What follows belongs to an exercise in optimizing a design on an open flow for small area, a short achievable clock period and few clock cycles; a production flow would make more cautious choices. RTL that was checked went through simulation tests only; none was proved equivalent to the original. Not every run is shown, and edits may drop behaviour that the tests do not exercise. The RTL of run 8 was laid out without a check of its function.

## flow/design.v in outline (module list and top-level ports)
// module Milestone_1: 1008 lines
module Milestone_1 (
	input  logic            Clock,
	input  logic            resetn,
	input  logic            start,
	input  logic   [15:0]   SRAM_read_data,
	output logic   [17:0]   SRAM_address,
	output logic   [15:0]   SRAM_write_data,
	output logic            SRAM_we_n,
	output logic            stop
);
  // ...
==> flow/run.sh <==
#!/bin/bash
# synth_recipe.tcl (not shown) runs the flow's synth.tcl, then flattens the netlist and writes it again
# the make line also repeats each setting of config.mk as NAME=value (left out here)
make -C /OpenROAD-flow-scripts/flow DESIGN_CONFIG=/design/flow/config.mk WORK_HOME=/design/flow/orfs CLKGATE_MAP_FILE= SYNTH_SCRIPT=/design/flow/synth_recipe.tcl finish
==> flow/config.mk <==
export PLATFORM = sky130hd
export DESIGN_NAME = Milestone_1
export DESIGN_NICKNAME = Milestone_1
export VERILOG_FILES = /design/flow/design.v
export SDC_FILE = /design/flow/constraint.sdc
export NUM_CORES = 4
export LEC_CHECK = 0
export ABC_CLOCK_PERIOD_IN_PS = 4500
export CAP_MARGIN = 20
export CORE_MARGIN = 2
export CORE_UTILIZATION = 65
export SETUP_SLACK_MARGIN = 5
export SLEW_MARGIN = 20
==> flow/constraint.sdc <==
create_clock -name core_clock -period 11.0 [get_ports {Clock}]
set_input_delay 2.2000 -clock core_clock [delete_from_list [all_inputs] [get_ports {Clock}]]
set_output_delay 2.2000 -clock core_clock [all_outputs]
set_load 0.01 [all_outputs]
==> run_1/port_nets.png <==
Drawn at 3 px/um.
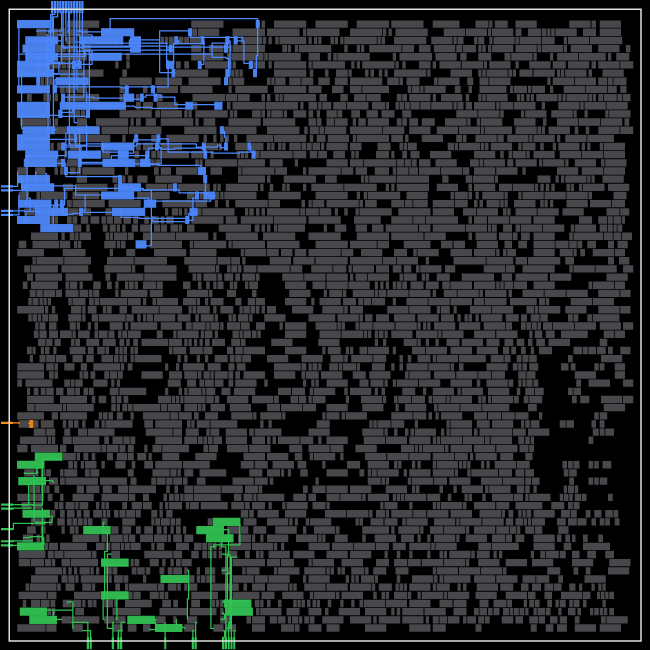
color	port	bits	direction	edge	end cells	wire
orange	start	1	input	west	1	3.30 um
green	SRAM_address	18	output	13 south, 5 west	18	539 um
blue	SRAM_read_data	16	input	12 north, 4 west	104	1,870 um
# IOs: 55
input/output buffers: 54

==> run_1/metal_stack.png <==
Drawn at 3 px/um. Two of the layers only.
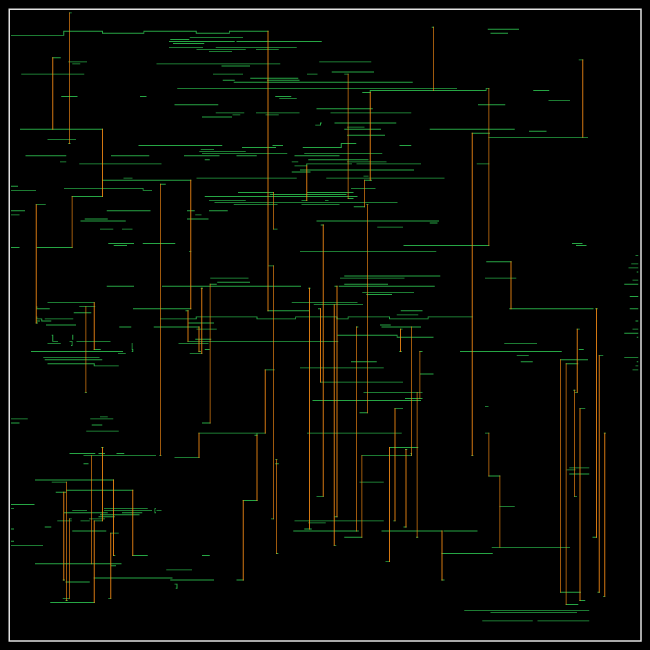
color	layer	wire length
green	met3	3,660 um
orange	met4	2,550 um
DRT Wirelength: 65.0 mm
overall routing resource usage: 30.8%

==> run_1/zoom.png <==
Region (28, 133) to (78, 183) um. Cells in gray, sequential cells in the stronger gray; small squares are vias.
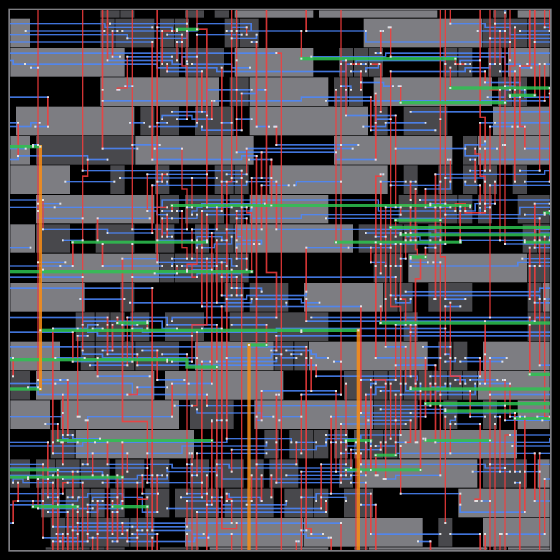
color	layer
blue	met1
green	met3
red	met2
orange	met4
sequential cells in the window	35
most frequent	nand2_1 (64), edfxtp_1 (30)
cells with their middle in the window	165

==> run_1/wire_density.png <==
Drawn at 2 px/um. 21 x 21 tiles, from dark blue (low) to red (high), scaled to the fullest tile. Values are wire area over tile area, all layers added.
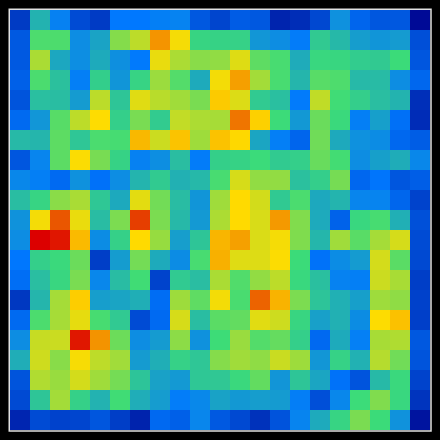
fullest tile	0.53
mean over tiles	0.24
emptiest ninth of the die	north-east
tiles over half the peak	38%
vias: 18,544
drt wl/cell: 20.0 um

==> results.txt, run 1 <==
* Number of global-route vias before repair at 19,460
* Register area share after synthesis at 39.6%
* Initial Util at about 66%
* Post-Synthesis Cells at 2,626
* Drt pass-1 iters at 5
* Crit-path slowest cell: clkdlybuf4s50_1
* Leading cell kind: multi-input gates
* Clock buffer count at 61
* Area of the die at 44,100 um2
* Pre-CTS WS at 7.30 ns
* Share of cells above drive strength 1 at 6.78%
* Multi-input logic area at 14,700 um2
* Run status: timing/DRC/antenna clean
* Reg2reg setup slack at slightly above 7 ns
* Pins Over Slew Limit at 0
* Clock transition at path regs at 0.06 ns
* Rows at 75
* Layout clock area frac at 5.37%
* Top-count cell post-synth: inv_1
* FMAX at between 200 and 300 MHz
* Comb_multi_in at 1,656
* Die X at ~210 um
* Post-synth EDFFs at roughly 150
* Crit path setup slack, layout at slightly above 7 ns
* Sequential share of cell area at 36.2%
* Crit share post-route at between 30% and 40%
* Synth cell count leaders: inv_1, nand2_1, ha_1
* Top cell type's share of synthesized area at between 10% and 20%
* Seq cells at 450
* ANT cells at 1
* Gpl congestion at 0.976
* Yosys reg bits at 450
* Worst hold stages at 0
* Fin crit period at 3.82 ns
* CP Buf/Inv Count at 1
* Placed wire-length estimate at approximately 50 mm
* Root buffer cell: clkbuf_16
* Area Growth Syn to Fin at 9.54%
* Hold Slack at 0.327 ns
* Total Nets Final at 3,153
* Setup bufs post-CTS at 0
* CP Depth at 1
* Crit path required time at 8.80 ns
* # DRC at 0
* Global-route wire length before repair at about 110 mm
* Worst Tran Pin Value at 1.06 ns
* Post-synthesis cell type count at 89
* CTS Buf Count at 47
* Bufs w/o clock at 66
* Worst path cell trace: clkdlybuf4s50_1
* Max incr delay on CP at 0.52 ns
* Inverters at around 450
* Antenna Violating Nets Remaining at 0
* Cell taking the most area after synthesis: fa_1
* Global route overflow at 0
* Core area at about 42,000 um2
* Startpoint type of the worst setup path: flip-flop
* Die height at 210 um
* CP Max Fanout at 1
* Final setup viols at 0
* Hold buffers post-CTS at 0
* Synth warn at 3
* Non-clk buf share at slightly above 2%
* Largest net degree at the start of global routing at 69
* Seq. cell area at 10,900 um2
* Max clock buf depth at 3
* Cell family with most CP delay: buffers and inverters
* Max reg flops at between 40 and 50
* Crit path kind: reg2out
* Initial antenna violation count at 0
* Critical Path End Type: output port
* Max-slew headroom at between 20% and 30%
* CTS tree: done
* Final TNS setup at 0 ns
* Clock skew at 0.0344 ns
* Max-Cap Viols at 0
* Ys async rst share at 19.1%
* Crit path DAT at 1.62 ns
* CTS resizes at 0
* Syn nets at a little over 3,000
* TritonCTS Sinks at between 400 and 500
* RSZ-0062 raised after global routing: false
* Fraction of area in multi-input gates at 48.5%
* # Taps at 539
* R2r worst-path depth at 10
* Syn avg cell area at 10.5 um2
* Primary FF master, synth: dfxtp_1
* Drt via density at 5.70
* Initial DRC Count at roughly 1,300
* Cell Area, Synth at 27,600 um2
* Hold WC Path Type: reg2reg
* Later-pin clock latency in the skew report at 0.61 ns
* FILL cells at 3,022
* Top post-synthesis cells by area: fa_1, edfxtp_1, dfxtp_1, ha_1, dfrtp_1
* Hold Fails Final Rpt at 0
* CTS H-tree lvls at 2
Testbench counts for the RTL of run 1, summed over its fixed seeds: cycles 774,744.
## run 1: layout by cell type (no fill, tap or decap), drive strengths merged, types with 10 or more instances in the layout
| master | n |
|---|---|
| a211oi | 19 |
| a21o | 20 |
| a21oi | 97 |
| a22oi | 11 |
| and3 | 24 |
| buf | 13 |
| clkbuf | 61 |
| clkdlybuf4s50 | 53 |
| clkinv | 20 |
| dfrtp | 79 |
| dfxtp | 215 |
| edfxtp | 149 |
| fa | 230 |
| ha | 231 |
| inv | 454 |
| mux2 | 59 |
| mux2i | 29 |
| nand2 | 304 |
| nand2b | 23 |
| nand3 | 34 |
| nor2 | 118 |
| nor2b | 20 |
| nor3 | 32 |
| nor4 | 16 |
| o21a | 14 |
| o21ai | 124 |
| o21bai | 11 |
| or3 | 10 |
| xnor2 | 71 |
| xor2 | 29 |
## run 1: logic make-up (layout without fill, tap and decap cells)
group | count (synthesis) | in the layout | share of synthesized area [%]
AO/OA/AOI/OAI | 373 | 373 | 8.61
other | 0 | 1 | 0
flip-flops | 450 | 450 | 39.6
XOR/XNOR | 100 | 100 | 3.17
buffers and inverters | 520 | 606 | 7.23
multiplexers | 88 | 88 | 3.46
AND/OR/NAND/NOR | 633 | 633 | 10.7
adder cells (fa/ha/maj) | 462 | 462 | 27.2
## run 1: metal layers
metal | wire length, um | GRT usage (%) | vias to the layer above
met5 | 0 | 0 | -
met4 | 2550 | 12.1 | 0
met3 | 3660 | 4.11 | 140
met2 | 30400 | 49.7 | 594
met1 | 28400 | 42.9 | 9090
li1 | - | - | 8720
## run 1: per-stage QoR
| stage | area, um2 | utilization (%) | cells |
|---|---|---|---|
| finish | 30200 | 72.1 | 3252 |
| detailed placement | 28600 | 68.2 | 3163 |
| global route | 30200 | 72.1 | 3251 |
| floorplan | 27600 | - | 2626 |
| CTS | 30200 | 72.1 | 3251 |
| global placement | 28600 | 68.2 | 3163 |
==> run 1 -> run 2 <==
--- a/flow/config.mk
+++ b/flow/config.mk
@@ -8,6 +8,6 @@
 export ABC_CLOCK_PERIOD_IN_PS = 4500
 export CAP_MARGIN = 20
 export CORE_MARGIN = 2
-export CORE_UTILIZATION = 65
+export CORE_UTILIZATION = 40
 export SETUP_SLACK_MARGIN = 5
 export SLEW_MARGIN = 20
==> run 2 against run 1 <==
Fmax shrank 0.92%. Cell count grew 11%. Flip-flop and latch count is the same. Sequential share of layout area shrank 0.60 points. Critical endpoint unchanged. First-iteration DRC count shrank 15%. Non-clock buffer count grew 1. Utilization shrank 27 points. Register-to-register slack gained 0.07 ns. Critical path type unchanged.
==> results.txt, run 2 <==
* CP Max Fanout at 1 (unchanged)
* GRT Max-Usage Layer: met2
* CP Depth at 1 (unchanged)
* Fin crit period at 3.85 ns (+0.0353 ns)
* Synth warn at 3 (unchanged)
* Initial Util at 40.3% (-25 points)
* Setup bufs post-CTS at 0 (unchanged)
* Crit share post-route at 35.0% (+0.32 points)
* Cell Area, Synth at 27,600 um2 (unchanged)
* Most common cell after layout, fill and taps aside: inv_1
* Met1 usage at 26.2% (-17 points)
* Post-Synthesis Cells at 2,626 (unchanged)
* Final setup viols at 0 (unchanged)
* CTS tree: done
* Rows at 96 (+28%)
* Cell family with most CP delay: flip-flops
* Hold buffers post-CTS at 0 (unchanged)
* Reg2reg setup slack at 7.32 ns (+0.07 ns)
* Top post-synthesis cells by area: fa_1, edfxtp_1, dfxtp_1, ha_1, dfrtp_1
* Input/output buffers at 54 (unchanged)
* Area Growth Syn to Fin at 11.4%
* Top-count cell post-synth: inv_1
* Crit path required time at 8.80 ns (about the same)
* # DRC at 0 (unchanged)
* Max reg flops at 48 (unchanged)
* Final TNS setup at 0 ns (unchanged)
* Max-slew headroom at 28.4% (-0.70 points)
* Cell taking the most area after synthesis: fa_1
* Global route overflow at 0 (unchanged)
* Largest net degree at the start of global routing at 86 (+25%)
* Most frequent cells in the layout: inv_1, nand2_1, ha_1
* CTS Buf Count at 50 (+6.4%)
* ANT cells at 0 (-1)
* Crit path DAT at 1.65 ns (+0.03 ns)
* Number of global-route vias before repair at 19,080 (-2.0%)
* Primary FF master, synth: dfxtp_1
* Register area share after synthesis at 39.6% (unchanged)
* FMAX at 260 MHz (-0.92%)
* Hold WC Path Type: reg2reg
* Clock transition at path regs at 0.06 ns (about the same)
* Global-route wire length before repair at 107 mm (+2.2%)
* Crit-path slowest cell: dfstp_2
* CTS resizes at 0 (unchanged)
* Drt via density at 5.06 (-11%)
* Worst hold stages at 0 (unchanged)
* Worst path cell trace: clkdlybuf4s50_1
* Grt met3 use at 2.59% (-1.5 points)
* RSZ-0062 raised after global routing: false
* Syn avg cell area at 10.5 um2 (unchanged)
* Startpoint type of the worst setup path: flip-flop
* Placed wire-length estimate at 52.4 mm (+4.5%)
* Max clock buf depth at 3 (unchanged)
* Initial antenna violation count at 1 (+1)
* Crit path kind: reg2out
* Yosys reg bits at 450 (unchanged)
* Antenna Violating Nets Remaining at 0 (unchanged)
* Worst Tran Pin Value at 1.07 ns (+0.00831 ns)
* Post-synth EDFFs at 149 (unchanged)
* TritonCTS Sinks at 450 (unchanged)
* Core area at 68,500 um2 (+63%)
* Clock skew at 0.0640 ns (+0.0296 ns)
* GRT met2 Usage at 31.7% (-18 points)
* R2r worst-path depth at 11 (+1)
* Top cell type's share of synthesized area at 16.7% (unchanged)
* CTS H-tree lvls at 2 (unchanged)
* Run status: timing/DRC/antenna clean
* FILL cells at 6,413 (+110%)
* Total Nets Final at 3,157 (+0.13%)
* Share of cells above drive strength 1 at 6.84% (+0.056 points)
* Max-Cap Viols at 0 (unchanged)
* Post-synthesis cell type count at 89 (unchanged)
* Synth cell count leaders: inv_1, nand2_1, ha_1
* Hold Fails Final Rpt at 0 (unchanged)
* # IOs at 55 (unchanged)
* Later-pin clock latency in the skew report at 0.62 ns (about the same)
* Gpl congestion at 0.943 (-3.4%)
* Drt pass-1 iters at 5 (unchanged)
* Max incr delay on CP at 0.52 ns (about the same)
* Ys async rst share at 19.1% (unchanged)
* Critical Path End Type: output port
* Initial DRC Count at 1,121 (-15%)
* Syn nets at 3,106 (unchanged)
* Root buffer cell: clkbuf_16
* Pins Over Slew Limit at 0 (unchanged)
* CP Buf/Inv Count at 1 (unchanged)
* Die X at 267 um (+27%)
[run 2: kinds of logic (layout without fill, tap and decap cells)]
| kind of cell | Yosys count | in the layout | synth area share, % |
|---|---|---|---|
| xor+xnor | 100 | 100 | 3.17 |
| mux | 88 | 88 | 3.46 |
| flops | 450 | 450 | 39.6 |
| simple gates | 633 | 633 | 10.7 |
| buf+inv | 520 | 613 | 7.23 |
| fa+ha+maj | 462 | 462 | 27.2 |
| compound gates | 373 | 373 | 8.61 |
[run 2: area by class of cell]
type	count	area [um2]	share of cell area (%)
multi-input combinational	1656	14700	47.7
sequential	450	10900	35.6
inverter	452	1700	5.52
clock buffer	65	1380	4.48
tap	882	1100	3.59
timing repair buffer	67	639	2.08
clock inverter	29	318	1.03
[run 2: routing by layer]
| metal | up-vias | wire length, um |
|---|---|---|
| met1 | 8897 | 30000 |
| met4 | 2 | 2410 |
| met3 | 127 | 3160 |
| met5 | - | 13 |
| li1 | 8738 | - |
| met2 | 453 | 31400 |
[run 2: through the flow]
step | cell area, um2 | worst slack [ns] | hold WS [ns] | cells
finish | 30700 | 7.15 | 0.327 | 3601
global route | 30700 | 7.04 | 0.333 | 3601
CTS | 30700 | 7.11 | 0.327 | 3601
detailed placement | 29000 | 7.34 | 0.313 | 3507
global placement | 29000 | 7.46 | 0.314 | 3507
floorplan | 27600 | 7.67 | 0.310 | 2626
==> run_2/port_nets.png <==
Drawn at 2 px/um.
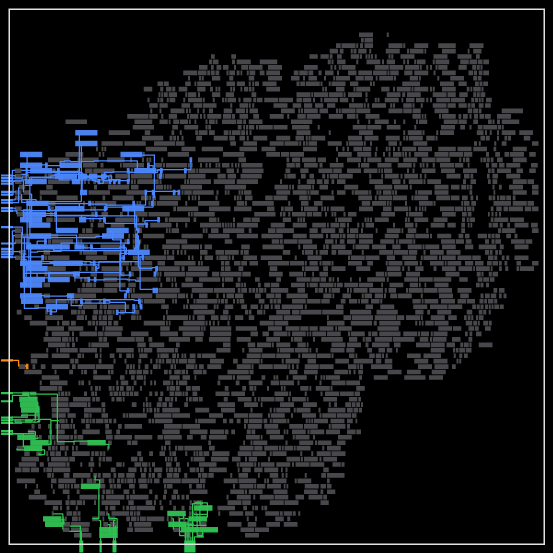
color	port	bits	direction	edge	end cells	wire
orange	start	1	input	west	1	7.40 um
green	SRAM_address	18	output	11 south, 7 west	18	555 um
blue	SRAM_read_data	16	input	west	104	1,940 um

==> run_2/metal_stack.png <==
Drawn at 2 px/um. Two of the layers only.
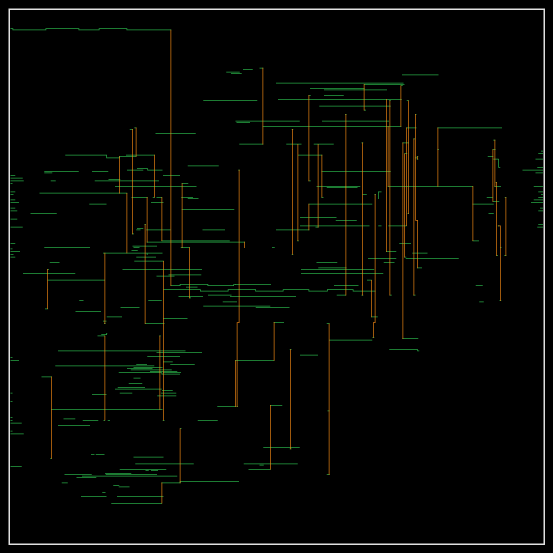
color	layer	wire length
green	met3	3,160 um
orange	met4	2,410 um
DRT Wirelength: 67.0 mm
overall routing resource usage: 19.4%
vias: 18,217
drt wl/cell: 18.6 um

==> run_2/final_all.png <==
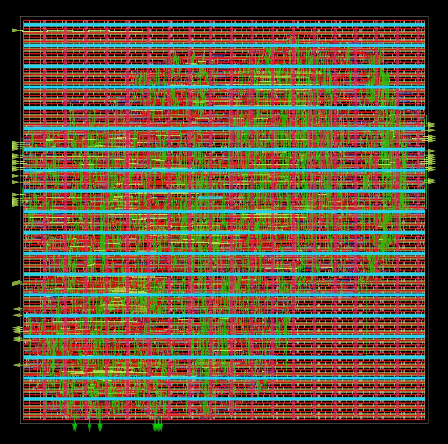
post-layout util: 44.9%
die height: 267 um
area of the die: 71,100 um2
Finished Cell Area: 30,700 um2

==> run_2/wire_density.png <==
Drawn at 1.5 px/um. 27 x 27 tiles, from dark blue (low) to red (high), scaled to the fullest tile. Values are wire area over tile area, all layers added.
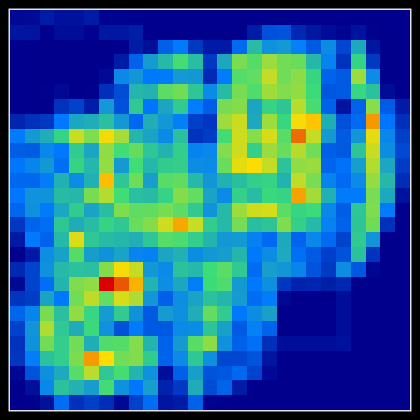
fullest tile	0.54
tiles over half the peak	18%
nearly empty tiles	23%
mean over tiles	0.15

==> run 2 -> run 3 <==
--- a/flow/design.v
+++ b/flow/design.v
@@ -94,68 +94,60 @@
 	if (~resetn) begin
 		run <= 1'b0;
 		stop <= 1'b0;
-		pre <= 1'b0;
-		xg <= 1'b0;
-		p <= 3'd0;
-		kk <= 8'd0;
-		pa <= 3'd0;
-		kka <= 8'd0;
-		xga <= 1'b0;
 		ycnt <= 16'd0;
 		waddr <= RGB_BASE;
-		b_rd_y <= 1'b0;
-		b_wr <= 1'b0;
-		b_rd_uv <= 1'b0;
-		b_isv <= 1'b0;
-		b_off <= 2'd0;
-		SRAM_address <= 18'd0;
 		SRAM_we_n <= 1'b1;
 	end else begin
 		SRAM_we_n <= 1'b1;
 		if (!run) begin
 			run <= start && !stop;
-			pre <= 1'b1;
-			begin
-				p <= 3'd0;
-				kk <= 8'd160;
-				pa <= 3'd1;
-				kka <= 8'd160;
-				SRAM_address <= U_BASE;
-				b_rd_y <= 1'b0;
-				b_wr <= 1'b0;
-				b_rd_uv <= 1'b1;
-				b_isv <= 1'b0;
-				b_off <= 2'd1;
-			end
 		end else if (row_end && last_row) begin
 			run <= 1'b0;
 			stop <= 1'b1;
-		end else begin
-			p <= pa;
-			kk <= kka;
-			xg <= xga;
-			pa <= np;
-			kka <= nkk;
-			xga <= nxg;
-			if (xga) pre <= 1'b0;
-			b_rd_y <= n_rd_y;
-			b_wr <= n_wr;
-			b_rd_uv <= n_rd_uv;
-			b_isv <= uv_isv;
-			b_off <= uv_off;
-			if (b_rd_y) begin
-				SRAM_address <= {2'd0, ycnt};
-				ycnt <= ycnt + 16'd1;
-			end else if (b_wr && !pre) begin
-				SRAM_address <= waddr;
-				waddr <= waddr + 18'd1;
-				SRAM_we_n <= 1'b0;
-			end else if (b_rd_uv) begin
-				SRAM_address <= uv_addr;
-			end
+		end else if (b_rd_y) begin
+			ycnt <= ycnt + 16'd1;
+		end else if (b_wr && !pre) begin
+			waddr <= waddr + 18'd1;
+			SRAM_we_n <= 1'b0;
 		end
 	end
 end
+always_ff @(posedge Clock) begin
+	if (!run) begin
+		pre <= 1'b1;
+		xg <= 1'b0;
+		xga <= 1'b0;
+		p <= 3'd0;
+		kk <= 8'd160;
+		pa <= 3'd1;
+		kka <= 8'd160;
+		SRAM_address <= U_BASE;
+		b_rd_y <= 1'b0;
+		b_wr <= 1'b0;
+		b_rd_uv <= 1'b1;
+		b_isv <= 1'b0;
+		b_off <= 2'd1;
+	end else begin
+		p <= pa;
+		kk <= kka;
+		xg <= xga;
+		pa <= np;
+		kka <= nkk;
+		xga <= nxg;
+		if (xga) pre <= 1'b0;
+		b_rd_y <= n_rd_y;
+		b_wr <= n_wr;
+		b_rd_uv <= n_rd_uv;
+		b_isv <= uv_isv;
+		b_off <= uv_off;
+		if (b_rd_y)
+			SRAM_address <= {2'd0, ycnt};
+		else if (b_wr && !pre)
+			SRAM_address <= waddr;
+		else if (b_rd_uv)
+			SRAM_address <= uv_addr;
+	end
+end
 logic c_s1v, c_tmode, c_tm2, c_tm3, c_isv3, c_first_i, c_ld_opu, c_ld_opv;
 logic c_cap_even, c_first_e, c_w1, c_w2;
 always_ff @(posedge Clock) begin
==> run 3 against run 2 <==
Critical path type unchanged. Routed wire length down 3.1%. Cell count down 1.8%. Synthesized area down 2.1%. Highest routed layer is now met4.
==> results.txt, run 3 <==
* Run status: timing/DRC/antenna clean
* CTS Buf Count at 51 (+2.0%)
* CTS tree: done
* Max reg flops at 48 (unchanged)
* Final TNS setup at 0 ns (unchanged)
* TritonCTS Sinks at 450 (unchanged)
* Later-pin clock latency in the skew report at 0.63 ns (about the same)
* Clock skew at 0.0488 ns (-0.0151 ns)
* Input/output buffers at 54 (unchanged)
* CTS resizes at 0 (unchanged)
* Crit-path slowest cell: clkdlybuf4s50_1
* Most common cell after layout, fill and taps aside: inv_1
* Global route overflow at 0 (unchanged)
* Initial DRC Count at 1,121 (unchanged)
* FMAX at 259 MHz (-0.12%)
* CTS H-tree lvls at 2 (unchanged)
* Largest net degree at the start of global routing at 52 (-40%)
* FILL cells at 6,217 (-3.1%)
* Initial antenna violation count at 0 (-1)
* Worst hold stages at 0 (unchanged)
* Ys async rst share at 8.22% (-11 points)
* Initial Util at 40.3% (about the same)
* Placed wire-length estimate at 51.3 mm (-2.1%)
* Fin crit period at 3.86 ns (+0.00452 ns)
* Top cell type's share of synthesized area at 19.6% (+2.9 points)
* Critical Path End Type: output port
* Total Nets Final at 3,102 (-1.7%)
* Area of the die at 69,600 um2 (-2.1%)
* Setup bufs post-CTS at 0 (unchanged)
* # IOs at 55 (unchanged)
* Synth warn at 3 (unchanged)
* Crit path DAT at 1.66 ns (about the same)
* Syn nets at 3,040 (-2.1%)
* Primary FF master, synth: dfxtp_1
* CP Depth at 1 (unchanged)
* Crit share post-route at 35.1% (+0.041 points)
* Crit path setup slack, layout at 7.14 ns (-0.00452 ns)
* Worst Tran Pin Value at 0.908 ns (-0.163 ns)
* Crit path kind: reg2out
* Top post-synthesis cells by area: dfxtp_1, fa_1, edfxtp_1, ha_1, inv_1
* Yosys reg bits at 450 (unchanged)
* Cell taking the most area after synthesis: dfxtp_1
* CP Max Fanout at 1 (unchanged)
* Root buffer cell: clkbuf_16
* Startpoint type of the worst setup path: flip-flop
* Max clock buf depth at 3 (unchanged)
* CP Buf/Inv Count at 1 (unchanged)
* Max-Cap Viols at 0 (unchanged)
* Worst path cell trace: clkdlybuf4s50_1
* Top-count cell post-synth: inv_1
* Area Growth Syn to Fin at 12.4%
* Pre-CTS WS at 7.40 ns (+0.0609 ns)
* Core area at 67,000 um2 (-2.1%)
* Post-synthesis cell type count at 81 (-9.0%)
* Register area share after synthesis at 39.6% (-0.051 points)
* Drt pass-1 iters at 5 (unchanged)
* Hold buffers post-CTS at 0 (unchanged)
* Max-slew headroom at 39.4% (+11 points)
* Cell family with most CP delay: buffers and inverters
* Cell Area, Synth at 27,000 um2 (-2.1%)
* Global-route wire length before repair at 104 mm (-3.6%)
Testbench counts for the RTL of run 3, summed over its fixed seeds: cycles 774,744.
-- run 3: changes by cell type after synthesis, sizes merged, moves of 12 or more --
cell and delta:
buf -23, nor2 -13, and3 -12, dfrtp -49, nand2 -12, o21ai -29
clkbuf +16, dfxtp +49, a21oi -16
-- run 3: cell type report --
cell class	count	area, um2	area share (%)
multi-input cells	1602	14400	47.5
clock inverters	16	272	0.894
diodes	1	2.50	0.00824
flip-flops and latches	450	10700	35.2
repair buffers	70	661	2.17
clock buffers	78	1560	5.13
well taps	873	1090	3.60
inverters	447	1680	5.52
-- run 3: logic make-up (layout without fill, tap and decap cells) --
group,after synthesis,after routing,synth area share [%]
buffers and inverters,508,611,7.07
AOI/OAI and AO/OA,341,341,8.12
adders and majority gates,461,461,27.7
xor gates and xnor gates,109,109,3.53
muxes,96,96,3.86
and+or+nand+nor,595,595,10.1
other,0,1,0
DFF,450,450,39.6
-- run 3: per-layer routing --
metal / wire [um] / GRT usage [%]
met1: 27700 / 23.6
met2: 32900 / 33.8
met3: 2110 / 2.38
met4: 2240 / 6.73
met5: 0 / 0
-- run 3: stage by stage --
step | area, um2 | instances
after floorplan | 27000 | 2560
after CTS | 30400 | 3534
after detailed placement | 28500 | 3440
final | 30400 | 3537
after global placement | 28500 | 3440
after global routing | 30400 | 3536
==> run_3/wire_density.png <==
Drawn at 1.5 px/um. 26 x 26 tiles, from dark blue (low) to red (high), scaled to the fullest tile. Values are wire area over tile area, all layers added.
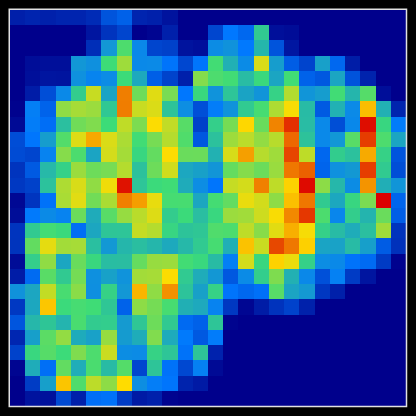
mean over tiles	0.15
fullest tile	0.44
tiles over half the peak	29%
drt wl/cell: 18.4 um
DRT Wirelength: 64.9 mm
vias: 17,630
overall routing resource usage: 19.0%

==> run_3/final_all.png <==
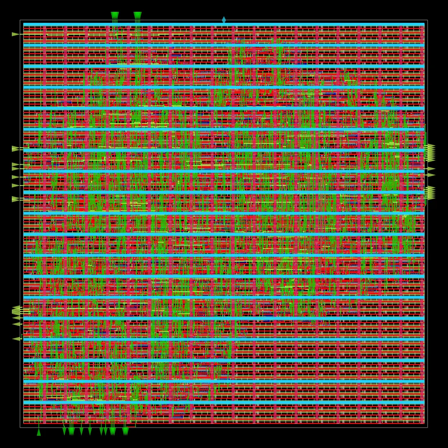
Cell Count, Final, Fillers Out: 3,537
Rows: 95
die height: 264 um
Die X: 264 um

==> run_3/metal_stack.png <==
Drawn at 2 px/um. Two of the layers only.
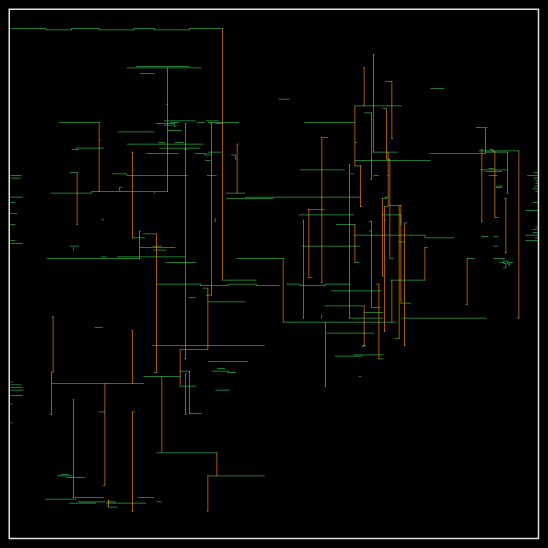

==> run_3/zoom.png <==
Region (41, 173) to (91, 223) um. Cells in gray, sequential cells in the stronger gray; small squares are vias.
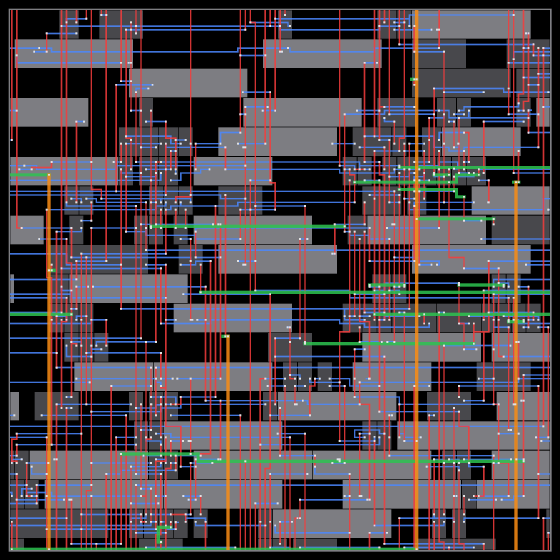

==> run 3 -> run 4 <==
==> flow/flow/run.sh (new file) <==
#!/bin/bash
set -euo pipefail
export BUFFER_PORTS_ARGS="-buffer_cell sky130_fd_sc_hd__buf_2"
export SETUP_SLACK_MARGIN=7.6
bash standard.sh > standard_flow.log 2>&1
==> flow/standard.sh (new file) <==
#!/bin/bash
# synth_recipe.tcl (not shown) runs the flow's synth.tcl, then flattens the netlist and writes it again
# the make line also repeats each setting of config.mk as NAME=value (left out here)
make -C /OpenROAD-flow-scripts/flow DESIGN_CONFIG=/design/flow/config.mk WORK_HOME=/design/flow/orfs CLKGATE_MAP_FILE= SYNTH_SCRIPT=/design/flow/synth_recipe.tcl "${@:-finish}"
--- a/flow/config.mk
+++ b/flow/config.mk
@@ -9,5 +9,4 @@
 export CAP_MARGIN = 20
 export CORE_MARGIN = 2
 export CORE_UTILIZATION = 40
-export SETUP_SLACK_MARGIN = 5
 export SLEW_MARGIN = 20
removed: flow/run.sh
==> run 4 against run 3 <==
Register-to-register slack improved by 0.32 ns. Flip-flop and latch count unchanged. Die area unchanged. Sequential share of layout area about the same. Clock-buffer cell count decreased by 13. Cell count increased by 0.85%.
==> results.txt, run 4 <==
* Drt pass-1 iters at 5 (unchanged)
* Critical Path End Type: output port
* Cell Area, Synth at 27,000 um2 (unchanged)
* Area Growth Syn to Fin at 12.7%
* Crit-path slowest cell: dfstp_2
* FMAX at 290 MHz (+12%)
* Input/output buffers at 54 (unchanged)
* Final setup viols at 0
* Rows at 95 (unchanged)
* Fin crit period at 3.45 ns (-0.411 ns)
* Pins Over Slew Limit at 0
* Top-count cell post-synth: inv_1
* R2r worst-path depth at 13
* CP Depth at 1 (unchanged)
* Worst path cell trace: buf_6
* Hold Slack at approximately 0.32 ns
* Startpoint type of the worst setup path: flip-flop
* Register area share after synthesis at 39.6% (unchanged)
* Root buffer cell: clkbuf_16
* Max-Cap Viols at 0 (unchanged)
* Syn nets at 3,040 (unchanged)
* Syn avg cell area at about 11 um2
* Gpl congestion at 0.935
* Die X at 264 um (unchanged)
* Worst Tran Pin Value at 1.06 ns (+0.156 ns)
* Pre-CTS WS at 7.35 ns (-0.0437 ns)
* ANT cells at 0 (-1)
* Initial Util at 40.3% (unchanged)
* Drt via density at 5.03
* RSZ-0062 raised after global routing: true
* Most common cell after layout, fill and taps aside: inv_1
* Later-pin clock latency in the skew report at 0.63 ns (about the same)
* Cell family with most CP delay: flip-flops
* Max reg flops at 48 (unchanged)
* Post-synthesis cell type count at 81 (unchanged)
* Cell taking the most area after synthesis: dfxtp_1
* CTS tree: done
* Primary FF master, synth: dfxtp_1
* Most frequent cells in the layout: inv_1, nand2_1, dfxtp_1
* Clock skew at 0.0642 ns (+0.0154 ns)
* CP Buf/Inv Count at 1 (unchanged)
* Run status: timing/DRC/antenna clean
* # IOs at 55 (unchanged)
* Worst hold stages at 0 (unchanged)
* Initial antenna violation count at 1 (+1)
* Antenna Violating Nets Remaining at 0
* Global route overflow at 0 (unchanged)
* Largest net degree at the start of global routing at 52 (unchanged)
* Hold Fails Final Rpt at 0
* Ys async rst share at 8.22% (unchanged)
* Clock transition at path regs at 0.06 ns
* Placed wire-length estimate at 51.5 mm (+0.39%)
* Hold WC Path Type: reg2reg
* Number of global-route vias before repair at 18,839
* Core area at 67,000 um2 (unchanged)
* Crit share post-route at 31.3% (-3.7 points)
* Max-slew headroom at 29.0% (-10 points)
* Final TNS setup at 0 ns (unchanged)
* Initial DRC Count at 957 (-15%)
* Global-route wire length before repair at 104 mm (+0.67%)
* Reg2reg setup slack at 7.71 ns
* TritonCTS Sinks at 450 (unchanged)
* # DRC at 0
* CTS Buf Count at 52 (+2.0%)
* Placed Cells at 3,437 (-0.087%)
* Hold buffers post-CTS at 0 (unchanged)
* CTS H-tree lvls at 2 (unchanged)
* Synth warn at 3 (unchanged)
* Total Nets Final at 3,132 (+0.97%)
* Crit path required time at 8.80 ns
* Post-layout util at a little under half
* Post-Synthesis Cells at 2,560
* Cell Area, Placed at 28,200 um2 (-0.98%)
* Post-synth EDFFs at 149
* Crit path kind: reg2out
* Yosys reg bits at 450 (unchanged)
* Share of cells above drive strength 1 at between 10% and 20%
* Crit path DAT at 1.25 ns (-0.41 ns)
* Top cell type's share of synthesized area at 19.6% (unchanged)
* Top post-synthesis cells by area: dfxtp_1, fa_1, edfxtp_1, ha_1, inv_1
* Crit path setup slack, layout at 7.55 ns (+0.411 ns)
* Max clock buf depth at 3 (unchanged)
* Die height at 264 um (unchanged)
* Synth cell count leaders: inv_1, nand2_1, dfxtp_1
* CP Max Fanout at 1 (unchanged)
* Max incr delay on CP at 0.53 ns
run 4: cell count changes in the layout (fill, tap and decap cells not counted), sizes merged, moves of 2 or more:
cell,change
buf,+82
bufinv,-2
clkbuf,-14
clkdlybuf4s50,-53
clkinv,+10
clkinvlp,+15
inv,-8
run 4: cells by family after synthesis:
| family | synth area share, % |
|---|---|
| adders and majority gates | 27.7 |
| muxes | 3.86 |
| buffers and inverters | 7.07 |
| and+or+nand+nor | 10.1 |
| xor gates and xnor gates | 3.53 |
| DFF | 39.6 |
| AOI/OAI and AO/OA | 8.12 |
run 4: worst register-to-register path: stages (launching register included):
cell and delay, ns:
edfxtp_1 0.42, buf_4 0.18, ha_1 0.27, inv_1 0.04, ha_1 0.26, inv_1 0.04, ha_1 0.33, a21oi_1 0.25
o22ai_1 0.14, o21a_1 0.20, nor2_1 0.21, o21ai_0 0.20, a211oi_2 0.31, xnor2_1 0.28
run 4: cell type report:
class / count / area (um2)
well taps: 873 / 1090
fillers: 6209 / 36600
flip-flops and latches: 450 / 10700
inverters: 447 / 1720
repair buffers: 98 / 611
clock inverters: 31 / 328
clock buffers: 65 / 1460
multi-input cells: 1603 / 14500
run 4: what timing repair did:
item | 4_1_cts | 5_1_grt
hold endpoints to repair | 0 | 0
gates resized for setup | 21 | 41
buffers inserted | 11 | 22
gates cloned | 0 | 1
pin swaps | 1 | 11
endpoints found under the setup margin | 68 | 66
run 4: routing by layer:
| metal | global-route usage, % | wire (um) | vias to the layer above | part of all wire, % |
|---|---|---|---|---|
| met5 | 0 | 0 | - | 0 |
| met4 | 6.96 | 2370 | 0 | 3.6 |
| met3 | 2.15 | 2710 | 121 | 4.1 |
| met2 | 33.6 | 32900 | 399 | 50 |
| met1 | 23.8 | 27900 | 8855 | 42 |
| li1 | - | - | 8565 | - |
==> run_4/wire_density.png <==
Drawn at 1.5 px/um. 26 x 26 tiles, from dark blue (low) to red (high), scaled to the fullest tile. Values are wire area over tile area, all layers added.
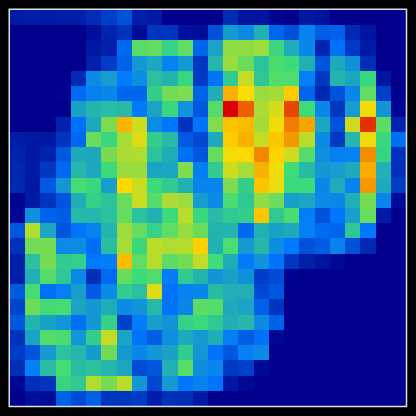
fullest tile	0.53
mean over tiles	0.15
emptiest ninth of the die	south-east
densest ninth of the die	center
tiles over half the peak	20%
drt wl/cell: 18.5 um
DRT Wirelength: 65.9 mm
overall routing resource usage: 19.0%

==> run_4/final_all.png <==
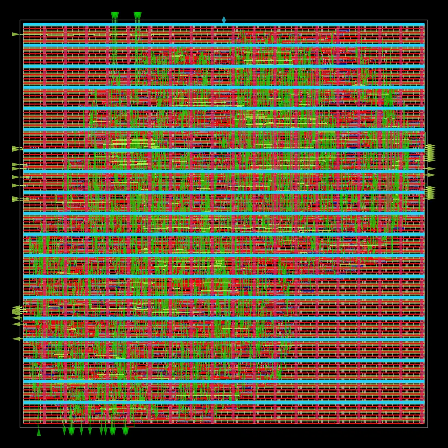
Finished Cell Area: 30,500 um2
Cell Count, Final, Fillers Out: 3,567
area of the die: 69,600 um2

==> run_4/zoom.png <==
Region (41, 173) to (91, 223) um. Cells in gray, sequential cells in the stronger gray; small squares are vias.
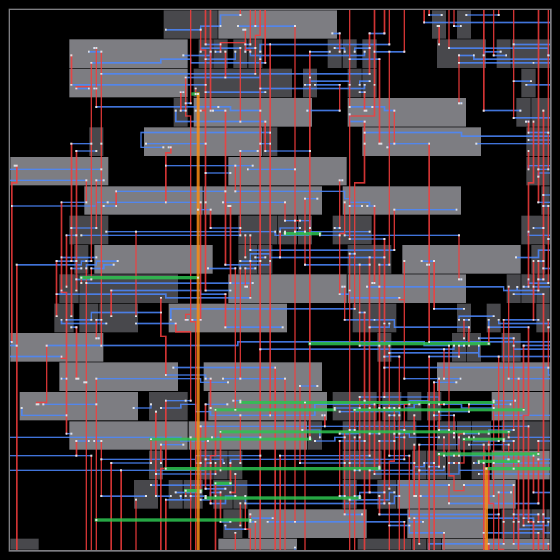
color	layer
red	met2
blue	met1
green	met3
orange	met4
cells with their middle in the window	111
most frequent	nand2_1 (41), edfxtp_1 (27), o21ai_0 (13)
sequential cells in the window	29

==> run_4/metal_stack.png <==
Drawn at 2 px/um. Two of the layers only.
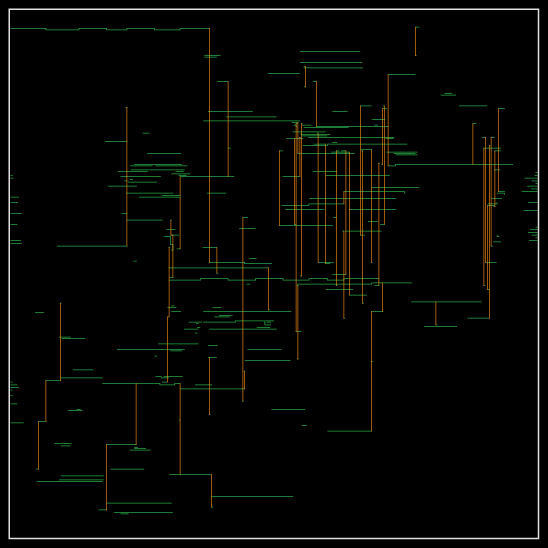
color	layer	wire length
orange	met4	2,370 um
green	met3	2,710 um
vias: 17,940

==> run 4 -> run 5 <==
--- a/flow/config.mk
+++ b/flow/config.mk
@@ -9,4 +9,5 @@
 export CAP_MARGIN = 20
 export CORE_MARGIN = 2
 export CORE_UTILIZATION = 40
+export CTS_BUF_LIST = sky130_fd_sc_hd__clkbuf_4 sky130_fd_sc_hd__clkbuf_8
 export SLEW_MARGIN = 20
==> run 5 against run 4 <==
Utilization increased by 0.082 points. Routed wire length rose by 0.71%. Cell count up 1.5%. Non-clock buffer count shrank 1. Clock-buffer cell count increased by 58. Synthesized area stayed put. Hold slack worse by 0.0082 ns. Via count rose by 1.5%. Critical path type unchanged. Highest routed layer unchanged.
==> results.txt, run 5 <==
* Run status: timing/DRC/antenna clean
* Antenna Violating Nets Remaining at 0 (unchanged)
* Max-slew headroom at 29.7% (+0.74 points)
* TritonCTS Sinks at 450 (unchanged)
* Hold Slack at 0.316 ns (-0.00819 ns)
* Syn nets at 3,040 (unchanged)
* Area Growth Syn to Fin at 12.9%
* Top post-synthesis cells by area: dfxtp_1, fa_1, edfxtp_1, ha_1, inv_1
* Post-layout util at 45.5% (+0.082 points)
* Crit share post-route at 31.9% (+0.53 points)
* Input/output buffers at 54 (unchanged)
* Final setup viols at 0 (unchanged)
* Total Nets Final at 3,160 (+0.89%)
* Register area share after synthesis at 39.6% (unchanged)
* Die height at 264 um (unchanged)
* Drt pass-1 iters at 6 (+1)
* Critical Path End Type: output port
* Yosys reg bits at 450 (unchanged)
* Hold buffers post-CTS at 0 (unchanged)
* CTS Buf Count at 81 (+56%)
* Hold WC Path Type: reg2reg
* Worst hold stages at 0 (unchanged)
* Area of the die at 69,600 um2 (unchanged)
* CP Buf/Inv Count at 1 (unchanged)
* Synth warn at 3 (unchanged)
* Cell taking the most area after synthesis: dfxtp_1
* CTS tree: done
* Max incr delay on CP at 0.53 ns (about the same)
* Cell Count, Final, Fillers Out at 3,622 (+1.5%)
* Die X at 264 um (unchanged)
* CTS H-tree lvls at 3 (+1)
* Primary FF master, synth: dfxtp_1
* Crit path DAT at 1.31 ns (+0.06 ns)
* Max reg flops at 48 (unchanged)
* Ys async rst share at 8.22% (unchanged)
* Worst path cell trace: buf_6
* # IOs at 55 (unchanged)
* Reg2reg setup slack at 7.73 ns (+0.02 ns)
* Root buffer cell: clkbuf_8
* Drt via density at 5.03 (about the same)
* Largest net degree at the start of global routing at 52 (unchanged)
* FMAX at 285 MHz (-1.7%)
* Final TNS setup at 0 ns (unchanged)
* Gpl congestion at 0.935 (unchanged)
* RSZ-0062 raised after global routing: true
* Startpoint type of the worst setup path: flip-flop
* Core area at 67,000 um2 (unchanged)
* Most frequent cells in the layout: inv_1, nand2_1, ha_1
* Crit-path slowest cell: dfstp_2
* Fin crit period at 3.51 ns (+0.0582 ns)
* Cell Area, Synth at 27,000 um2 (unchanged)
* Placed wire-length estimate at 51.5 mm (unchanged)
* Global-route wire length before repair at 105 mm (+0.97%)
* Crit path kind: reg2out
* Clock transition at path regs at 0.06 ns (about the same)
* Max clock buf depth at 3 (unchanged)
* Global route overflow at 0 (unchanged)
* Number of global-route vias before repair at 19,180 (+1.8%)
* Crit path required time at 8.80 ns (about the same)
* Syn avg cell area at 10.6 um2 (unchanged)
* Pins Over Slew Limit at 0 (unchanged)
* Clock skew at 0.0606 ns (-0.00355 ns)
* Hold Fails Final Rpt at 0 (unchanged)
* Top cell type's share of synthesized area at 19.6% (unchanged)
* Post-synth EDFFs at 149 (unchanged)
* CP Depth at 1 (unchanged)
* Top-count cell post-synth: inv_1
* # DRC at 0 (unchanged)
* Initial DRC Count at 1,039 (+8.6%)
* Cell family with most CP delay: flip-flops
* Later-pin clock latency in the skew report at 0.70 ns (+0.07 ns)
* R2r worst-path depth at 11 (-2)
* Initial Util at 40.3% (unchanged)
* Worst Tran Pin Value at 1.05 ns (-0.0110 ns)
* Most common cell after layout, fill and taps aside: inv_1
* Max-Cap Viols at 0 (unchanged)
* CP Max Fanout at 1 (unchanged)
## run 5: logic make-up (layout without fill, tap and decap cells)
logic type	after synthesis	count (layout)	share of synthesized area, %
AO/OA/AOI/OAI	341	342	8.12
XOR/XNOR	109	109	3.53
adder cells (fa/ha/maj)	461	461	27.7
buffers and inverters	508	691	7.07
flip-flops	450	450	39.6
multiplexers	96	96	3.86
other	0	5	0
AND/OR/NAND/NOR	595	595	10.1
## run 5: repair_timing
item	CTS	global route
endpoints found under the setup margin	82	79
pin swaps	0	8
buffers inserted	9	23
hold endpoints to repair	0	0
gates resized for setup	43	51
gates cloned	0	1
## run 5: layout make-up
type / instances / area [um2]
Fill cell: 6241 / 36500
Multi-Input combinational cell: 1603 / 14500
Sequential cell: 450 / 10700
Inverter: 447 / 1720
Clock buffer: 123 / 1510
Tap cell: 873 / 1090
Timing Repair Buffer: 97 / 684
Clock inverter: 24 / 230
Antenna cell: 5 / 12.5
## run 5: stage by stage
stage,instance area [um2],setup slack [ns]
after floorplan,27000,7.68
after global placement,28200,7.43
after detailed placement,28200,7.35
after CTS,30200,7.43
after global routing,30500,7.43
final,30500,7.49
## run 5: routing by layer
metal  wire length, um  GRT usage [%]  vias up  share of wire (%)
met4              2760           8.26        0                4.2
li1                  -              -     8640                  -
met5                 0              0        -                  0
met2             32800           33.3      433                 49
met1             28000           23.9     8984                 42
met3              2780           2.99      154                4.2
==> run_5/metal_stack.png <==
Drawn at 2 px/um. Two of the layers only.
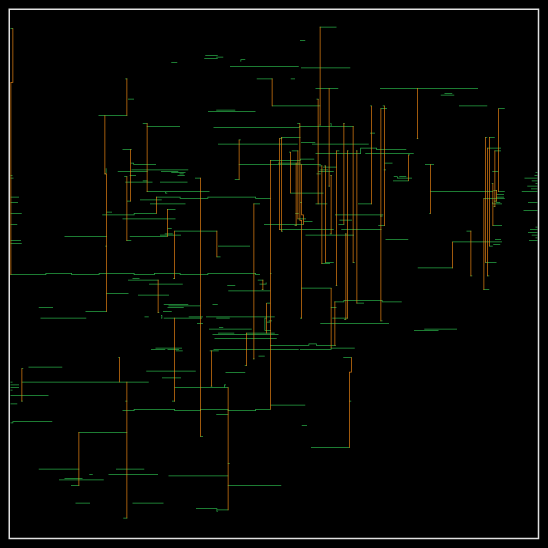
color	layer	wire length
orange	met4	2,760 um
green	met3	2,780 um
vias: 18,211
drt wl/cell: 18.3 um
overall routing resource usage: 19.3%
DRT Wirelength: 66.3 mm

==> run_5/zoom.png <==
Region (41, 173) to (91, 223) um. Cells in gray, sequential cells in the stronger gray; small squares are vias.
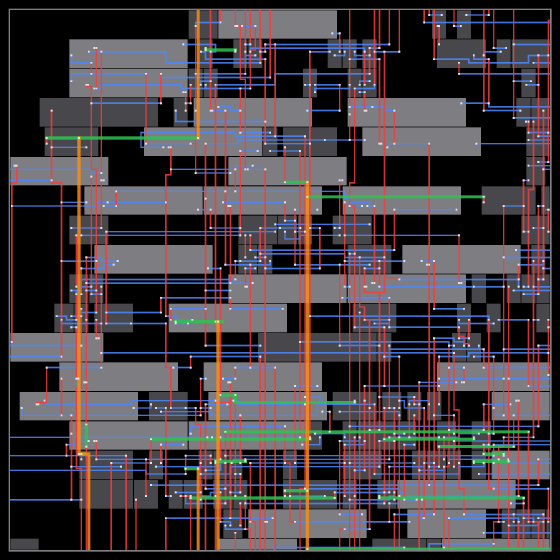
color	layer
orange	met4
red	met2
green	met3
blue	met1
most frequent	nand2_1 (41), edfxtp_1 (27), o21ai_0 (13)
sequential cells in the window	29
cells with their middle in the window	117

==> run_5/wire_density.png <==
Drawn at 1.5 px/um. 26 x 26 tiles, from dark blue (low) to red (high), scaled to the fullest tile. Values are wire area over tile area, all layers added.
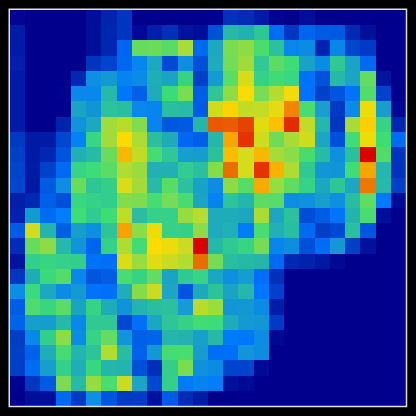

==> run_5/port_nets.png <==
Drawn at 2 px/um.
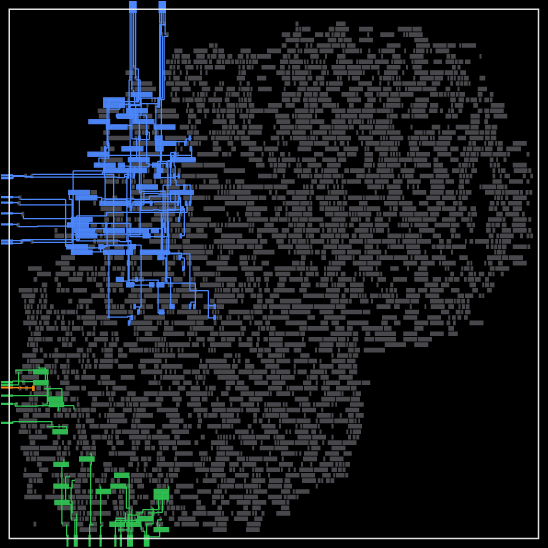
color	port	bits	direction	edge	end cells	wire
green	SRAM_address	18	output	13 south, 5 west	18	605 um
orange	start	1	input	west	1	11.1 um
blue	SRAM_read_data	16	input	8 west, 8 north	104	2,620 um

==> run 5 -> run 6 <==
==> flow/flow/run.sh (replaced) <==
#!/bin/bash
set -euo pipefail
export BUFFER_PORTS_ARGS="-buffer_cell sky130_fd_sc_hd__buf_2"
bash standard.sh > standard_flow.log 2>&1
--- a/flow/config.mk
+++ b/flow/config.mk
@@ -9,5 +9,5 @@
 export CAP_MARGIN = 20
 export CORE_MARGIN = 2
 export CORE_UTILIZATION = 40
-export CTS_BUF_LIST = sky130_fd_sc_hd__clkbuf_4 sky130_fd_sc_hd__clkbuf_8
+export SETUP_SLACK_MARGIN = 5
 export SLEW_MARGIN = 20
==> run 6 against run 5 <==
Register-to-register slack lost 0.35 ns. Cell count down 2.4%. Via count fell by 2.1%. Synthesized area unchanged. First-iteration DRC count shrank 0.38%. Clock-buffer cell count shrank 58. Sequential share of layout area rose by 0.37 points. Cell area fell by 1.5%. Utilization fell by 0.69 points.
==> results.txt, run 6 <==
* Setup bufs post-CTS at 0 (-9)
* Top post-synthesis cells by area: dfxtp_1, fa_1, edfxtp_1, ha_1, inv_1
* Gpl congestion at 0.935 (unchanged)
* Fin crit period at 3.62 ns (+0.112 ns)
* Initial DRC Count at 1,035 (-0.38%)
* CP Buf/Inv Count at 2 (+1)
* CTS tree: done
* Number of global-route vias before repair at 18,791 (-2.0%)
* Critical Path End Type: flip-flop
* # IOs at 55 (unchanged)
* Register area share after synthesis at 39.6% (unchanged)
* Final setup viols at 0 (unchanged)
* Post-Synth XOR/XNOR Area at 3.53% (unchanged)
* Placed wire-length estimate at 51.5 mm (unchanged)
* Clock transition at path regs at 0.06 ns (about the same)
* FMAX at 276 MHz (-3.1%)
* Top-count cell post-synth: inv_1
* Global route overflow at 0 (unchanged)
* Crit path kind: reg2reg
* Input/output buffers at 54 (unchanged)
* Syn avg cell area at 10.6 um2 (unchanged)
* Synth warn at 3 (unchanged)
* Drt via density at 5.04 (+0.31%)
* Most common cell after layout, fill and taps aside: inv_1
* Cell taking the most area after synthesis: dfxtp_1
* Area Growth Syn to Fin at 11.2%
* Synth Area in Compound Gates at 8.12% (unchanged)
* Crit-path slowest cell: edfxtp_1
* Placed Cells at 3,437
* Pins Over Slew Limit at 0 (unchanged)
* Hold Fails Final Rpt at 0 (unchanged)
* Crit path DAT at 4.15 ns (+2.84 ns)
* Cell family with most CP delay: adder cells
* Crit path required time at 11.53 ns (+2.73 ns)
* Post-Synth Adder-Cell Area at 27.7% (unchanged)
* CTS Buf Count at 52 (-36%)
* Max reg flops at 48 (unchanged)
* Cell Count, Final, Fillers Out at 3,534 (-2.4%)
* Primary FF master, synth: dfxtp_1
* Global-route wire length before repair at 104 mm (-1.3%)
* Crit share post-route at 32.9% (+1.0 points)
* Area of the die at 69,600 um2 (unchanged)
* Max incr delay on CP at 0.48 ns (-0.05 ns)
* Post-synth EDFFs at 149 (unchanged)
* CTS H-tree lvls at 2 (-1)
* # DRC at 0 (unchanged)
* Syn nets at 3,040 (unchanged)
* Worst Tran Pin Value at 1.11 ns (+0.0567 ns)
* Hold Slack at 0.324 ns (+0.00819 ns)
* Largest net degree at the start of global routing at 52 (unchanged)
* Crit path setup slack, layout at 7.38 ns (-0.112 ns)
* Hold WC Path Type: reg2reg
* Ys async rst share at 8.22% (unchanged)
* Largest family of logic cells by synthesized area: adder cells
* Clock skew at 0.0646 ns (+0.00398 ns)
* Pre-CTS WS at 7.35 ns (unchanged)
* ANT cells at 0 (-5)
* Final TNS setup at 0 ns (unchanged)
* Total Nets Final at 3,099 (-1.9%)
* Max clock buf depth at 3 (unchanged)
* R2r worst-path depth at 13 (+2)
* Initial Util at 40.3% (unchanged)
* Run status: timing/DRC/antenna clean
* Hold buffers post-CTS at 0 (unchanged)
* Top cell type's share of synthesized area at 19.6% (unchanged)
* Synth cell count leaders: inv_1, nand2_1, dfxtp_1
* Max-Cap Viols at 0 (unchanged)
* Cell Area, Synth at 27,000 um2 (unchanged)
* Root buffer cell: clkbuf_16
* RSZ-0062 raised after global routing: false
* Share of cells above drive strength 1 at 9.55%
* Antenna Violating Nets Remaining at 0 (unchanged)
* Max-slew headroom at 25.9% (-3.8 points)
* Post-synthesis cell type count at 81
* Initial antenna violation count at 1
* TritonCTS Sinks at 450 (unchanged)
* Most frequent cells in the layout: inv_1, nand2_1, dfxtp_1
* CP Depth at 13 (+12)
* Mux cell area share after synthesis at 3.86% (unchanged)
* Later-pin clock latency in the skew report at 0.63 ns (-0.07 ns)
* Die height at 264 um (unchanged)
* Drt pass-1 iters at 5 (-1)
* Reg2reg setup slack at 7.38 ns (-0.35 ns)
* Die X at 264 um (unchanged)
* Worst path cell trace: inv_1 > fa_1 > inv_1 > fa_1 > ha_1 > a21o_1 > a21o_1 > a21oi_1 > o221ai_1 > nor3_1 > o21bai_1 > a21oi_1 > xnor2_1
* Post-Synthesis Cells at 2,560
* Core area at 67,000 um2 (unchanged)
* Startpoint type of the worst setup path: flip-flop
* CP Max Fanout at 6 (+5)
* Worst hold stages at 0 (unchanged)
* Synth Area in Simple Gates at 10.1% (unchanged)
* Yosys reg bits at 450 (unchanged)
* CTS resizes at 0 (-100%)
* Rows at 95
run 6: cell counts after synthesis:
Identical to the previous run, type by type.
run 6: cell type report:
| type | instances | area [um2] |
|---|---|---|
| well taps | 873 | 1090 |
| flip-flops and latches | 450 | 10700 |
| clock inverters | 31 | 328 |
| multi-input cells | 1602 | 14400 |
| repair buffers | 66 | 358 |
| fillers | 6245 | 37000 |
| inverters | 447 | 1680 |
| clock buffers | 65 | 1460 |
run 6: logic make-up after synthesis:
logic type | after synthesis
AO/OA/AOI/OAI | 341
XOR/XNOR | 109
adder cells (fa/ha/maj) | 461
buffers and inverters | 508
flip-flops | 450
multiplexers | 96
AND/OR/NAND/NOR | 595
run 6: metrics by stage:
stage	instance area [um2]	utilization (%)
floorplan	27000	-
global placement	28200	42.1
detailed placement	28200	42.1
CTS	30000	44.8
global route	30000	44.8
finish	30000	44.8
run 6: per-layer routing:
layer,global-route usage (%),wire length [um],vias up
met3,2.15,2400,120
met5,0,0,-
met2,33.4,32400,401
met1,23.8,28100,8802
li1,-,-,8500
met4,6.68,2220,0
==> run_6/port_nets.png <==
Drawn at 2 px/um.
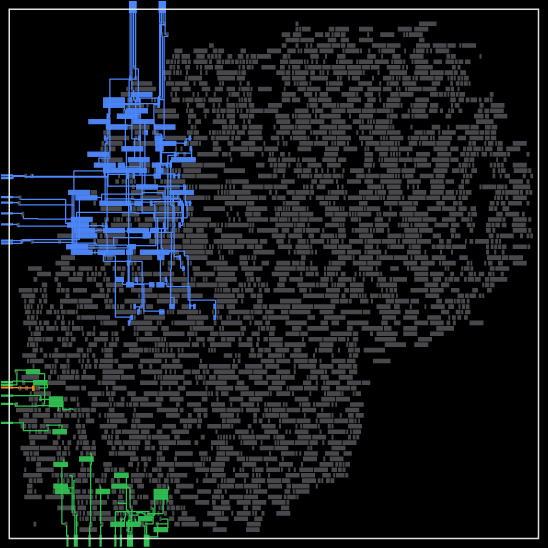

==> run_6/wire_density.png <==
Drawn at 1.5 px/um. 26 x 26 tiles, from dark blue (low) to red (high), scaled to the fullest tile. Values are wire area over tile area, all layers added.
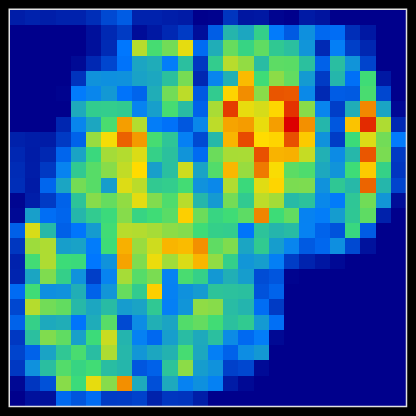
nearly empty tiles	21%
tiles over half the peak	26%
emptiest ninth of the die	south-east
DRT Wirelength: 65.2 mm
drt wl/cell: 18.4 um
vias: 17,823
overall routing resource usage: 18.9%

==> run_6/metal_stack.png <==
Drawn at 2 px/um. Two of the layers only.
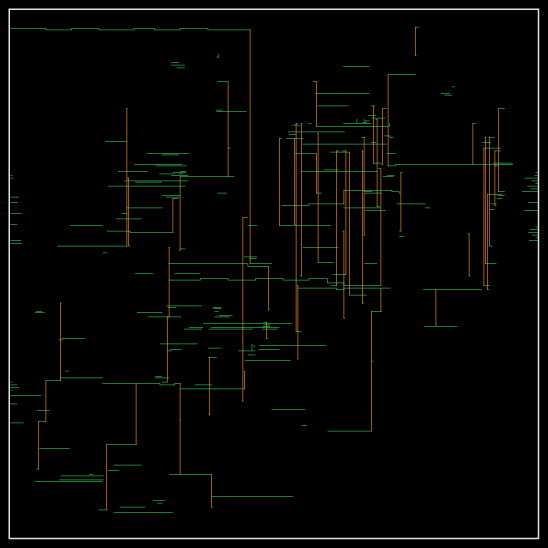

==> run_6/zoom.png <==
Region (41, 173) to (91, 223) um. Cells in gray, sequential cells in the stronger gray; small squares are vias.
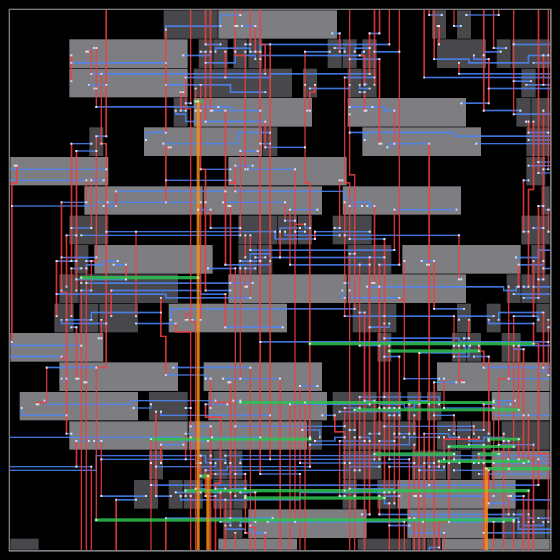

==> run 6 -> run 7 <==
==> flow/flow/run.sh (replaced) <==
#!/bin/bash
set -euo pipefail
export BUFFER_PORTS_ARGS="-buffer_cell sky130_fd_sc_hd__buf_2"
export SETUP_SLACK_MARGIN=7.6
bash standard.sh > standard_flow.log 2>&1
--- a/flow/config.mk
+++ b/flow/config.mk
@@ -9,5 +9,6 @@
 export CAP_MARGIN = 20
 export CORE_MARGIN = 2
 export CORE_UTILIZATION = 40
-export SETUP_SLACK_MARGIN = 5
+export CTS_CLUSTER_DIAMETER = 100
+export CTS_CLUSTER_SIZE = 25
 export SLEW_MARGIN = 20
==> run 7 against run 6 <==
Utilization fell by 0.80 points. Register-to-register slack improved by 0.33 ns. Via count fell by 0.46%. Clock-buffer cell count fell by 33. Synthesized cell count did not move. Largest cell class unchanged. Highest routed layer unchanged.
==> results.txt, run 7 <==
* Post-synth EDFFs at 149 (unchanged)
* Seq. cell area at 10,700 um2 (+0.29%)
* Primary FF master, synth: dfxtp_1
* Post-layout util at 44.0% (-0.80 points)
* FILL cells at 6,293 (+0.77%)
* Core area at 67,000 um2 (unchanged)
* Later-pin clock latency in the skew report at 0.59 ns (-0.04 ns)
* Yosys reg bits at 450 (unchanged)
* Hold Slack at 0.332 ns (+0.00741 ns)
* Die X at 264 um (unchanged)
* Register area share after synthesis at 39.6% (unchanged)
* Crit path DAT at 1.21 ns (-2.94 ns)
* Fin crit period at 3.41 ns (-0.202 ns)
* Syn nets at 3,040 (unchanged)
* FMAX at 293 MHz (+5.9%)
* Worst Tran Pin Value at 1.06 ns (-0.0541 ns)
* Clock transition at path regs at 0.09 ns (+0.03 ns)
* Cell family with most CP delay: flip-flops
* Max clock buf depth at 3 (unchanged)
* Input/output buffers at 54 (unchanged)
* Drt pass-1 iters at 5 (unchanged)
* Multi-input logic area at 14,500 um2 (+0.62%)
* Pins Over Slew Limit at 0 (unchanged)
* Ys async rst share at 8.22% (unchanged)
* Area Growth Syn to Fin at 9.22%
* Post-synthesis cell type count at 81 (unchanged)
* Top cell type's share of synthesized area at 19.6% (unchanged)
* Initial DRC Count at 1,088 (+5.1%)
* Antenna Violating Nets Remaining at 0 (unchanged)
* Max-Cap Viols at 0 (unchanged)
* Critical Path End Type: output port
* Crit path required time at 8.80 ns (-2.73 ns)
* Clock skew at 0.0255 ns (-0.0391 ns)
* Drt via density at 5.04 (about the same)
* Initial Util at 40.3% (unchanged)
* Most common cell after layout, fill and taps aside: inv_1
* Hold Fails Final Rpt at 0 (unchanged)
* RSZ-0062 raised after global routing: true
* Syn avg cell area at 10.6 um2 (unchanged)
* Reg2reg setup slack at 7.71 ns (+0.33 ns)
* Root buffer cell: clkbuf_16
* Max-slew headroom at 29.5% (+3.6 points)
* TritonCTS Sinks at 450 (unchanged)
* Share of cells above drive strength 1 at 10.7% (+1.1 points)
* CP Buf/Inv Count at 1 (-1)
* Area of the die at 69,600 um2 (unchanged)
* Crit share post-route at 31.0% (-1.8 points)
* Top-count cell post-synth: inv_1
* Worst hold stages at 0 (unchanged)
* Total Nets Final at 3,108 (+0.29%)
* Final setup viols at 0 (unchanged)
* CTS Buf Count at 24 (-54%)
* Most frequent cells in the layout: inv_1, nand2_1, dfxtp_1
* Run status: timing/DRC/antenna clean
* Hold buffers post-CTS at 0 (unchanged)
* ANT cells at 0 (unchanged)
* CP Max Fanout at 1 (-5)
* Largest net degree at the start of global routing at 52 (unchanged)
* Crit-path slowest cell: dfstp_2
* Final TNS setup at 0 ns (unchanged)
* Global-route wire length before repair at 103 mm (-0.84%)
* R2r worst-path depth at 13 (unchanged)
* Post-Synthesis Cells at 2,560 (unchanged)
* CTS tree: done
* Crit path kind: reg2out
* Number of global-route vias before repair at 18,473 (-1.7%)
* Cell taking the most area after synthesis: dfxtp_1
* Top post-synthesis cells by area: dfxtp_1, fa_1, edfxtp_1, ha_1, inv_1
* Gpl congestion at 0.935 (unchanged)
* Startpoint type of the worst setup path: flip-flop
* Max incr delay on CP at 0.54 ns (+0.06 ns)
* Max reg flops at 48 (unchanged)
* Global route overflow at 0 (unchanged)
* Synth warn at 3 (unchanged)
* Worst path cell trace: buf_6
* Placed wire-length estimate at 51.5 mm (unchanged)
* Rows at 95 (unchanged)
* Cell Area, Synth at 27,000 um2 (unchanged)
* Hold WC Path Type: reg2reg
* # DRC at 0 (unchanged)
* Die height at 264 um (unchanged)
* Synth cell count leaders: inv_1, nand2_1, dfxtp_1
* # IOs at 55 (unchanged)
* Initial antenna violation count at 2 (+1)
* CTS H-tree lvls at 1 (-1)
* CP Depth at 1 (-12)
run 7: cell counts after synthesis:
Identical to the previous run, type by type.
run 7: layout make-up:
cell class	instances	share of cell area [%]
repair buffers	103	2.25
flip-flops and latches	450	36.4
well taps	873	3.70
inverters	447	5.81
clock inverters	11	0.394
clock buffers	32	2.28
multi-input cells	1602	49.2
run 7: kinds of logic after synthesis:
| logic type | Yosys count | share of synthesized area, % |
|---|---|---|
| AND/OR/NAND/NOR | 595 | 10.1 |
| buffers and inverters | 508 | 7.07 |
| adder cells (fa/ha/maj) | 461 | 27.7 |
| flip-flops | 450 | 39.6 |
| AO/OA/AOI/OAI | 341 | 8.12 |
| XOR/XNOR | 109 | 3.53 |
| multiplexers | 96 | 3.86 |
run 7: routing by layer:
metal  vias to the layer above  global-route usage (%)  wire length, um
met4                         0                    5.85             2240
met1                      8763                    24.0            27700
met3                       100                    1.72             2580
met5                         -                       0                0
li1                       8481                       -                -
met2                       397                    33.1            32500
run 7: timing repair:
action / in CTS / in global routing
setup endpoints to repair: 69 / 64
resized for setup: 23 / 39
pin swaps: 2 / 9
cloned: 0 / 0
setup buffers: 12 / 26
run 7: per-stage QoR:
stage               instance area [um2]  instances  setup slack, ns
floorplan                         27000       2560             7.68
global placement                  28200       3437             7.43
detailed placement                28200       3437             7.35
CTS                               29200       3492             7.55
global route                      29500       3518             7.49
finish                            29500       3518             7.59
==> run_7/metal_stack.png <==
Drawn at 2 px/um. Two of the layers only.
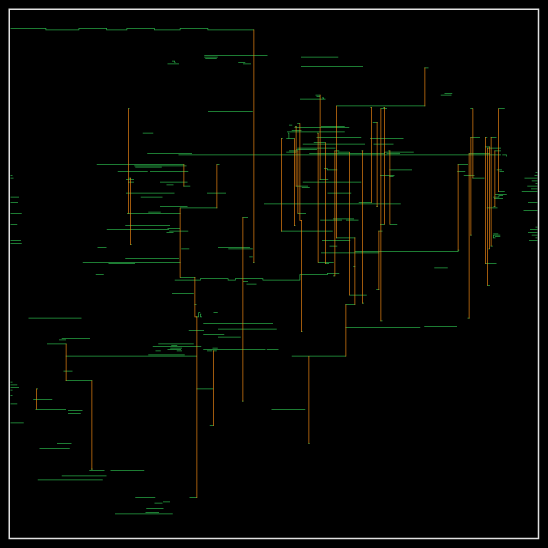
color	layer	wire length
green	met3	2,580 um
orange	met4	2,240 um
DRT Wirelength: 65.0 mm
vias: 17,741

==> run_7/zoom.png <==
Region (41, 173) to (91, 223) um. Cells in gray, sequential cells in the stronger gray; small squares are vias.
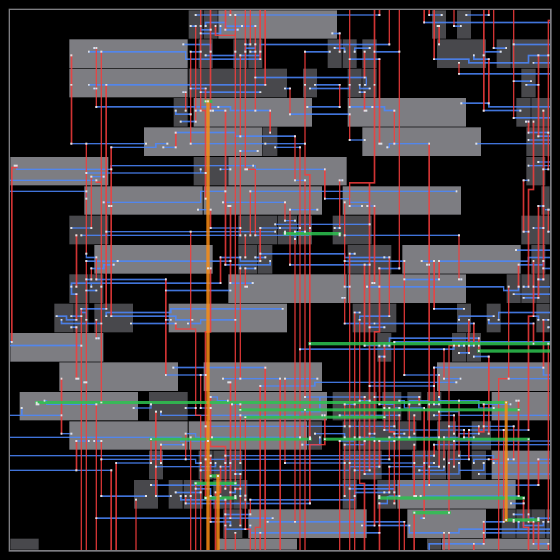
color	layer
orange	met4
blue	met1
red	met2
green	met3
cells with their middle in the window	108
most frequent	nand2_1 (41), edfxtp_1 (27), o21ai_0 (13)
sequential cells in the window	29

==> run_7/port_nets.png <==
Drawn at 2 px/um.
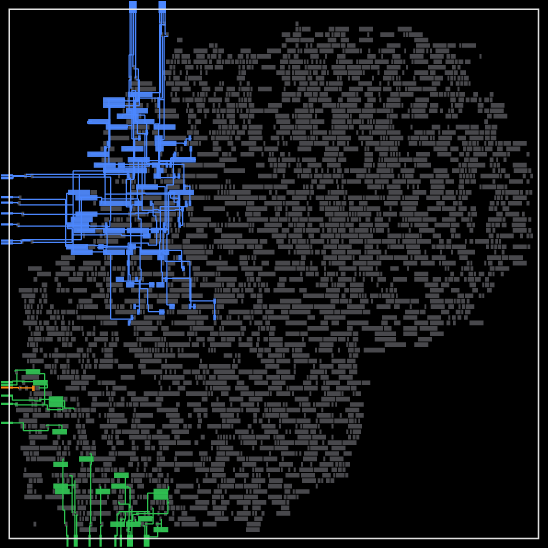
color	port	bits	direction	edge	end cells	wire
green	SRAM_address	18	output	13 south, 5 west	18	586 um
blue	SRAM_read_data	16	input	8 west, 8 north	104	2,580 um
orange	start	1	input	west	1	11.1 um

==> run_7/wire_density.png <==
Drawn at 1.5 px/um. 26 x 26 tiles, from dark blue (low) to red (high), scaled to the fullest tile. Values are wire area over tile area, all layers added.
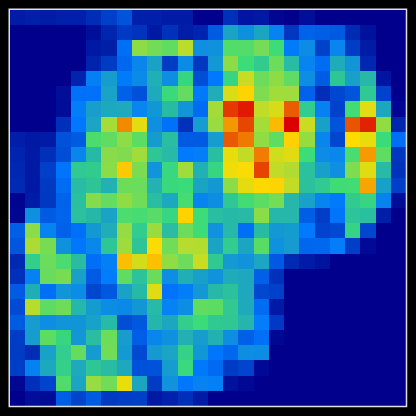
emptiest ninth of the die	south-east
fullest tile	0.51
mean over tiles	0.15
nearly empty tiles	21%
overall routing resource usage: 18.6%
drt wl/cell: 18.5 um

## Run 8: large edit since run 7, in outline
flow/design.v: 1002 -> 1042 lines; modules unchanged: 0
  Milestone_1: edited, 1000 -> 1040 lines
==> flow/run.sh (new file) <==
#!/bin/bash
# synth_recipe.tcl (not shown) runs the flow's synth.tcl, then flattens the netlist and writes it again
# the make line also repeats each setting of config.mk as NAME=value (left out here)
make -C /OpenROAD-flow-scripts/flow DESIGN_CONFIG=/design/flow/config.mk WORK_HOME=/design/flow/orfs CLKGATE_MAP_FILE= SYNTH_SCRIPT=/design/flow/synth_recipe.tcl finish
--- a/flow/config.mk
+++ b/flow/config.mk
@@ -10,5 +10,4 @@
 export CORE_MARGIN = 2
 export CORE_UTILIZATION = 40
-export CTS_CLUSTER_DIAMETER = 100
-export CTS_CLUSTER_SIZE = 25
+export SETUP_SLACK_MARGIN = 5
 export SLEW_MARGIN = 20
removed: flow/flow/run.sh
removed: flow/standard.sh
==> run 8 against run 7 <==
Utilization grew 0.80 points. Routed wire length grew 0.20%. Synthesized cell count is the same. Hold slack lost 0.0068 ns. Largest cell class unchanged. Non-clock buffer count shrank 37. Global-route usage grew 0.27 points. Synthesized area grew 1.6%. Register-to-register slack lost 0.81 ns. Still clean on timing, DRC and antenna. Highest routed layer is now met5. Clock-buffer cell count grew 32.
==> results.txt, run 8 <==
* Final TNS setup at 0 ns (unchanged)
* Yosys reg bits at 434 (-3.6%)
* Largest net degree at the start of global routing at 77 (+48%)
* Die X at 266 um (+0.81%)
* Worst Tran Pin Value at 1.05 ns (-0.00520 ns)
* Crit path DAT at 4.78 ns (+3.57 ns)
* Crit share post-route at 39.0% (+7.9 points)
* Max-slew headroom at 29.9% (+0.42 points)
* Worst hold stages at 0 (unchanged)
* Crit path kind: in2reg
* Total Nets Final at 3,102 (-0.19%)
* Placed wire-length estimate at 50.1 mm (-2.7%)
* Final setup viols at 0 (unchanged)
* Initial DRC Count at 1,218 (+12%)
* CTS resizes at 0 (-100%)
* # IOs at 55 (unchanged)
* Global-route wire length before repair at 104 mm (+1.4%)
* Most common cell after layout, fill and taps aside: inv_1
* Top post-synthesis cells by area: fa_1, edfxtp_1, dfxtp_1, ha_1, dfrtp_1
* Max-Cap Viols at 0 (unchanged)
* Primary FF master, synth: dfxtp_1
* Number of global-route vias before repair at 18,523 (+0.27%)
* Max incr delay on CP at 0.70 ns (+0.16 ns)
* # DRC at 0 (unchanged)
* Max clock buf depth at 3 (unchanged)
* CTS tree: done
* Area of the die at 70,800 um2 (+1.6%)
* Crit path required time at 11.49 ns (+2.69 ns)
* Clock skew at 0.0676 ns (+0.0421 ns)
* Clock transition at path regs at 0.06 ns (-0.03 ns)
* Share of cells above drive strength 1 at 7.57% (-3.1 points)
* Hold Slack at 0.325 ns (-0.00677 ns)
* Hold WC Path Type: reg2reg
* CTS Buf Count at 50 (+110%)
* Gpl congestion at 0.966 (+3.3%)
* Core area at 68,200 um2 (+1.8%)
* Pins Over Slew Limit at 0 (unchanged)
* Setup bufs post-CTS at 0 (-12)
* Post-Synthesis Cells at 2,560 (unchanged)
* Cell Area, Synth at 27,500 um2 (+1.6%)
* Rows at 96 (+1.1%)
* Hold buffers post-CTS at 0 (unchanged)
* Later-pin clock latency in the skew report at 0.64 ns (+0.05 ns)
* GRT met2 Usage at 31.7% (-1.4 points)
* Root buffer cell: clkbuf_16
* Drt via density at 5.04 (about the same)
* Crit-path slowest cell: nor3b_1
* RSZ-0062 raised after global routing: false
* GRT Max-Usage Layer: met2
* Run status: timing/DRC/antenna clean
* ANT cells at 0 (unchanged)
* Met1 usage at 25.7% (+1.7 points)
* Worst path cell trace: clkdlybuf4s50_1 > nor3b_1 > nor2_4 > or2_1 > a2111oi_0 > a21oi_1
* Antenna Violating Nets Remaining at 0 (unchanged)
* Register area share after synthesis at 38.7% (-0.92 points)
* Global route overflow at 0 (unchanged)
* Most frequent cells in the layout: inv_1, nand2_1, fa_1
* Hold Fails Final Rpt at 0 (unchanged)
* Max reg flops at 48 (unchanged)
* Critical Path End Type: flip-flop
* CP Max Fanout at 27 (+26)
* R2r worst-path depth at 13 (unchanged)
* Area Growth Syn to Fin at 11.3%
* Startpoint type of the worst setup path: primary input
* Reg2reg setup slack at 6.90 ns (-0.81 ns)
* Syn nets at 3,050 (+0.33%)
* Post-synthesis cell type count at 107 (+32%)
* CTS H-tree lvls at 2 (+1)
* Cell taking the most area after synthesis: fa_1
* Grt met3 use at 2.95% (+1.2 points)
* Top-count cell post-synth: inv_1
* Input/output buffers at 54 (unchanged)
* Drt pass-1 iters at 7 (+2)
* Fin crit period at 4.29 ns (+0.871 ns)
* Post-synth EDFFs at 149 (unchanged)
* Top cell type's share of synthesized area at 19.2% (-0.32 points)
* TritonCTS Sinks at 434 (-3.6%)
* Ys async rst share at 19.8% (+12 points)
* Initial antenna violation count at 1 (-1)
* Syn avg cell area at 10.7 um2 (+1.6%)
* FMAX at 233 MHz (-20%)
* Initial Util at 40.3% (-0.048 points)
* Synth cell count leaders: inv_1, nand2_1, fa_1
* Synth warn at 3 (unchanged)
[run 8: cell types whose count changed after synthesis, sizes merged, moves of 14 or more]
cell	previous run	this run
a211oi	24	10
buf	5	24
clkbuf	56	42
dfrtp	30	79
dfxtp	264	199
fa	230	264
ha	231	207
nand2	292	317
nor2	105	80
o21ai	95	123
xnor2	80	50
[run 8: per-stage QoR]
stage	cell area (um2)	util (%)	cells	setup slack (ns)
global route	30600	44.8	3536	6.55
finish	30600	44.8	3536	6.71
global placement	28900	42.3	3442	6.13
floorplan	27500	-	2560	7.23
CTS	30600	44.8	3536	6.74
detailed placement	28900	42.3	3442	6.09
[run 8: cell families (layout without fill, tap and decap cells)]
family | after synthesis | after routing | share of synthesized area [%]
adders and majority gates | 472 | 472 | 28.7
xor gates and xnor gates | 81 | 81 | 2.58
and+or+nand+nor | 602 | 602 | 10.5
buffers and inverters | 516 | 610 | 7.36
AOI/OAI and AO/OA | 367 | 367 | 8.71
DFF | 434 | 434 | 38.7
muxes | 88 | 88 | 3.47
[run 8: final cells by class]
cell class | count | area (um2)
fill | 6410 | 37700
multi-input combinational | 1610 | 14800
sequential | 434 | 10600
inverter | 450 | 1690
clock buffer | 64 | 1340
tap | 882 | 1100
timing repair buffer | 66 | 628
clock inverter | 30 | 355
[run 8: critical path, delay by kind of cell]
kind | cells | cell delay (ns)
buf+inv | 1 | 0.46
simple gates | 3 | 1.44
compound gates | 2 | 0.67
[run 8: metal layers]
layer / vias to the layer above / routed length (um)
li1: 8511 / -
met4: 2 / 1380
met2: 365 / 31300
met1: 8853 / 29800
met5: - / 13
met3: 91 / 2560
==> run_8/metal_stack.png <==
Drawn at 2 px/um. Two of the layers only.
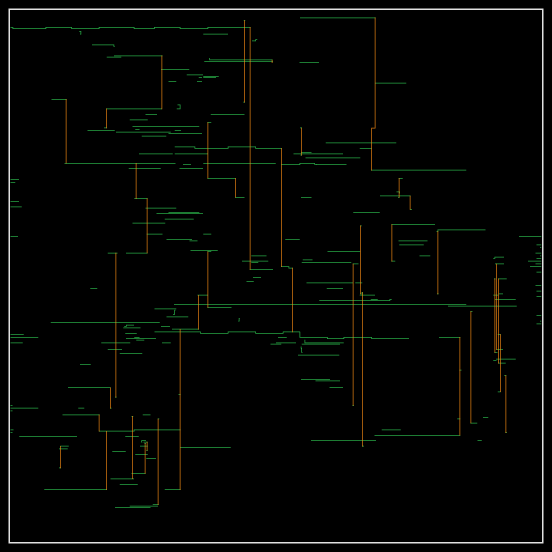
color	layer	wire length
orange	met4	1,380 um
green	met3	2,560 um
vias: 17,822
DRT Wirelength: 65.1 mm
overall routing resource usage: 18.9%
drt wl/cell: 18.4 um

==> run_8/port_nets.png <==
Drawn at 2 px/um.
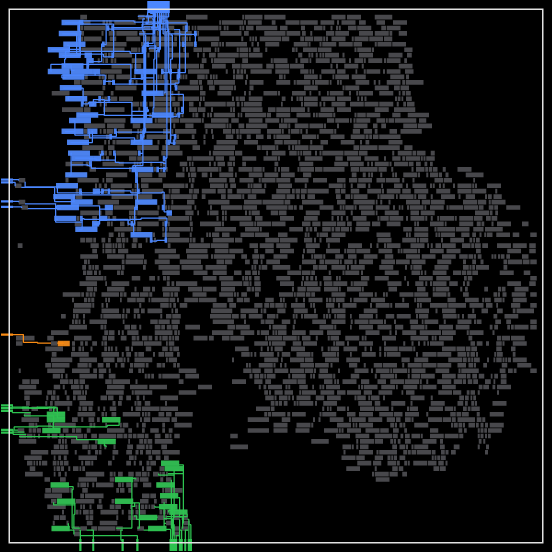

==> run_8/wire_density.png <==
Drawn at 1.5 px/um. 27 x 27 tiles, from dark blue (low) to red (high), scaled to the fullest tile. Values are wire area over tile area, all layers added.
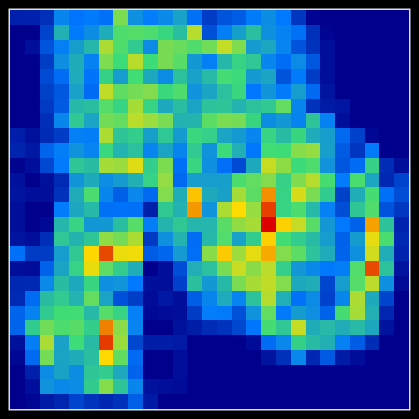
nearly empty tiles	20%
densest ninth of the die	center
mean over tiles	0.14
tiles over half the peak	19%

==> run_8/final_all.png <==
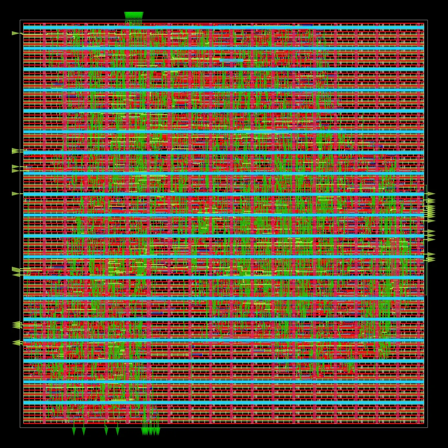
die height: 266 um
post-layout util: 44.8%

==> run 8 -> run 9 <==
--- a/flow/design.v
+++ b/flow/design.v
@@ -94,68 +94,60 @@
 	if (~resetn) begin
 		run <= 1'b0;
 		stop <= 1'b0;
-		pre <= 1'b0;
-		xg <= 1'b0;
-		p <= 3'd0;
-		kk <= 8'd0;
-		pa <= 3'd0;
-		kka <= 8'd0;
-		xga <= 1'b0;
 		ycnt <= 16'd0;
 		waddr <= RGB_BASE;
-		b_rd_y <= 1'b0;
-		b_wr <= 1'b0;
-		b_rd_uv <= 1'b0;
-		b_isv <= 1'b0;
-		b_off <= 2'd0;
-		SRAM_address <= 18'd0;
 		SRAM_we_n <= 1'b1;
 	end else begin
 		SRAM_we_n <= 1'b1;
 		if (!run) begin
-			if (start && !stop) begin
-				run <= 1'b1;
-				pre <= 1'b1;
-				p <= 3'd0;
-				kk <= 8'd160;
-				pa <= 3'd1;
-				kka <= 8'd160;
-				SRAM_address <= U_BASE;
-				b_rd_y <= 1'b0;
-				b_wr <= 1'b0;
-				b_rd_uv <= 1'b1;
-				b_isv <= 1'b0;
-				b_off <= 2'd1;
-			end
+			run <= start && !stop;
 		end else if (row_end && last_row) begin
 			run <= 1'b0;
 			stop <= 1'b1;
-		end else begin
-			p <= pa;
-			kk <= kka;
-			xg <= xga;
-			pa <= np;
-			kka <= nkk;
-			xga <= nxg;
-			if (xga) pre <= 1'b0;
-			b_rd_y <= n_rd_y;
-			b_wr <= n_wr;
-			b_rd_uv <= n_rd_uv;
-			b_isv <= uv_isv;
-			b_off <= uv_off;
-			if (b_rd_y) begin
-				SRAM_address <= {2'd0, ycnt};
-				ycnt <= ycnt + 16'd1;
-			end else if (b_wr && !pre) begin
-				SRAM_address <= waddr;
-				waddr <= waddr + 18'd1;
-				SRAM_we_n <= 1'b0;
-			end else if (b_rd_uv) begin
-				SRAM_address <= uv_addr;
-			end
+		end else if (b_rd_y) begin
+			ycnt <= ycnt + 16'd1;
+		end else if (b_wr && !pre) begin
+			waddr <= waddr + 18'd1;
+			SRAM_we_n <= 1'b0;
 		end
 	end
 end
+always_ff @(posedge Clock) begin
+	if (!run) begin
+		pre <= 1'b1;
+		xg <= 1'b0;
+		xga <= 1'b0;
+		p <= 3'd0;
+		kk <= 8'd160;
+		pa <= 3'd1;
+		kka <= 8'd160;
+		SRAM_address <= U_BASE;
+		b_rd_y <= 1'b0;
+		b_wr <= 1'b0;
+		b_rd_uv <= 1'b1;
+		b_isv <= 1'b0;
+		b_off <= 2'd1;
+	end else begin
+		p <= pa;
+		kk <= kka;
+		xg <= xga;
+		pa <= np;
+		kka <= nkk;
+		xga <= nxg;
+		if (xga) pre <= 1'b0;
+		b_rd_y <= n_rd_y;
+		b_wr <= n_wr;
+		b_rd_uv <= n_rd_uv;
+		b_isv <= uv_isv;
+		b_off <= uv_off;
+		if (b_rd_y)
+			SRAM_address <= {2'd0, ycnt};
+		else if (b_wr && !pre)
+			SRAM_address <= waddr;
+		else if (b_rd_uv)
+			SRAM_address <= uv_addr;
+	end
+end
 logic c_s1v, c_tmode, c_tm2, c_tm3, c_isv3, c_first_i, c_ld_opu, c_ld_opv;
 logic c_cap_even, c_first_e, c_w1, c_w2;
 always_ff @(posedge Clock) begin
==> flow/flow/run.sh (new file) <==
#!/bin/bash
set -euo pipefail
export BUFFER_PORTS_ARGS="-buffer_cell sky130_fd_sc_hd__buf_2"
export SETUP_SLACK_MARGIN=7.6
bash standard.sh > standard_flow.log 2>&1
==> flow/standard.sh (new file) <==
#!/bin/bash
# synth_recipe.tcl (not shown) runs the flow's synth.tcl, then flattens the netlist and writes it again
# the make line also repeats each setting of config.mk as NAME=value (left out here)
make -C /OpenROAD-flow-scripts/flow DESIGN_CONFIG=/design/flow/config.mk WORK_HOME=/design/flow/orfs CLKGATE_MAP_FILE= SYNTH_SCRIPT=/design/flow/synth_recipe.tcl "${@:-finish}"
--- a/flow/config.mk
+++ b/flow/config.mk
@@ -9,5 +9,6 @@
 export CAP_MARGIN = 20
 export CORE_MARGIN = 2
 export CORE_UTILIZATION = 40
-export SETUP_SLACK_MARGIN = 5
+export CTS_CLUSTER_DIAMETER = 100
+export CTS_CLUSTER_SIZE = 25
 export SLEW_MARGIN = 20
removed: flow/run.sh
==> run 9 against run 8 <==
Utilization down 0.37 points. Critical path type is now reg2out. Setup slack gained 0.89 ns. Cell area is 4.1% lower. Global-route usage decreased by 0.38 points. Hold slack gained 0.0093 ns. Sequential share of layout area increased by 0.89 points. Still clean. Die area fell by 2.7%. Clock-buffer cell count is 32 lower.
==> results.txt, run 9 <==
* Run status: timing/DRC/antenna clean
* RSZ-0062 raised after global routing: true
* Syn nets at 2,986 (-2.1%)
* Gpl congestion at 0.930 (-3.7%)
* Max-Cap Viols at 0 (unchanged)
* Largest net degree at the start of global routing at 38 (-51%)
* Cell family with most CP delay: flip-flops
* Post-Synthesis Cells at 2,496 (-2.5%)
* Cell taking the most area after synthesis: fa_1
* Final TNS setup at 0 ns (unchanged)
* Worst Tran Pin Value at 0.978 ns (-0.0731 ns)
* Clock transition at path regs at 0.10 ns (+0.04 ns)
* Top cell type's share of synthesized area at 19.8% (+0.54 points)
* Fin crit period at 3.40 ns (-0.886 ns)
* Pins Over Slew Limit at 0 (unchanged)
* Area Growth Syn to Fin at 9.79%
* Worst hold stages at 0 (unchanged)
* Global-route wire length before repair at 101 mm (-3.1%)
* Crit-path slowest cell: dfstp_2
* Later-pin clock latency in the skew report at 0.59 ns (-0.05 ns)
* Hold WC Path Type: reg2reg
* Most common cell after layout, fill and taps aside: inv_1
* Share of cells above drive strength 1 at 11.5% (+3.9 points)
* CP Depth at 1 (-5)
* # DRC at 0 (unchanged)
* Global route overflow at 0 (unchanged)
* Initial DRC Count at 959 (-21%)
* Max-slew headroom at 33.9% (+4.0 points)
* Total Nets Final at 3,074 (-0.90%)
* Initial antenna violation count at 0 (-1)
* Yosys reg bits at 434 (unchanged)
* Initial Util at 40.5% (+0.23 points)
* CTS tree: done
* Max clock buf depth at 3 (unchanged)
* Post-synthesis cell type count at 78 (-27%)
* Post-layout util at 44.4% (-0.37 points)
* Final setup viols at 0 (unchanged)
* Top-count cell post-synth: inv_1
* CP Buf/Inv Count at 1 (unchanged)
* Drt via density at 5.00 (-0.74%)
* Ys async rst share at 8.53% (-11 points)
* FMAX at 294 MHz (+26%)
* Clock skew at 0.0196 ns (-0.0480 ns)
* Finished Cell Area at 29,300 um2 (-4.1%)
* Cell Area, Placed at 27,900 um2 (-3.3%)
* CP Max Fanout at 1 (-96%)
* Core area at 66,000 um2 (-3.3%)
* Post-synth EDFFs at 149 (unchanged)
* Crit share post-route at 30.9% (-8.1 points)
* Hold buffers post-CTS at 0 (unchanged)
* TritonCTS Sinks at 434 (unchanged)
* Worst path cell trace: buf_6
* Cell Area, Synth at 26,700 um2 (-2.7%)
* Primary FF master, synth: dfxtp_1
* Hold Fails Final Rpt at 0 (unchanged)
* Reg2reg setup slack at 7.71 ns (+0.81 ns)
* Register area share after synthesis at 38.8% (+0.17 points)
* Syn avg cell area at 10.7 um2 (-0.25%)
* Crit path DAT at 1.20 ns (-3.58 ns)
* R2r worst-path depth at 12 (-1)
* Synth cell count leaders: inv_1, nand2_1, fa_1
* Root buffer cell: clkbuf_16
* CTS H-tree lvls at 1 (-1)
* Top post-synthesis cells by area: fa_1, dfxtp_1, edfxtp_1, ha_1, inv_1
* Critical Path End Type: output port
* Startpoint type of the worst setup path: flip-flop
* Antenna Violating Nets Remaining at 0 (unchanged)
* Input/output buffers at 54 (unchanged)
* # IOs at 55 (unchanged)
* Most frequent cells in the layout: inv_1, nand2_1, fa_1
* ANT cells at 0 (unchanged)
* CTS Buf Count at 24 (-52%)
* Max reg flops at 48 (unchanged)
* Number of global-route vias before repair at 18,097 (-2.3%)
* Crit path required time at 8.80 ns (-2.69 ns)
* Crit path kind: reg2out
* Placed wire-length estimate at 50.3 mm (+0.47%)
* Max incr delay on CP at 0.53 ns (-0.17 ns)
* Synth warn at 3 (unchanged)
* Rows at 94 (-2.1%)
* Drt pass-1 iters at 5 (-2)
Testbench counts for the RTL of run 9, summed over its fixed seeds: cycles 774,744.
run 9: kinds of logic (layout without fill, tap and decap cells):
family                   Yosys count  after routing  share of synthesized area [%]
buffers and inverters            506            612                           7.20
AO/OA/AOI/OAI                    308            308                           7.59
XOR/XNOR                          82             82                           2.69
AND/OR/NAND/NOR                  606            606                           10.6
flip-flops                       434            434                           38.8
adder cells (fa/ha/maj)          471            471                           29.5
multiplexers                      89             89                           3.63
run 9: per-layer routing:
metal	up-vias	part of all wire [%]	track usage [%]
li1	8292	-	-
met1	8535	45	25.0
met2	407	46	30.1
met3	106	5.6	3.33
met4	0	3.4	6.31
met5	-	0	0
run 9: layout make-up:
class / instances / area [um2]
inverters: 450 / 1730
flip-flops and latches: 434 / 10400
well taps: 864 / 1080
repair buffers: 118 / 764
clock inverters: 12 / 158
multi-input cells: 1556 / 14500
fillers: 6067 / 36700
clock buffers: 32 / 631
run 9: metrics by stage:
stage               hold slack, ns  cells  setup WS (ns)
floorplan                    0.310   2496           7.63
global placement             0.312   3369           7.08
detailed placement           0.313   3369           6.92
CTS                          0.338   3438           7.57
global route                 0.340   3466           7.55
finish                       0.334   3466           7.60
run 9: what timing repair did:
item / CTS / global route
setup buffers: 25 / 28
endpoints found under the setup margin: 119 / 106
pin swaps: 1 / 4
hold endpoints to repair: 0 / 0
gates resized for setup: 42 / 41
==> run_9/port_nets.png <==
Drawn at 2 px/um.
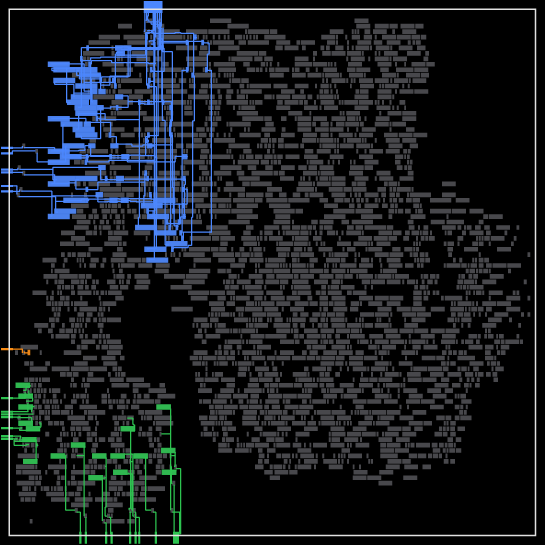

==> run_9/wire_density.png <==
Drawn at 1.5 px/um. 26 x 26 tiles, from dark blue (low) to red (high), scaled to the fullest tile. Values are wire area over tile area, all layers added.
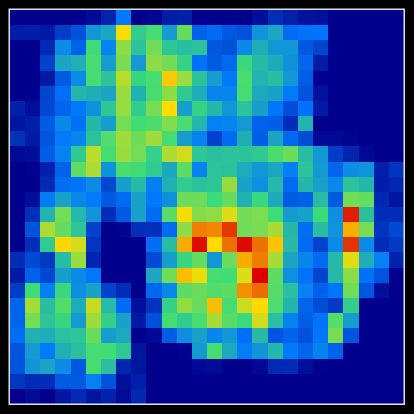
emptiest ninth of the die	north-east
mean over tiles	0.15
densest ninth of the die	center
nearly empty tiles	23%
overall routing resource usage: 18.5%
vias: 17,340

==> run_9/final_all.png <==
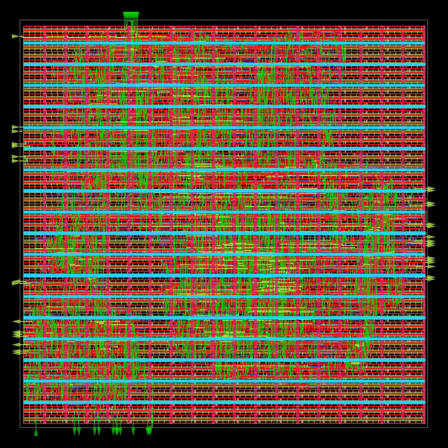
area of the die: 68,900 um2
Die X: 262 um
die height: 262 um

==> run_9/metal_stack.png <==
Drawn at 2 px/um. Two of the layers only.
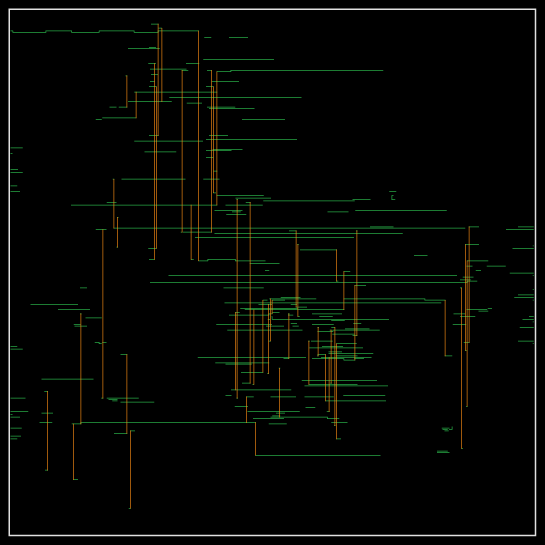
DRT Wirelength: 63.6 mm
drt wl/cell: 18.4 um

==> run 9 -> run 10 <==
--- a/flow/config.mk
+++ b/flow/config.mk
@@ -8,7 +8,7 @@
 export ABC_CLOCK_PERIOD_IN_PS = 4500
 export CAP_MARGIN = 20
 export CORE_MARGIN = 2
-export CORE_UTILIZATION = 40
+export CORE_UTILIZATION = 55
 export CTS_CLUSTER_DIAMETER = 100
 export CTS_CLUSTER_SIZE = 25
 export SLEW_MARGIN = 20
==> run 10 against run 9 <==
Setup slack got worse by 0.013 ns. Hold slack improved by 0.0057 ns. Critical path depth did not move. Cell area fell by 1.6%. Critical endpoint unchanged.
==> results.txt, run 10 <==
* Number of global-route vias before repair at 17,453 (-3.6%)
* Total Nets Final at 3,061 (-0.42%)
* Clock skew at 0.0370 ns (+0.0174 ns)
* Placed Cells at 3,120 (-7.4%)
* Top-count cell post-synth: inv_1
* Syn avg cell area at 10.7 um2 (unchanged)
* Later-pin clock latency in the skew report at 0.59 ns (about the same)
* Mux cell area share after synthesis at 3.63% (unchanged)
* Gpl congestion at 0.928 (-0.26%)
* Cell taking the most area after synthesis: fa_1
* Fin crit period at 3.41 ns (+0.0127 ns)
* Clock transition at path regs at 0.10 ns (about the same)
* Worst Tran Pin Value at 0.971 ns (-0.00708 ns)
* Pre-CTS WS at 7.01 ns (+0.0919 ns)
* Post-Synth XOR/XNOR Area at 2.69% (unchanged)
* Synth warn at 3 (unchanged)
* Max clock buf depth at 3 (unchanged)
* Share of cells above drive strength 1 at 10.8% (-0.66 points)
* Largest net degree at the start of global routing at 43 (+13%)
* CTS tree: done
* Global route overflow at 0 (unchanged)
* Synth Area in Compound Gates at 7.59% (unchanged)
* CTS H-tree lvls at 1 (unchanged)
* Cell Area, Placed at 27,600 um2 (-1.1%)
* Finished Cell Area at 28,800 um2 (-1.6%)
* Area Growth Syn to Fin at 8.00%
* Most frequent cells in the layout: inv_1, nand2_1, fa_1
* CP Buf/Inv Count at 1 (unchanged)
* Hold Fails Final Rpt at 0 (unchanged)
* Initial antenna violation count at 1 (+1)
* Root buffer cell: clkbuf_16
* Antenna Violating Nets Remaining at 0 (unchanged)
* Cell Count, Final, Fillers Out at 3,203 (-7.6%)
* Max incr delay on CP at 0.54 ns (about the same)
* Max reg flops at 48 (unchanged)
* Core area at 47,800 um2 (-27%)
* Crit share post-route at 31.0% (+0.12 points)
* Post-Synth Adder-Cell Area at 29.5% (unchanged)
* Synth Area in Simple Gates at 10.6% (unchanged)
* Crit path DAT at 1.21 ns (about the same)
* CP Max Fanout at 1 (unchanged)
* TritonCTS Sinks at 434 (unchanged)
* Top post-synthesis cells by area: fa_1, dfxtp_1, edfxtp_1, ha_1, inv_1
* Drt pass-1 iters at 5 (unchanged)
* Post-Synthesis Cells at 2,496 (unchanged)
* Yosys reg bits at 434 (unchanged)
* Most common cell after layout, fill and taps aside: inv_1
* RSZ-0062 raised after global routing: true
* Drt via density at 5.39 (+7.8%)
* Crit path required time at 8.80 ns (about the same)
* Syn nets at 2,986 (unchanged)
* Crit-path slowest cell: dfstp_2
* Synth cell count leaders: inv_1, nand2_1, fa_1
* Global-route wire length before repair at 100 mm (-0.87%)
* Initial DRC Count at 1,352 (+41%)
* Cell family with most CP delay: flip-flops
* Final TNS setup at 0 ns (unchanged)
* # IOs at 55 (unchanged)
* Startpoint type of the worst setup path: flip-flop
* Hold WC Path Type: reg2reg
* Crit path setup slack, layout at 7.59 ns (-0.0127 ns)
* Worst hold stages at 0 (unchanged)
* Max-slew headroom at 34.4% (+0.48 points)
* Input/output buffers at 54 (unchanged)
* Critical Path End Type: output port
* # DRC at 0 (unchanged)
* Ys async rst share at 8.53% (unchanged)
* CP Depth at 1 (unchanged)
* R2r worst-path depth at 11 (-1)
* Final setup viols at 0 (unchanged)
* Largest family of logic cells by synthesized area: adder cells
* FMAX at 293 MHz (-0.37%)
* Cell Area, Synth at 26,700 um2 (unchanged)
* Max-Cap Viols at 0 (unchanged)
* CTS Buf Count at 22 (-8.3%)
* Pins Over Slew Limit at 0 (unchanged)
* Reg2reg setup slack at 7.74 ns (+0.03 ns)
* Crit path kind: reg2out
* Post-synth EDFFs at 149 (unchanged)
* Worst path cell trace: buf_6
* Post-synthesis cell type count at 78 (unchanged)
* Run status: timing/DRC/antenna clean
* Register area share after synthesis at 38.8% (unchanged)
* Top cell type's share of synthesized area at 19.8% (unchanged)
* Primary FF master, synth: dfxtp_1
* Initial Util at 55.8% (+15 points)
* Placed wire-length estimate at 49.6 mm (-1.4%)
-- run 10: cell families (layout without fill, tap and decap cells) --
group / Yosys count / after routing
other: 0 / 2
adder cells (fa/ha/maj): 471 / 471
AND/OR/NAND/NOR: 606 / 606
buffers and inverters: 506 / 596
XOR/XNOR: 82 / 82
multiplexers: 89 / 89
flip-flops: 434 / 434
AO/OA/AOI/OAI: 308 / 308
-- run 10: worst reg2reg max path: stages (launching register included) --
cell and delay, ns:
dfxtp_4 0.38, inv_1 0.12, fa_2 0.60, inv_1 0.06, fa_1 0.48, inv_1 0.05, fa_1 0.47, inv_1 0.04
ha_1 0.30, a21o_1 0.20, a2111oi_2 0.35, a21oi_1 0.10
-- run 10: cell type report --
type | instances | area, um2
multi-input combinational | 1556 | 14500
tap | 615 | 769
inverter | 450 | 1730
fill | 4026 | 19000
antenna | 2 | 5.00
sequential | 434 | 10400
clock inverter | 4 | 68.8
clock buffer | 35 | 609
timing repair buffer | 107 | 704
-- run 10: what timing repair did --
| action | CTS | global route |
|---|---|---|
| gates cloned | 0 | 1 |
| hold endpoints to repair | 0 | 0 |
| buffers inserted | 25 | 16 |
| hold buffers | 0 | 0 |
| pin swaps | 1 | 6 |
| setup endpoints to repair | 114 | 88 |
| resized for setup | 46 | 34 |
-- run 10: routing by layer --
metal	GRT usage [%]	vias to the layer above	wire [um]
li1	-	8261	-
met1	37.9	8490	29500
met2	41.3	425	29100
met3	2.40	100	2840
met4	7.14	0	2010
met5	0	-	0
-- run 10: metrics by stage --
step	hold WS (ns)
after floorplan	0.310
after global placement	0.311
after detailed placement	0.314
after CTS	0.341
after global routing	0.347
final	0.340
==> run_10/zoom.png <==
Region (31, 143) to (81, 193) um. Cells in gray, sequential cells in the stronger gray; small squares are vias.
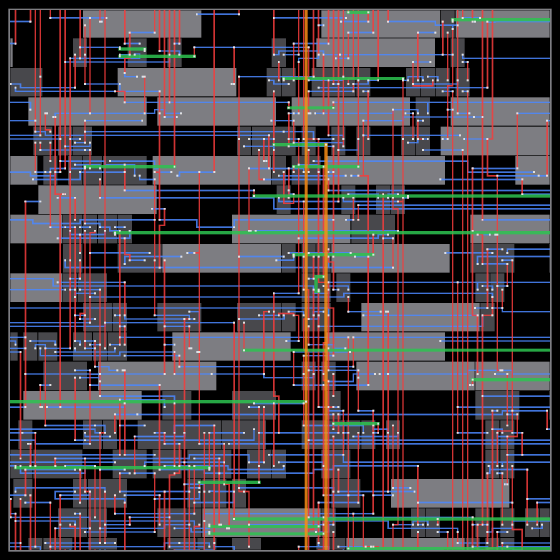

==> run_10/metal_stack.png <==
Drawn at 2 px/um. Two of the layers only.
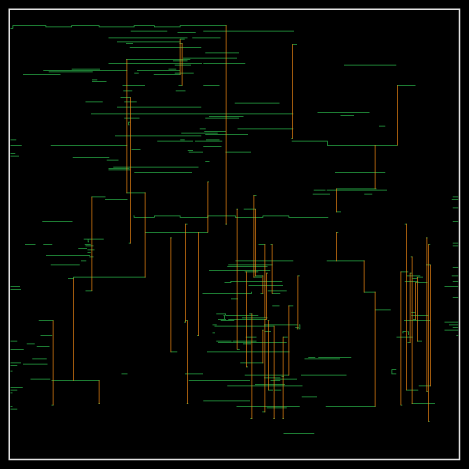
color	layer	wire length
green	met3	2,840 um
orange	met4	2,010 um
overall routing resource usage: 25.8%
DRT Wirelength: 63.5 mm
drt wl/cell: 19.8 um

==> run_10/final_all.png <==
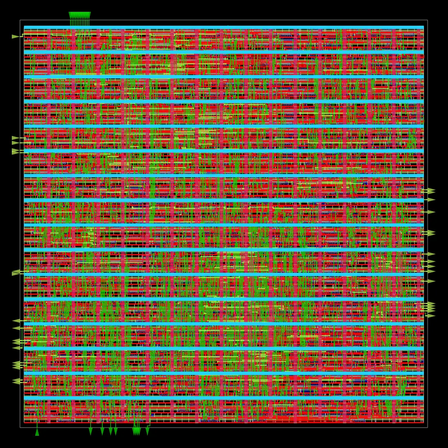
post-layout util: 60.3%
area of the die: 50,300 um2
Rows: 80
Die X: 224 um
die height: 224 um

==> run_10/wire_density.png <==
Drawn at 1.5 px/um. 22 x 22 tiles, from dark blue (low) to red (high), scaled to the fullest tile. Values are wire area over tile area, all layers added.
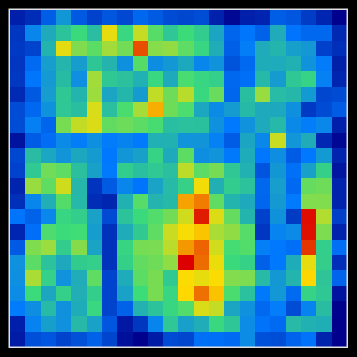
vias: 17,276

==> run 10 -> run 11 <==
--- a/flow/design.v
+++ b/flow/design.v
@@ -13,7 +13,7 @@
 localparam [17:0] U_BASE = 18'd38400;
 localparam [17:0] V_BASE = 18'd57600;
 localparam [17:0] RGB_BASE = 18'd146944;
-logic        run, pre, xg, xga;
+logic        run, pre;
 logic [2:0]  p, pa;
 logic [7:0]  kk, kka;
 logic [15:0] ycnt;
@@ -27,27 +27,15 @@
 logic [7:0]  bhold;
 logic [2:0] np;
 logic [7:0] nkk;
-logic       nxg, row_end, last_row;
-assign row_end  = (p == 3'd4) && (kk == 8'd160) && !xg;
+logic       row_end, last_row;
+assign row_end  = (p == 3'd4) && (kk == 8'd160);
 assign last_row = (ycnt == 16'd38400) && !pre;
 always_comb begin
-	nxg = 1'b0;
 	nkk = kka;
 	np  = pa + 3'd1;
-	if (xga && pa == 3'd5) begin
-		nxg = 1'b1;
-		np  = 3'd6;
-	end else if (xga) begin
-		nkk = 8'd0;
+	if (pa == 3'd4) begin
 		np  = 3'd0;
-	end else if (pa == 3'd4) begin
-		np = 3'd0;
-		if (kka == 8'd160) begin
-			nxg = 1'b1;
-			np  = 3'd5;
-		end else begin
-			nkk = kka + 8'd1;
-		end
+		nkk = (kka == 8'd160) ? 8'd0 : kka + 8'd1;
 	end
 end
 logic        n_rd_y, n_wr, n_rd_uv, b_rd_y, b_wr, b_rd_uv, b_isv;
@@ -61,9 +49,7 @@
 	n_rd_uv = 1'b0;
 	uv_off  = 2'd2;
 	uv_isv  = 1'b0;
-	if (nxg) begin
-		n_rd_uv = 1'b1; uv_isv = 1'b1; uv_off = (np == 3'd5) ? 2'd0 : 2'd1;
-	end else if (nkk == 8'd0) begin
+	if (nkk == 8'd0) begin
 		case (np)
 			3'd1: n_rd_y = 1'b1;
 			3'd2: begin n_rd_uv = 1'b1; uv_isv = 1'b0; uv_off = 2'd2; end
@@ -72,18 +58,20 @@
 	end else begin
 		case (np)
 			3'd0: begin
-				if (!nkk[0]) begin
+				if (nkk == 8'd158) begin n_rd_uv = 1'b1; uv_isv = 1'b0; uv_off = pre ? 2'd0 : 2'd1; end
+				else if (nkk == 8'd159) begin n_rd_uv = 1'b1; uv_isv = 1'b0; uv_off = pre ? 2'd1 : 2'd2; end
+				else if (nkk == 8'd160) begin n_rd_uv = 1'b1; uv_isv = 1'b1; uv_off = 2'd0; end
+				else if (!nkk[0]) begin
 					uv_isv = 1'b0;
-					if (nkk == 8'd160) begin n_rd_uv = 1'b1; uv_off = 2'd0; end
-					else n_rd_uv = (nkk <= 8'd154);
+					n_rd_uv = (nkk <= 8'd154);
 				end else begin
 					uv_isv = 1'b1;
 					n_rd_uv = (nkk <= 8'd155);
 				end
 			end
 			3'd1: begin
-				if (nkk == 8'd160) begin n_rd_uv = 1'b1; uv_isv = 1'b0; uv_off = 2'd1; end
-				else n_rd_y = 1'b1;
+				if (nkk == 8'd160) begin n_rd_uv = 1'b1; uv_isv = 1'b1; uv_off = 2'd1; end
+				else n_rd_y = !pre;
 			end
 			default: n_wr = 1'b1;
 		endcase
@@ -115,26 +103,22 @@
 always_ff @(posedge Clock) begin
 	if (!run) begin
 		pre <= 1'b1;
-		xg <= 1'b0;
-		xga <= 1'b0;
 		p <= 3'd0;
-		kk <= 8'd160;
+		kk <= 8'd158;
 		pa <= 3'd1;
-		kka <= 8'd160;
+		kka <= 8'd158;
 		SRAM_address <= U_BASE;
 		b_rd_y <= 1'b0;
 		b_wr <= 1'b0;
-		b_rd_uv <= 1'b1;
+		b_rd_uv <= 1'b0;
 		b_isv <= 1'b0;
-		b_off <= 2'd1;
+		b_off <= 2'd0;
 	end else begin
 		p <= pa;
 		kk <= kka;
-		xg <= xga;
 		pa <= np;
 		kka <= nkk;
-		xga <= nxg;
-		if (xga) pre <= 1'b0;
+		if (p == 3'd4 && kk == 8'd160) pre <= 1'b0;
 		b_rd_y <= n_rd_y;
 		b_wr <= n_wr;
 		b_rd_uv <= n_rd_uv;
@@ -152,11 +136,11 @@
 logic c_cap_even, c_first_e, c_w1, c_w2;
 always_ff @(posedge Clock) begin
 	c_s1v      <= (pa == 3'd2);
-	c_tmode    <= (pa == 3'd0) && (kka == 8'd0) && !xga;
+	c_tmode    <= (pa == 3'd0) && (kka == 8'd0);
 	c_tm2      <= c_tmode;
 	c_tm3      <= c_tm2;
 	c_isv3     <= (pa == 3'd4);
-	c_first_i  <= (kka == 8'd0) && !xga;
+	c_first_i  <= (kka == 8'd0);
 	c_ld_opu   <= (pa == 3'd3);
 	c_ld_opv   <= (pa == 3'd4);
 	c_cap_even <= (pa == 3'd4);
@@ -169,33 +153,33 @@
 assign rd_lo = SRAM_read_data[7:0];
 assign vin = (kk >= 8'd157) ? vw[5] : (kk[0] ? rd_hi : vlo);
 always_ff @(posedge Clock) begin
-	if (p == 3'd3 && kk <= 8'd159 && !xg) begin
+	if (p == 3'd3 && kk <= 8'd159) begin
 		cyr <= rd_hi;
 		ylo <= rd_lo;
-	end else if (p == 3'd4 && !xg) begin
+	end else if (p == 3'd4) begin
 		cyr <= ylo;
 	end
-	if (kk == 8'd160 && p == 3'd2 && !xg) begin
-		uw[0] <= rd_hi; uw[1] <= rd_hi; uw[2] <= rd_hi; uw[3] <= rd_lo;
-	end else if (kk == 8'd160 && p == 3'd3 && !xg) begin
+	if (kk == 8'd159 && p == 3'd4) begin
+		uw[0] <= uhi; uw[1] <= uhi; uw[2] <= uhi; uw[3] <= ulo;
+	end else if (kk == 8'd159 && p == 3'd2) begin
 		uw[4] <= rd_hi; uw[5] <= rd_lo;
-	end else if (p == 3'd0 && kk != 8'd0 && !xg) begin
+	end else if (p == 3'd0 && kk != 8'd0 && kk != 8'd160) begin
 		uw[0] <= uw[1]; uw[1] <= uw[2]; uw[2] <= uw[3]; uw[3] <= uw[4]; uw[4] <= uw[5];
 		uw[5] <= (kk >= 8'd157) ? uw[5] : (kk[0] ? uhi : ulo);
 	end
-	if (!xg && ((p == 3'd2 && !kk[0] && kk != 8'd0 && kk <= 8'd154) || (p == 3'd4 && kk == 8'd0))) begin
+	if ((p == 3'd2 && !kk[0] && kk != 8'd0 && (kk <= 8'd154 || kk == 8'd158)) || (p == 3'd4 && kk == 8'd0)) begin
 		uhi <= rd_hi;
 		ulo <= rd_lo;
 	end
-	if (kk == 8'd0 && p == 3'd0 && !xg) begin
+	if (kk == 8'd160 && p == 3'd2) begin
 		vw[1] <= rd_hi; vw[2] <= rd_hi; vw[3] <= rd_hi; vw[4] <= rd_lo;
-	end else if (kk == 8'd0 && p == 3'd1 && !xg) begin
+	end else if (kk == 8'd160 && p == 3'd3) begin
 		vw[5] <= rd_hi;
-	end else if (p == 3'd2 && !xg) begin
+	end else if (p == 3'd2) begin
 		vw[0] <= vw[1]; vw[1] <= vw[2]; vw[2] <= vw[3]; vw[3] <= vw[4]; vw[4] <= vw[5];
 		vw[5] <= vin;
 	end
-	if (!xg && ((p == 3'd2 && kk[0] && kk <= 8'd155) || (p == 3'd1 && kk == 8'd0))) vlo <= rd_lo;
+	if ((p == 3'd2 && kk[0] && kk <= 8'd155) || (p == 3'd3 && kk == 8'd160)) vlo <= rd_lo;
 end
 logic        uadj;
 logic [7:0]  ia, ib, ic, id, ie, ig;
==> flow/flow/run.sh (replaced) <==
#!/bin/bash
set -euo pipefail
export BUFFER_PORTS_ARGS="-buffer_cell sky130_fd_sc_hd__buf_2"
export SETUP_SLACK_MARGIN=7.9
bash standard.sh > standard_flow.log 2>&1
==> run 11 against run 10 <==
Sequential share of layout area is 0.79 points lower. Clock-buffer cell count decreased by 3. Hold slack lost 0.0057 ns. Routed wire length grew 4.5%. Critical path type is now reg2reg. Non-clock buffer count increased by 20. Cell area up 2.2%. Global-route usage up 0.70 points. Register-to-register slack worse by 0.15 ns. Via count is 1.7% higher. Die area up 0.42%. Still clean on timing, DRC and antenna. Critical path depth increased by 11.
==> results.txt, run 11 <==
* Root buffer cell: clkbuf_16
* Most common cell after layout, fill and taps aside: inv_1
* Rows at 80 (unchanged)
* Run status: timing/DRC/antenna clean
* Final TNS setup at 0 ns (unchanged)
* CP Buf/Inv Count at 4 (+3)
* Synth warn at 3 (unchanged)
* Reg2reg setup slack at 7.59 ns (-0.15 ns)
* Post-synthesis cell type count at 84 (+7.7%)
* Later-pin clock latency in the skew report at 0.56 ns (-0.03 ns)
* Max clock buf depth at 3 (unchanged)
* Top cell type's share of synthesized area at 19.7% (-0.085 points)
* Gpl congestion at 0.913 (-1.6%)
* Most frequent cells in the layout: inv_1, nand2_1, fa_1
* Top-count cell post-synth: inv_1
* Yosys reg bits at 432 (-0.46%)
* Max-Cap Viols at 0 (unchanged)
* CP Max Fanout at 5 (+4)
* Hold buffers post-CTS at 0 (unchanged)
* Antenna Violating Nets Remaining at 0 (unchanged)
* Crit share post-route at 31.0% (-0.032 points)
* Max-slew headroom at 29.4% (-5.0 points)
* Syn avg cell area at 10.7 um2 (+0.43%)
* Clock skew at 0.0193 ns (-0.0177 ns)
* Post-synth EDFFs at 149 (unchanged)
* Global route overflow at 0 (unchanged)
* Area Growth Syn to Fin at 9.95%
* # DRC at 0 (unchanged)
* Multi-input logic area at 14,800 um2 (+1.7%)
* Max reg flops at 48 (unchanged)
* Hold WC Path Type: reg2reg
* Final setup viols at 0 (unchanged)
* RSZ-0062 raised after global routing: true
* FMAX at 293 MHz (+0.10%)
* CP Depth at 12 (+11)
* CTS H-tree lvls at 1 (unchanged)
* Crit path kind: reg2reg
Testbench counts for the RTL of run 11, summed over its fixed seeds: cycles 772,864.
==> run 11: worst register-to-register path: cells and delay by family, from the launching register on <==
kind,cells,cell delay [ns]
adder cells (fa/ha/maj),5,2.16
flip-flops,1,0.37
AND/OR/NAND/NOR,1,0.36
buffers and inverters,4,0.29
AO/OA/AOI/OAI,2,0.13
==> run 11: per-stage QoR <==
stage | worst slack [ns] | utilization, % | instance area [um2] | instances
3_3_place_gp | 7.22 | 57.9 | 27800 | 3115
4_1_cts | 7.51 | 60.4 | 28900 | 3181
6_report | 7.59 | 61.5 | 29500 | 3212
5_1_grt | 7.44 | 61.5 | 29500 | 3211
2_1_floorplan | 7.56 | - | 26900 | 2496
3_5_place_dp | 7.19 | 58.0 | 27800 | 3116
==> run 11: repair_timing <==
| item | 4_1_cts | 5_1_grt |
|---|---|---|
| endpoints found under the setup margin | 75 | 115 |
| setup buffers | 30 | 28 |
| pin swaps | 11 | 40 |
| cloned | 0 | 2 |
| resized for setup | 97 | 88 |
==> run 11: final cells by class <==
| type | instances | share of cell area [%] |
|---|---|---|
| Inverter | 479 | 6.31 |
| Clock buffer | 32 | 1.92 |
| Tap cell | 615 | 2.61 |
| Sequential cell | 432 | 35.4 |
| Clock inverter | 3 | 0.0806 |
| Timing Repair Buffer | 127 | 3.61 |
| Antenna cell | 1 | 0.00848 |
| Multi-Input combinational cell | 1523 | 50.0 |
==> run 11: metal layers <==
layer | global-route usage (%) | vias up | routed length (um)
met5 | 0 | - | 0
met4 | 5.66 | 0 | 1720
met3 | 3.19 | 94 | 3370
met2 | 41.3 | 473 | 29700
met1 | 40.1 | 8669 | 31600
li1 | - | 8327 | -
==> run 11: cell families after synthesis <==
kind of cell	Yosys count	share of synthesized area [%]
buf+inv	542	7.68
simple gates	542	10.0
fa+ha+maj	471	29.4
flops	432	38.5
compound gates	352	8.75
xor+xnor	85	2.78
mux	72	2.89
==> run_11/port_nets.png <==
Drawn at 2 px/um.
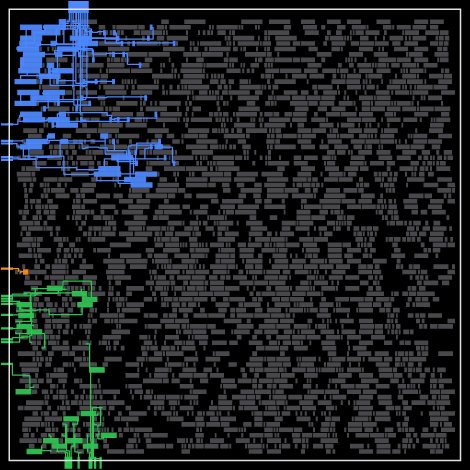

==> run_11/wire_density.png <==
Drawn at 1.5 px/um. 22 x 22 tiles, from dark blue (low) to red (high), scaled to the fullest tile. Values are wire area over tile area, all layers added.
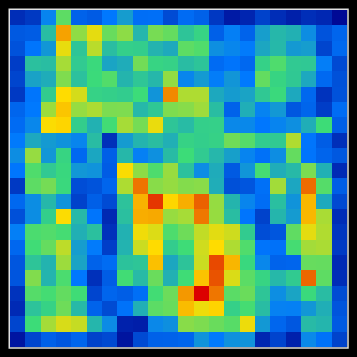
mean over tiles	0.21
nearly empty tiles	0.20%
fullest tile	0.52
tiles over half the peak	31%
drt wl/cell: 20.7 um
overall routing resource usage: 26.5%

==> run_11/final_all.png <==
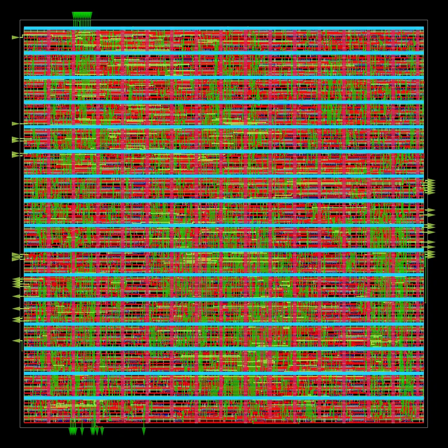
Cell Count, Final, Fillers Out: 3,212
die height: 225 um
Finished Cell Area: 29,500 um2
post-layout util: 61.5%

==> run_11/metal_stack.png <==
Drawn at 2 px/um. Two of the layers only.
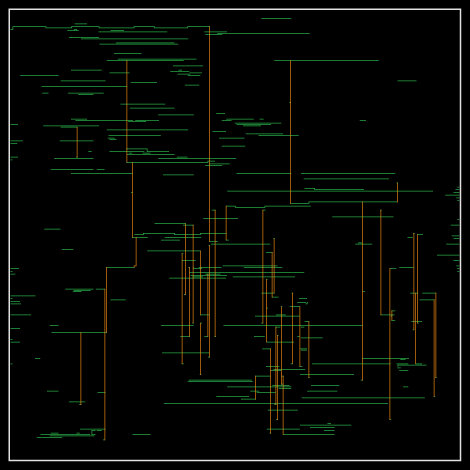
vias: 17,563
DRT Wirelength: 66.4 mm


==> screenshots <==
Finished layout with every layer on.
panel A
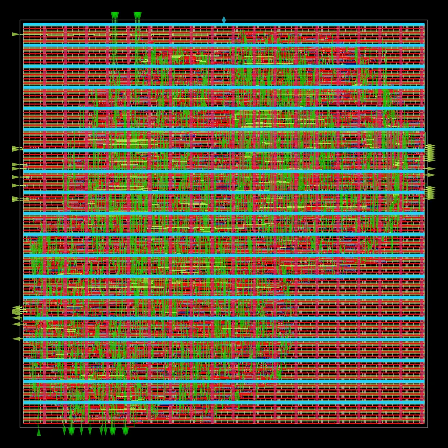
panel B
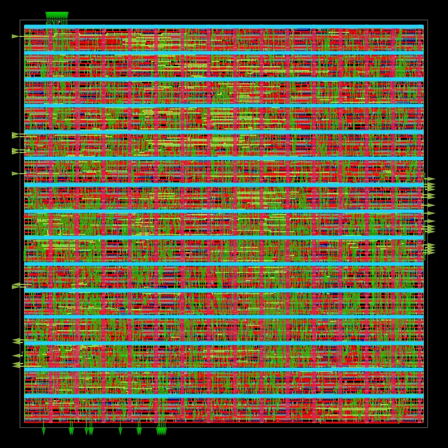
Panel A is run 7.
Panel B is run 1.
- largest die: panel A


==> gallery <==
I/O nets highlighted.
Drawn at 2 px/um.
image #1
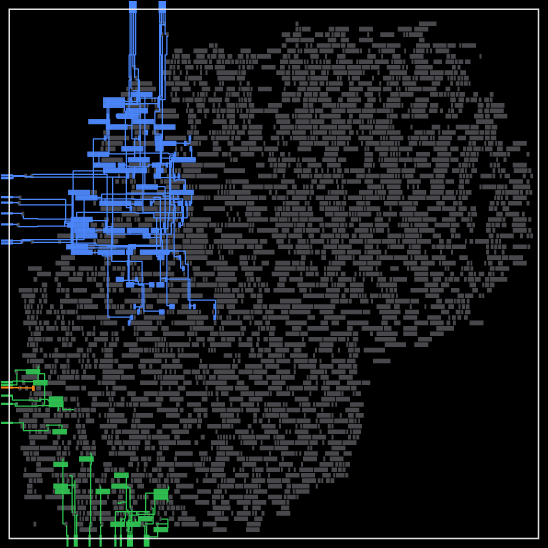
image #2
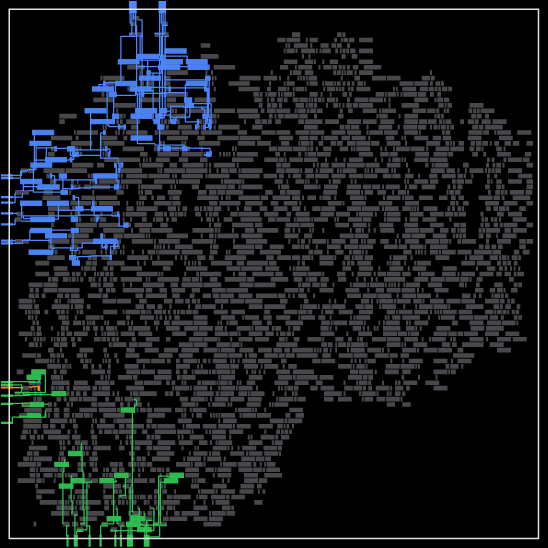
image #3
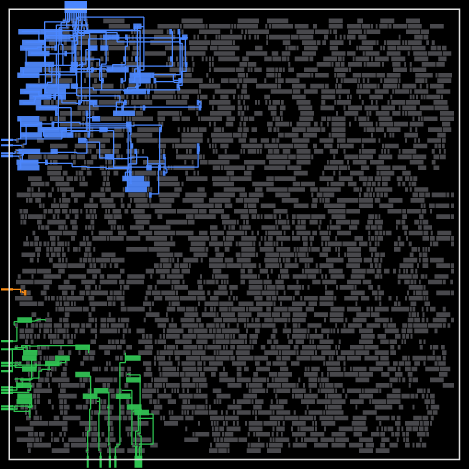
image #3: run 10
image #1: run 4
image #2: run 3

Key to image #2:
color	port	bits	direction	edge	end cells	wire
blue	SRAM_read_data	16	input	8 west, 8 north	104	1,640 um
orange	start	1	input	west	1	12.2 um
green	SRAM_address	18	output	13 south, 5 west	18	653 um

-- re-timing with driven ports --
In the flow no input, the clock included, has a driving cell. The finished layouts below were timed again as built, in two steps.
Step 1: set_driving_cell puts a clkbuf_16 on Clock and a buf_2 on each other input, an assumption about the parent block.
Step 2 adds t to the input delays and takes it off the output delays; t is the mean of the earliest and latest rising clock arrival at the registers after step 1. Input paths then give back, and output paths get back, about the clock's delay inside the block.
a / b / c = no drivers / after step 1 / after step 2; a / b = the first two.
| run | shift t [ns] | setup WS [ns] | worst hold slack (ns) | clock arrival spread, ns |
|---|---|---|---|---|
| run 1 | 0.647 | 7.182 / 7.125 / 7.246 | 0.327 / 0.327 / 0.327 | 0.039 / 0.039 |
| run 2 | 0.651 | 7.147 / 7.086 / 7.319 | 0.327 / 0.327 / 0.327 | 0.064 / 0.065 |
| run 3 | 0.665 | 7.143 / 7.081 / 7.386 | 0.293 / 0.293 / 0.293 | 0.049 / 0.049 |
| run 4 | 0.662 | 7.553 / 7.491 / 7.714 | 0.324 / 0.324 / 0.324 | 0.067 / 0.068 |
| run 5 | 0.733 | 7.495 / 7.437 / 7.730 | 0.316 / 0.316 / 0.316 | 0.070 / 0.070 |
| run 6 | 0.661 | 7.383 / 7.383 / 7.383 | 0.324 / 0.324 / 0.324 | 0.067 / 0.068 |
| run 7 | 0.635 | 7.585 / 7.527 / 7.714 | 0.332 / 0.332 / 0.332 | 0.030 / 0.029 |
| run 8 | 0.667 | 6.714 / 6.741 / 6.074 | 0.325 / 0.325 / 0.325 | 0.067 / 0.068 |
| run 9 | 0.641 | 7.599 / 7.540 / 7.708 | 0.334 / 0.334 / 0.334 | 0.023 / 0.024 |
| run 10 | 0.624 | 7.587 / 7.531 / 7.506 | 0.340 / 0.340 / 0.340 | 0.038 / 0.038 |
| run 11 | 0.610 | 7.590 / 7.555 / 7.590 | 0.334 / 0.334 / 0.334 | 0.026 / 0.026 |
After both steps every run listed still meets setup and hold. For run 8, which loses most, drivers alone change the setup slack by +0.027 ns; drivers and shift together by -0.640 ns.
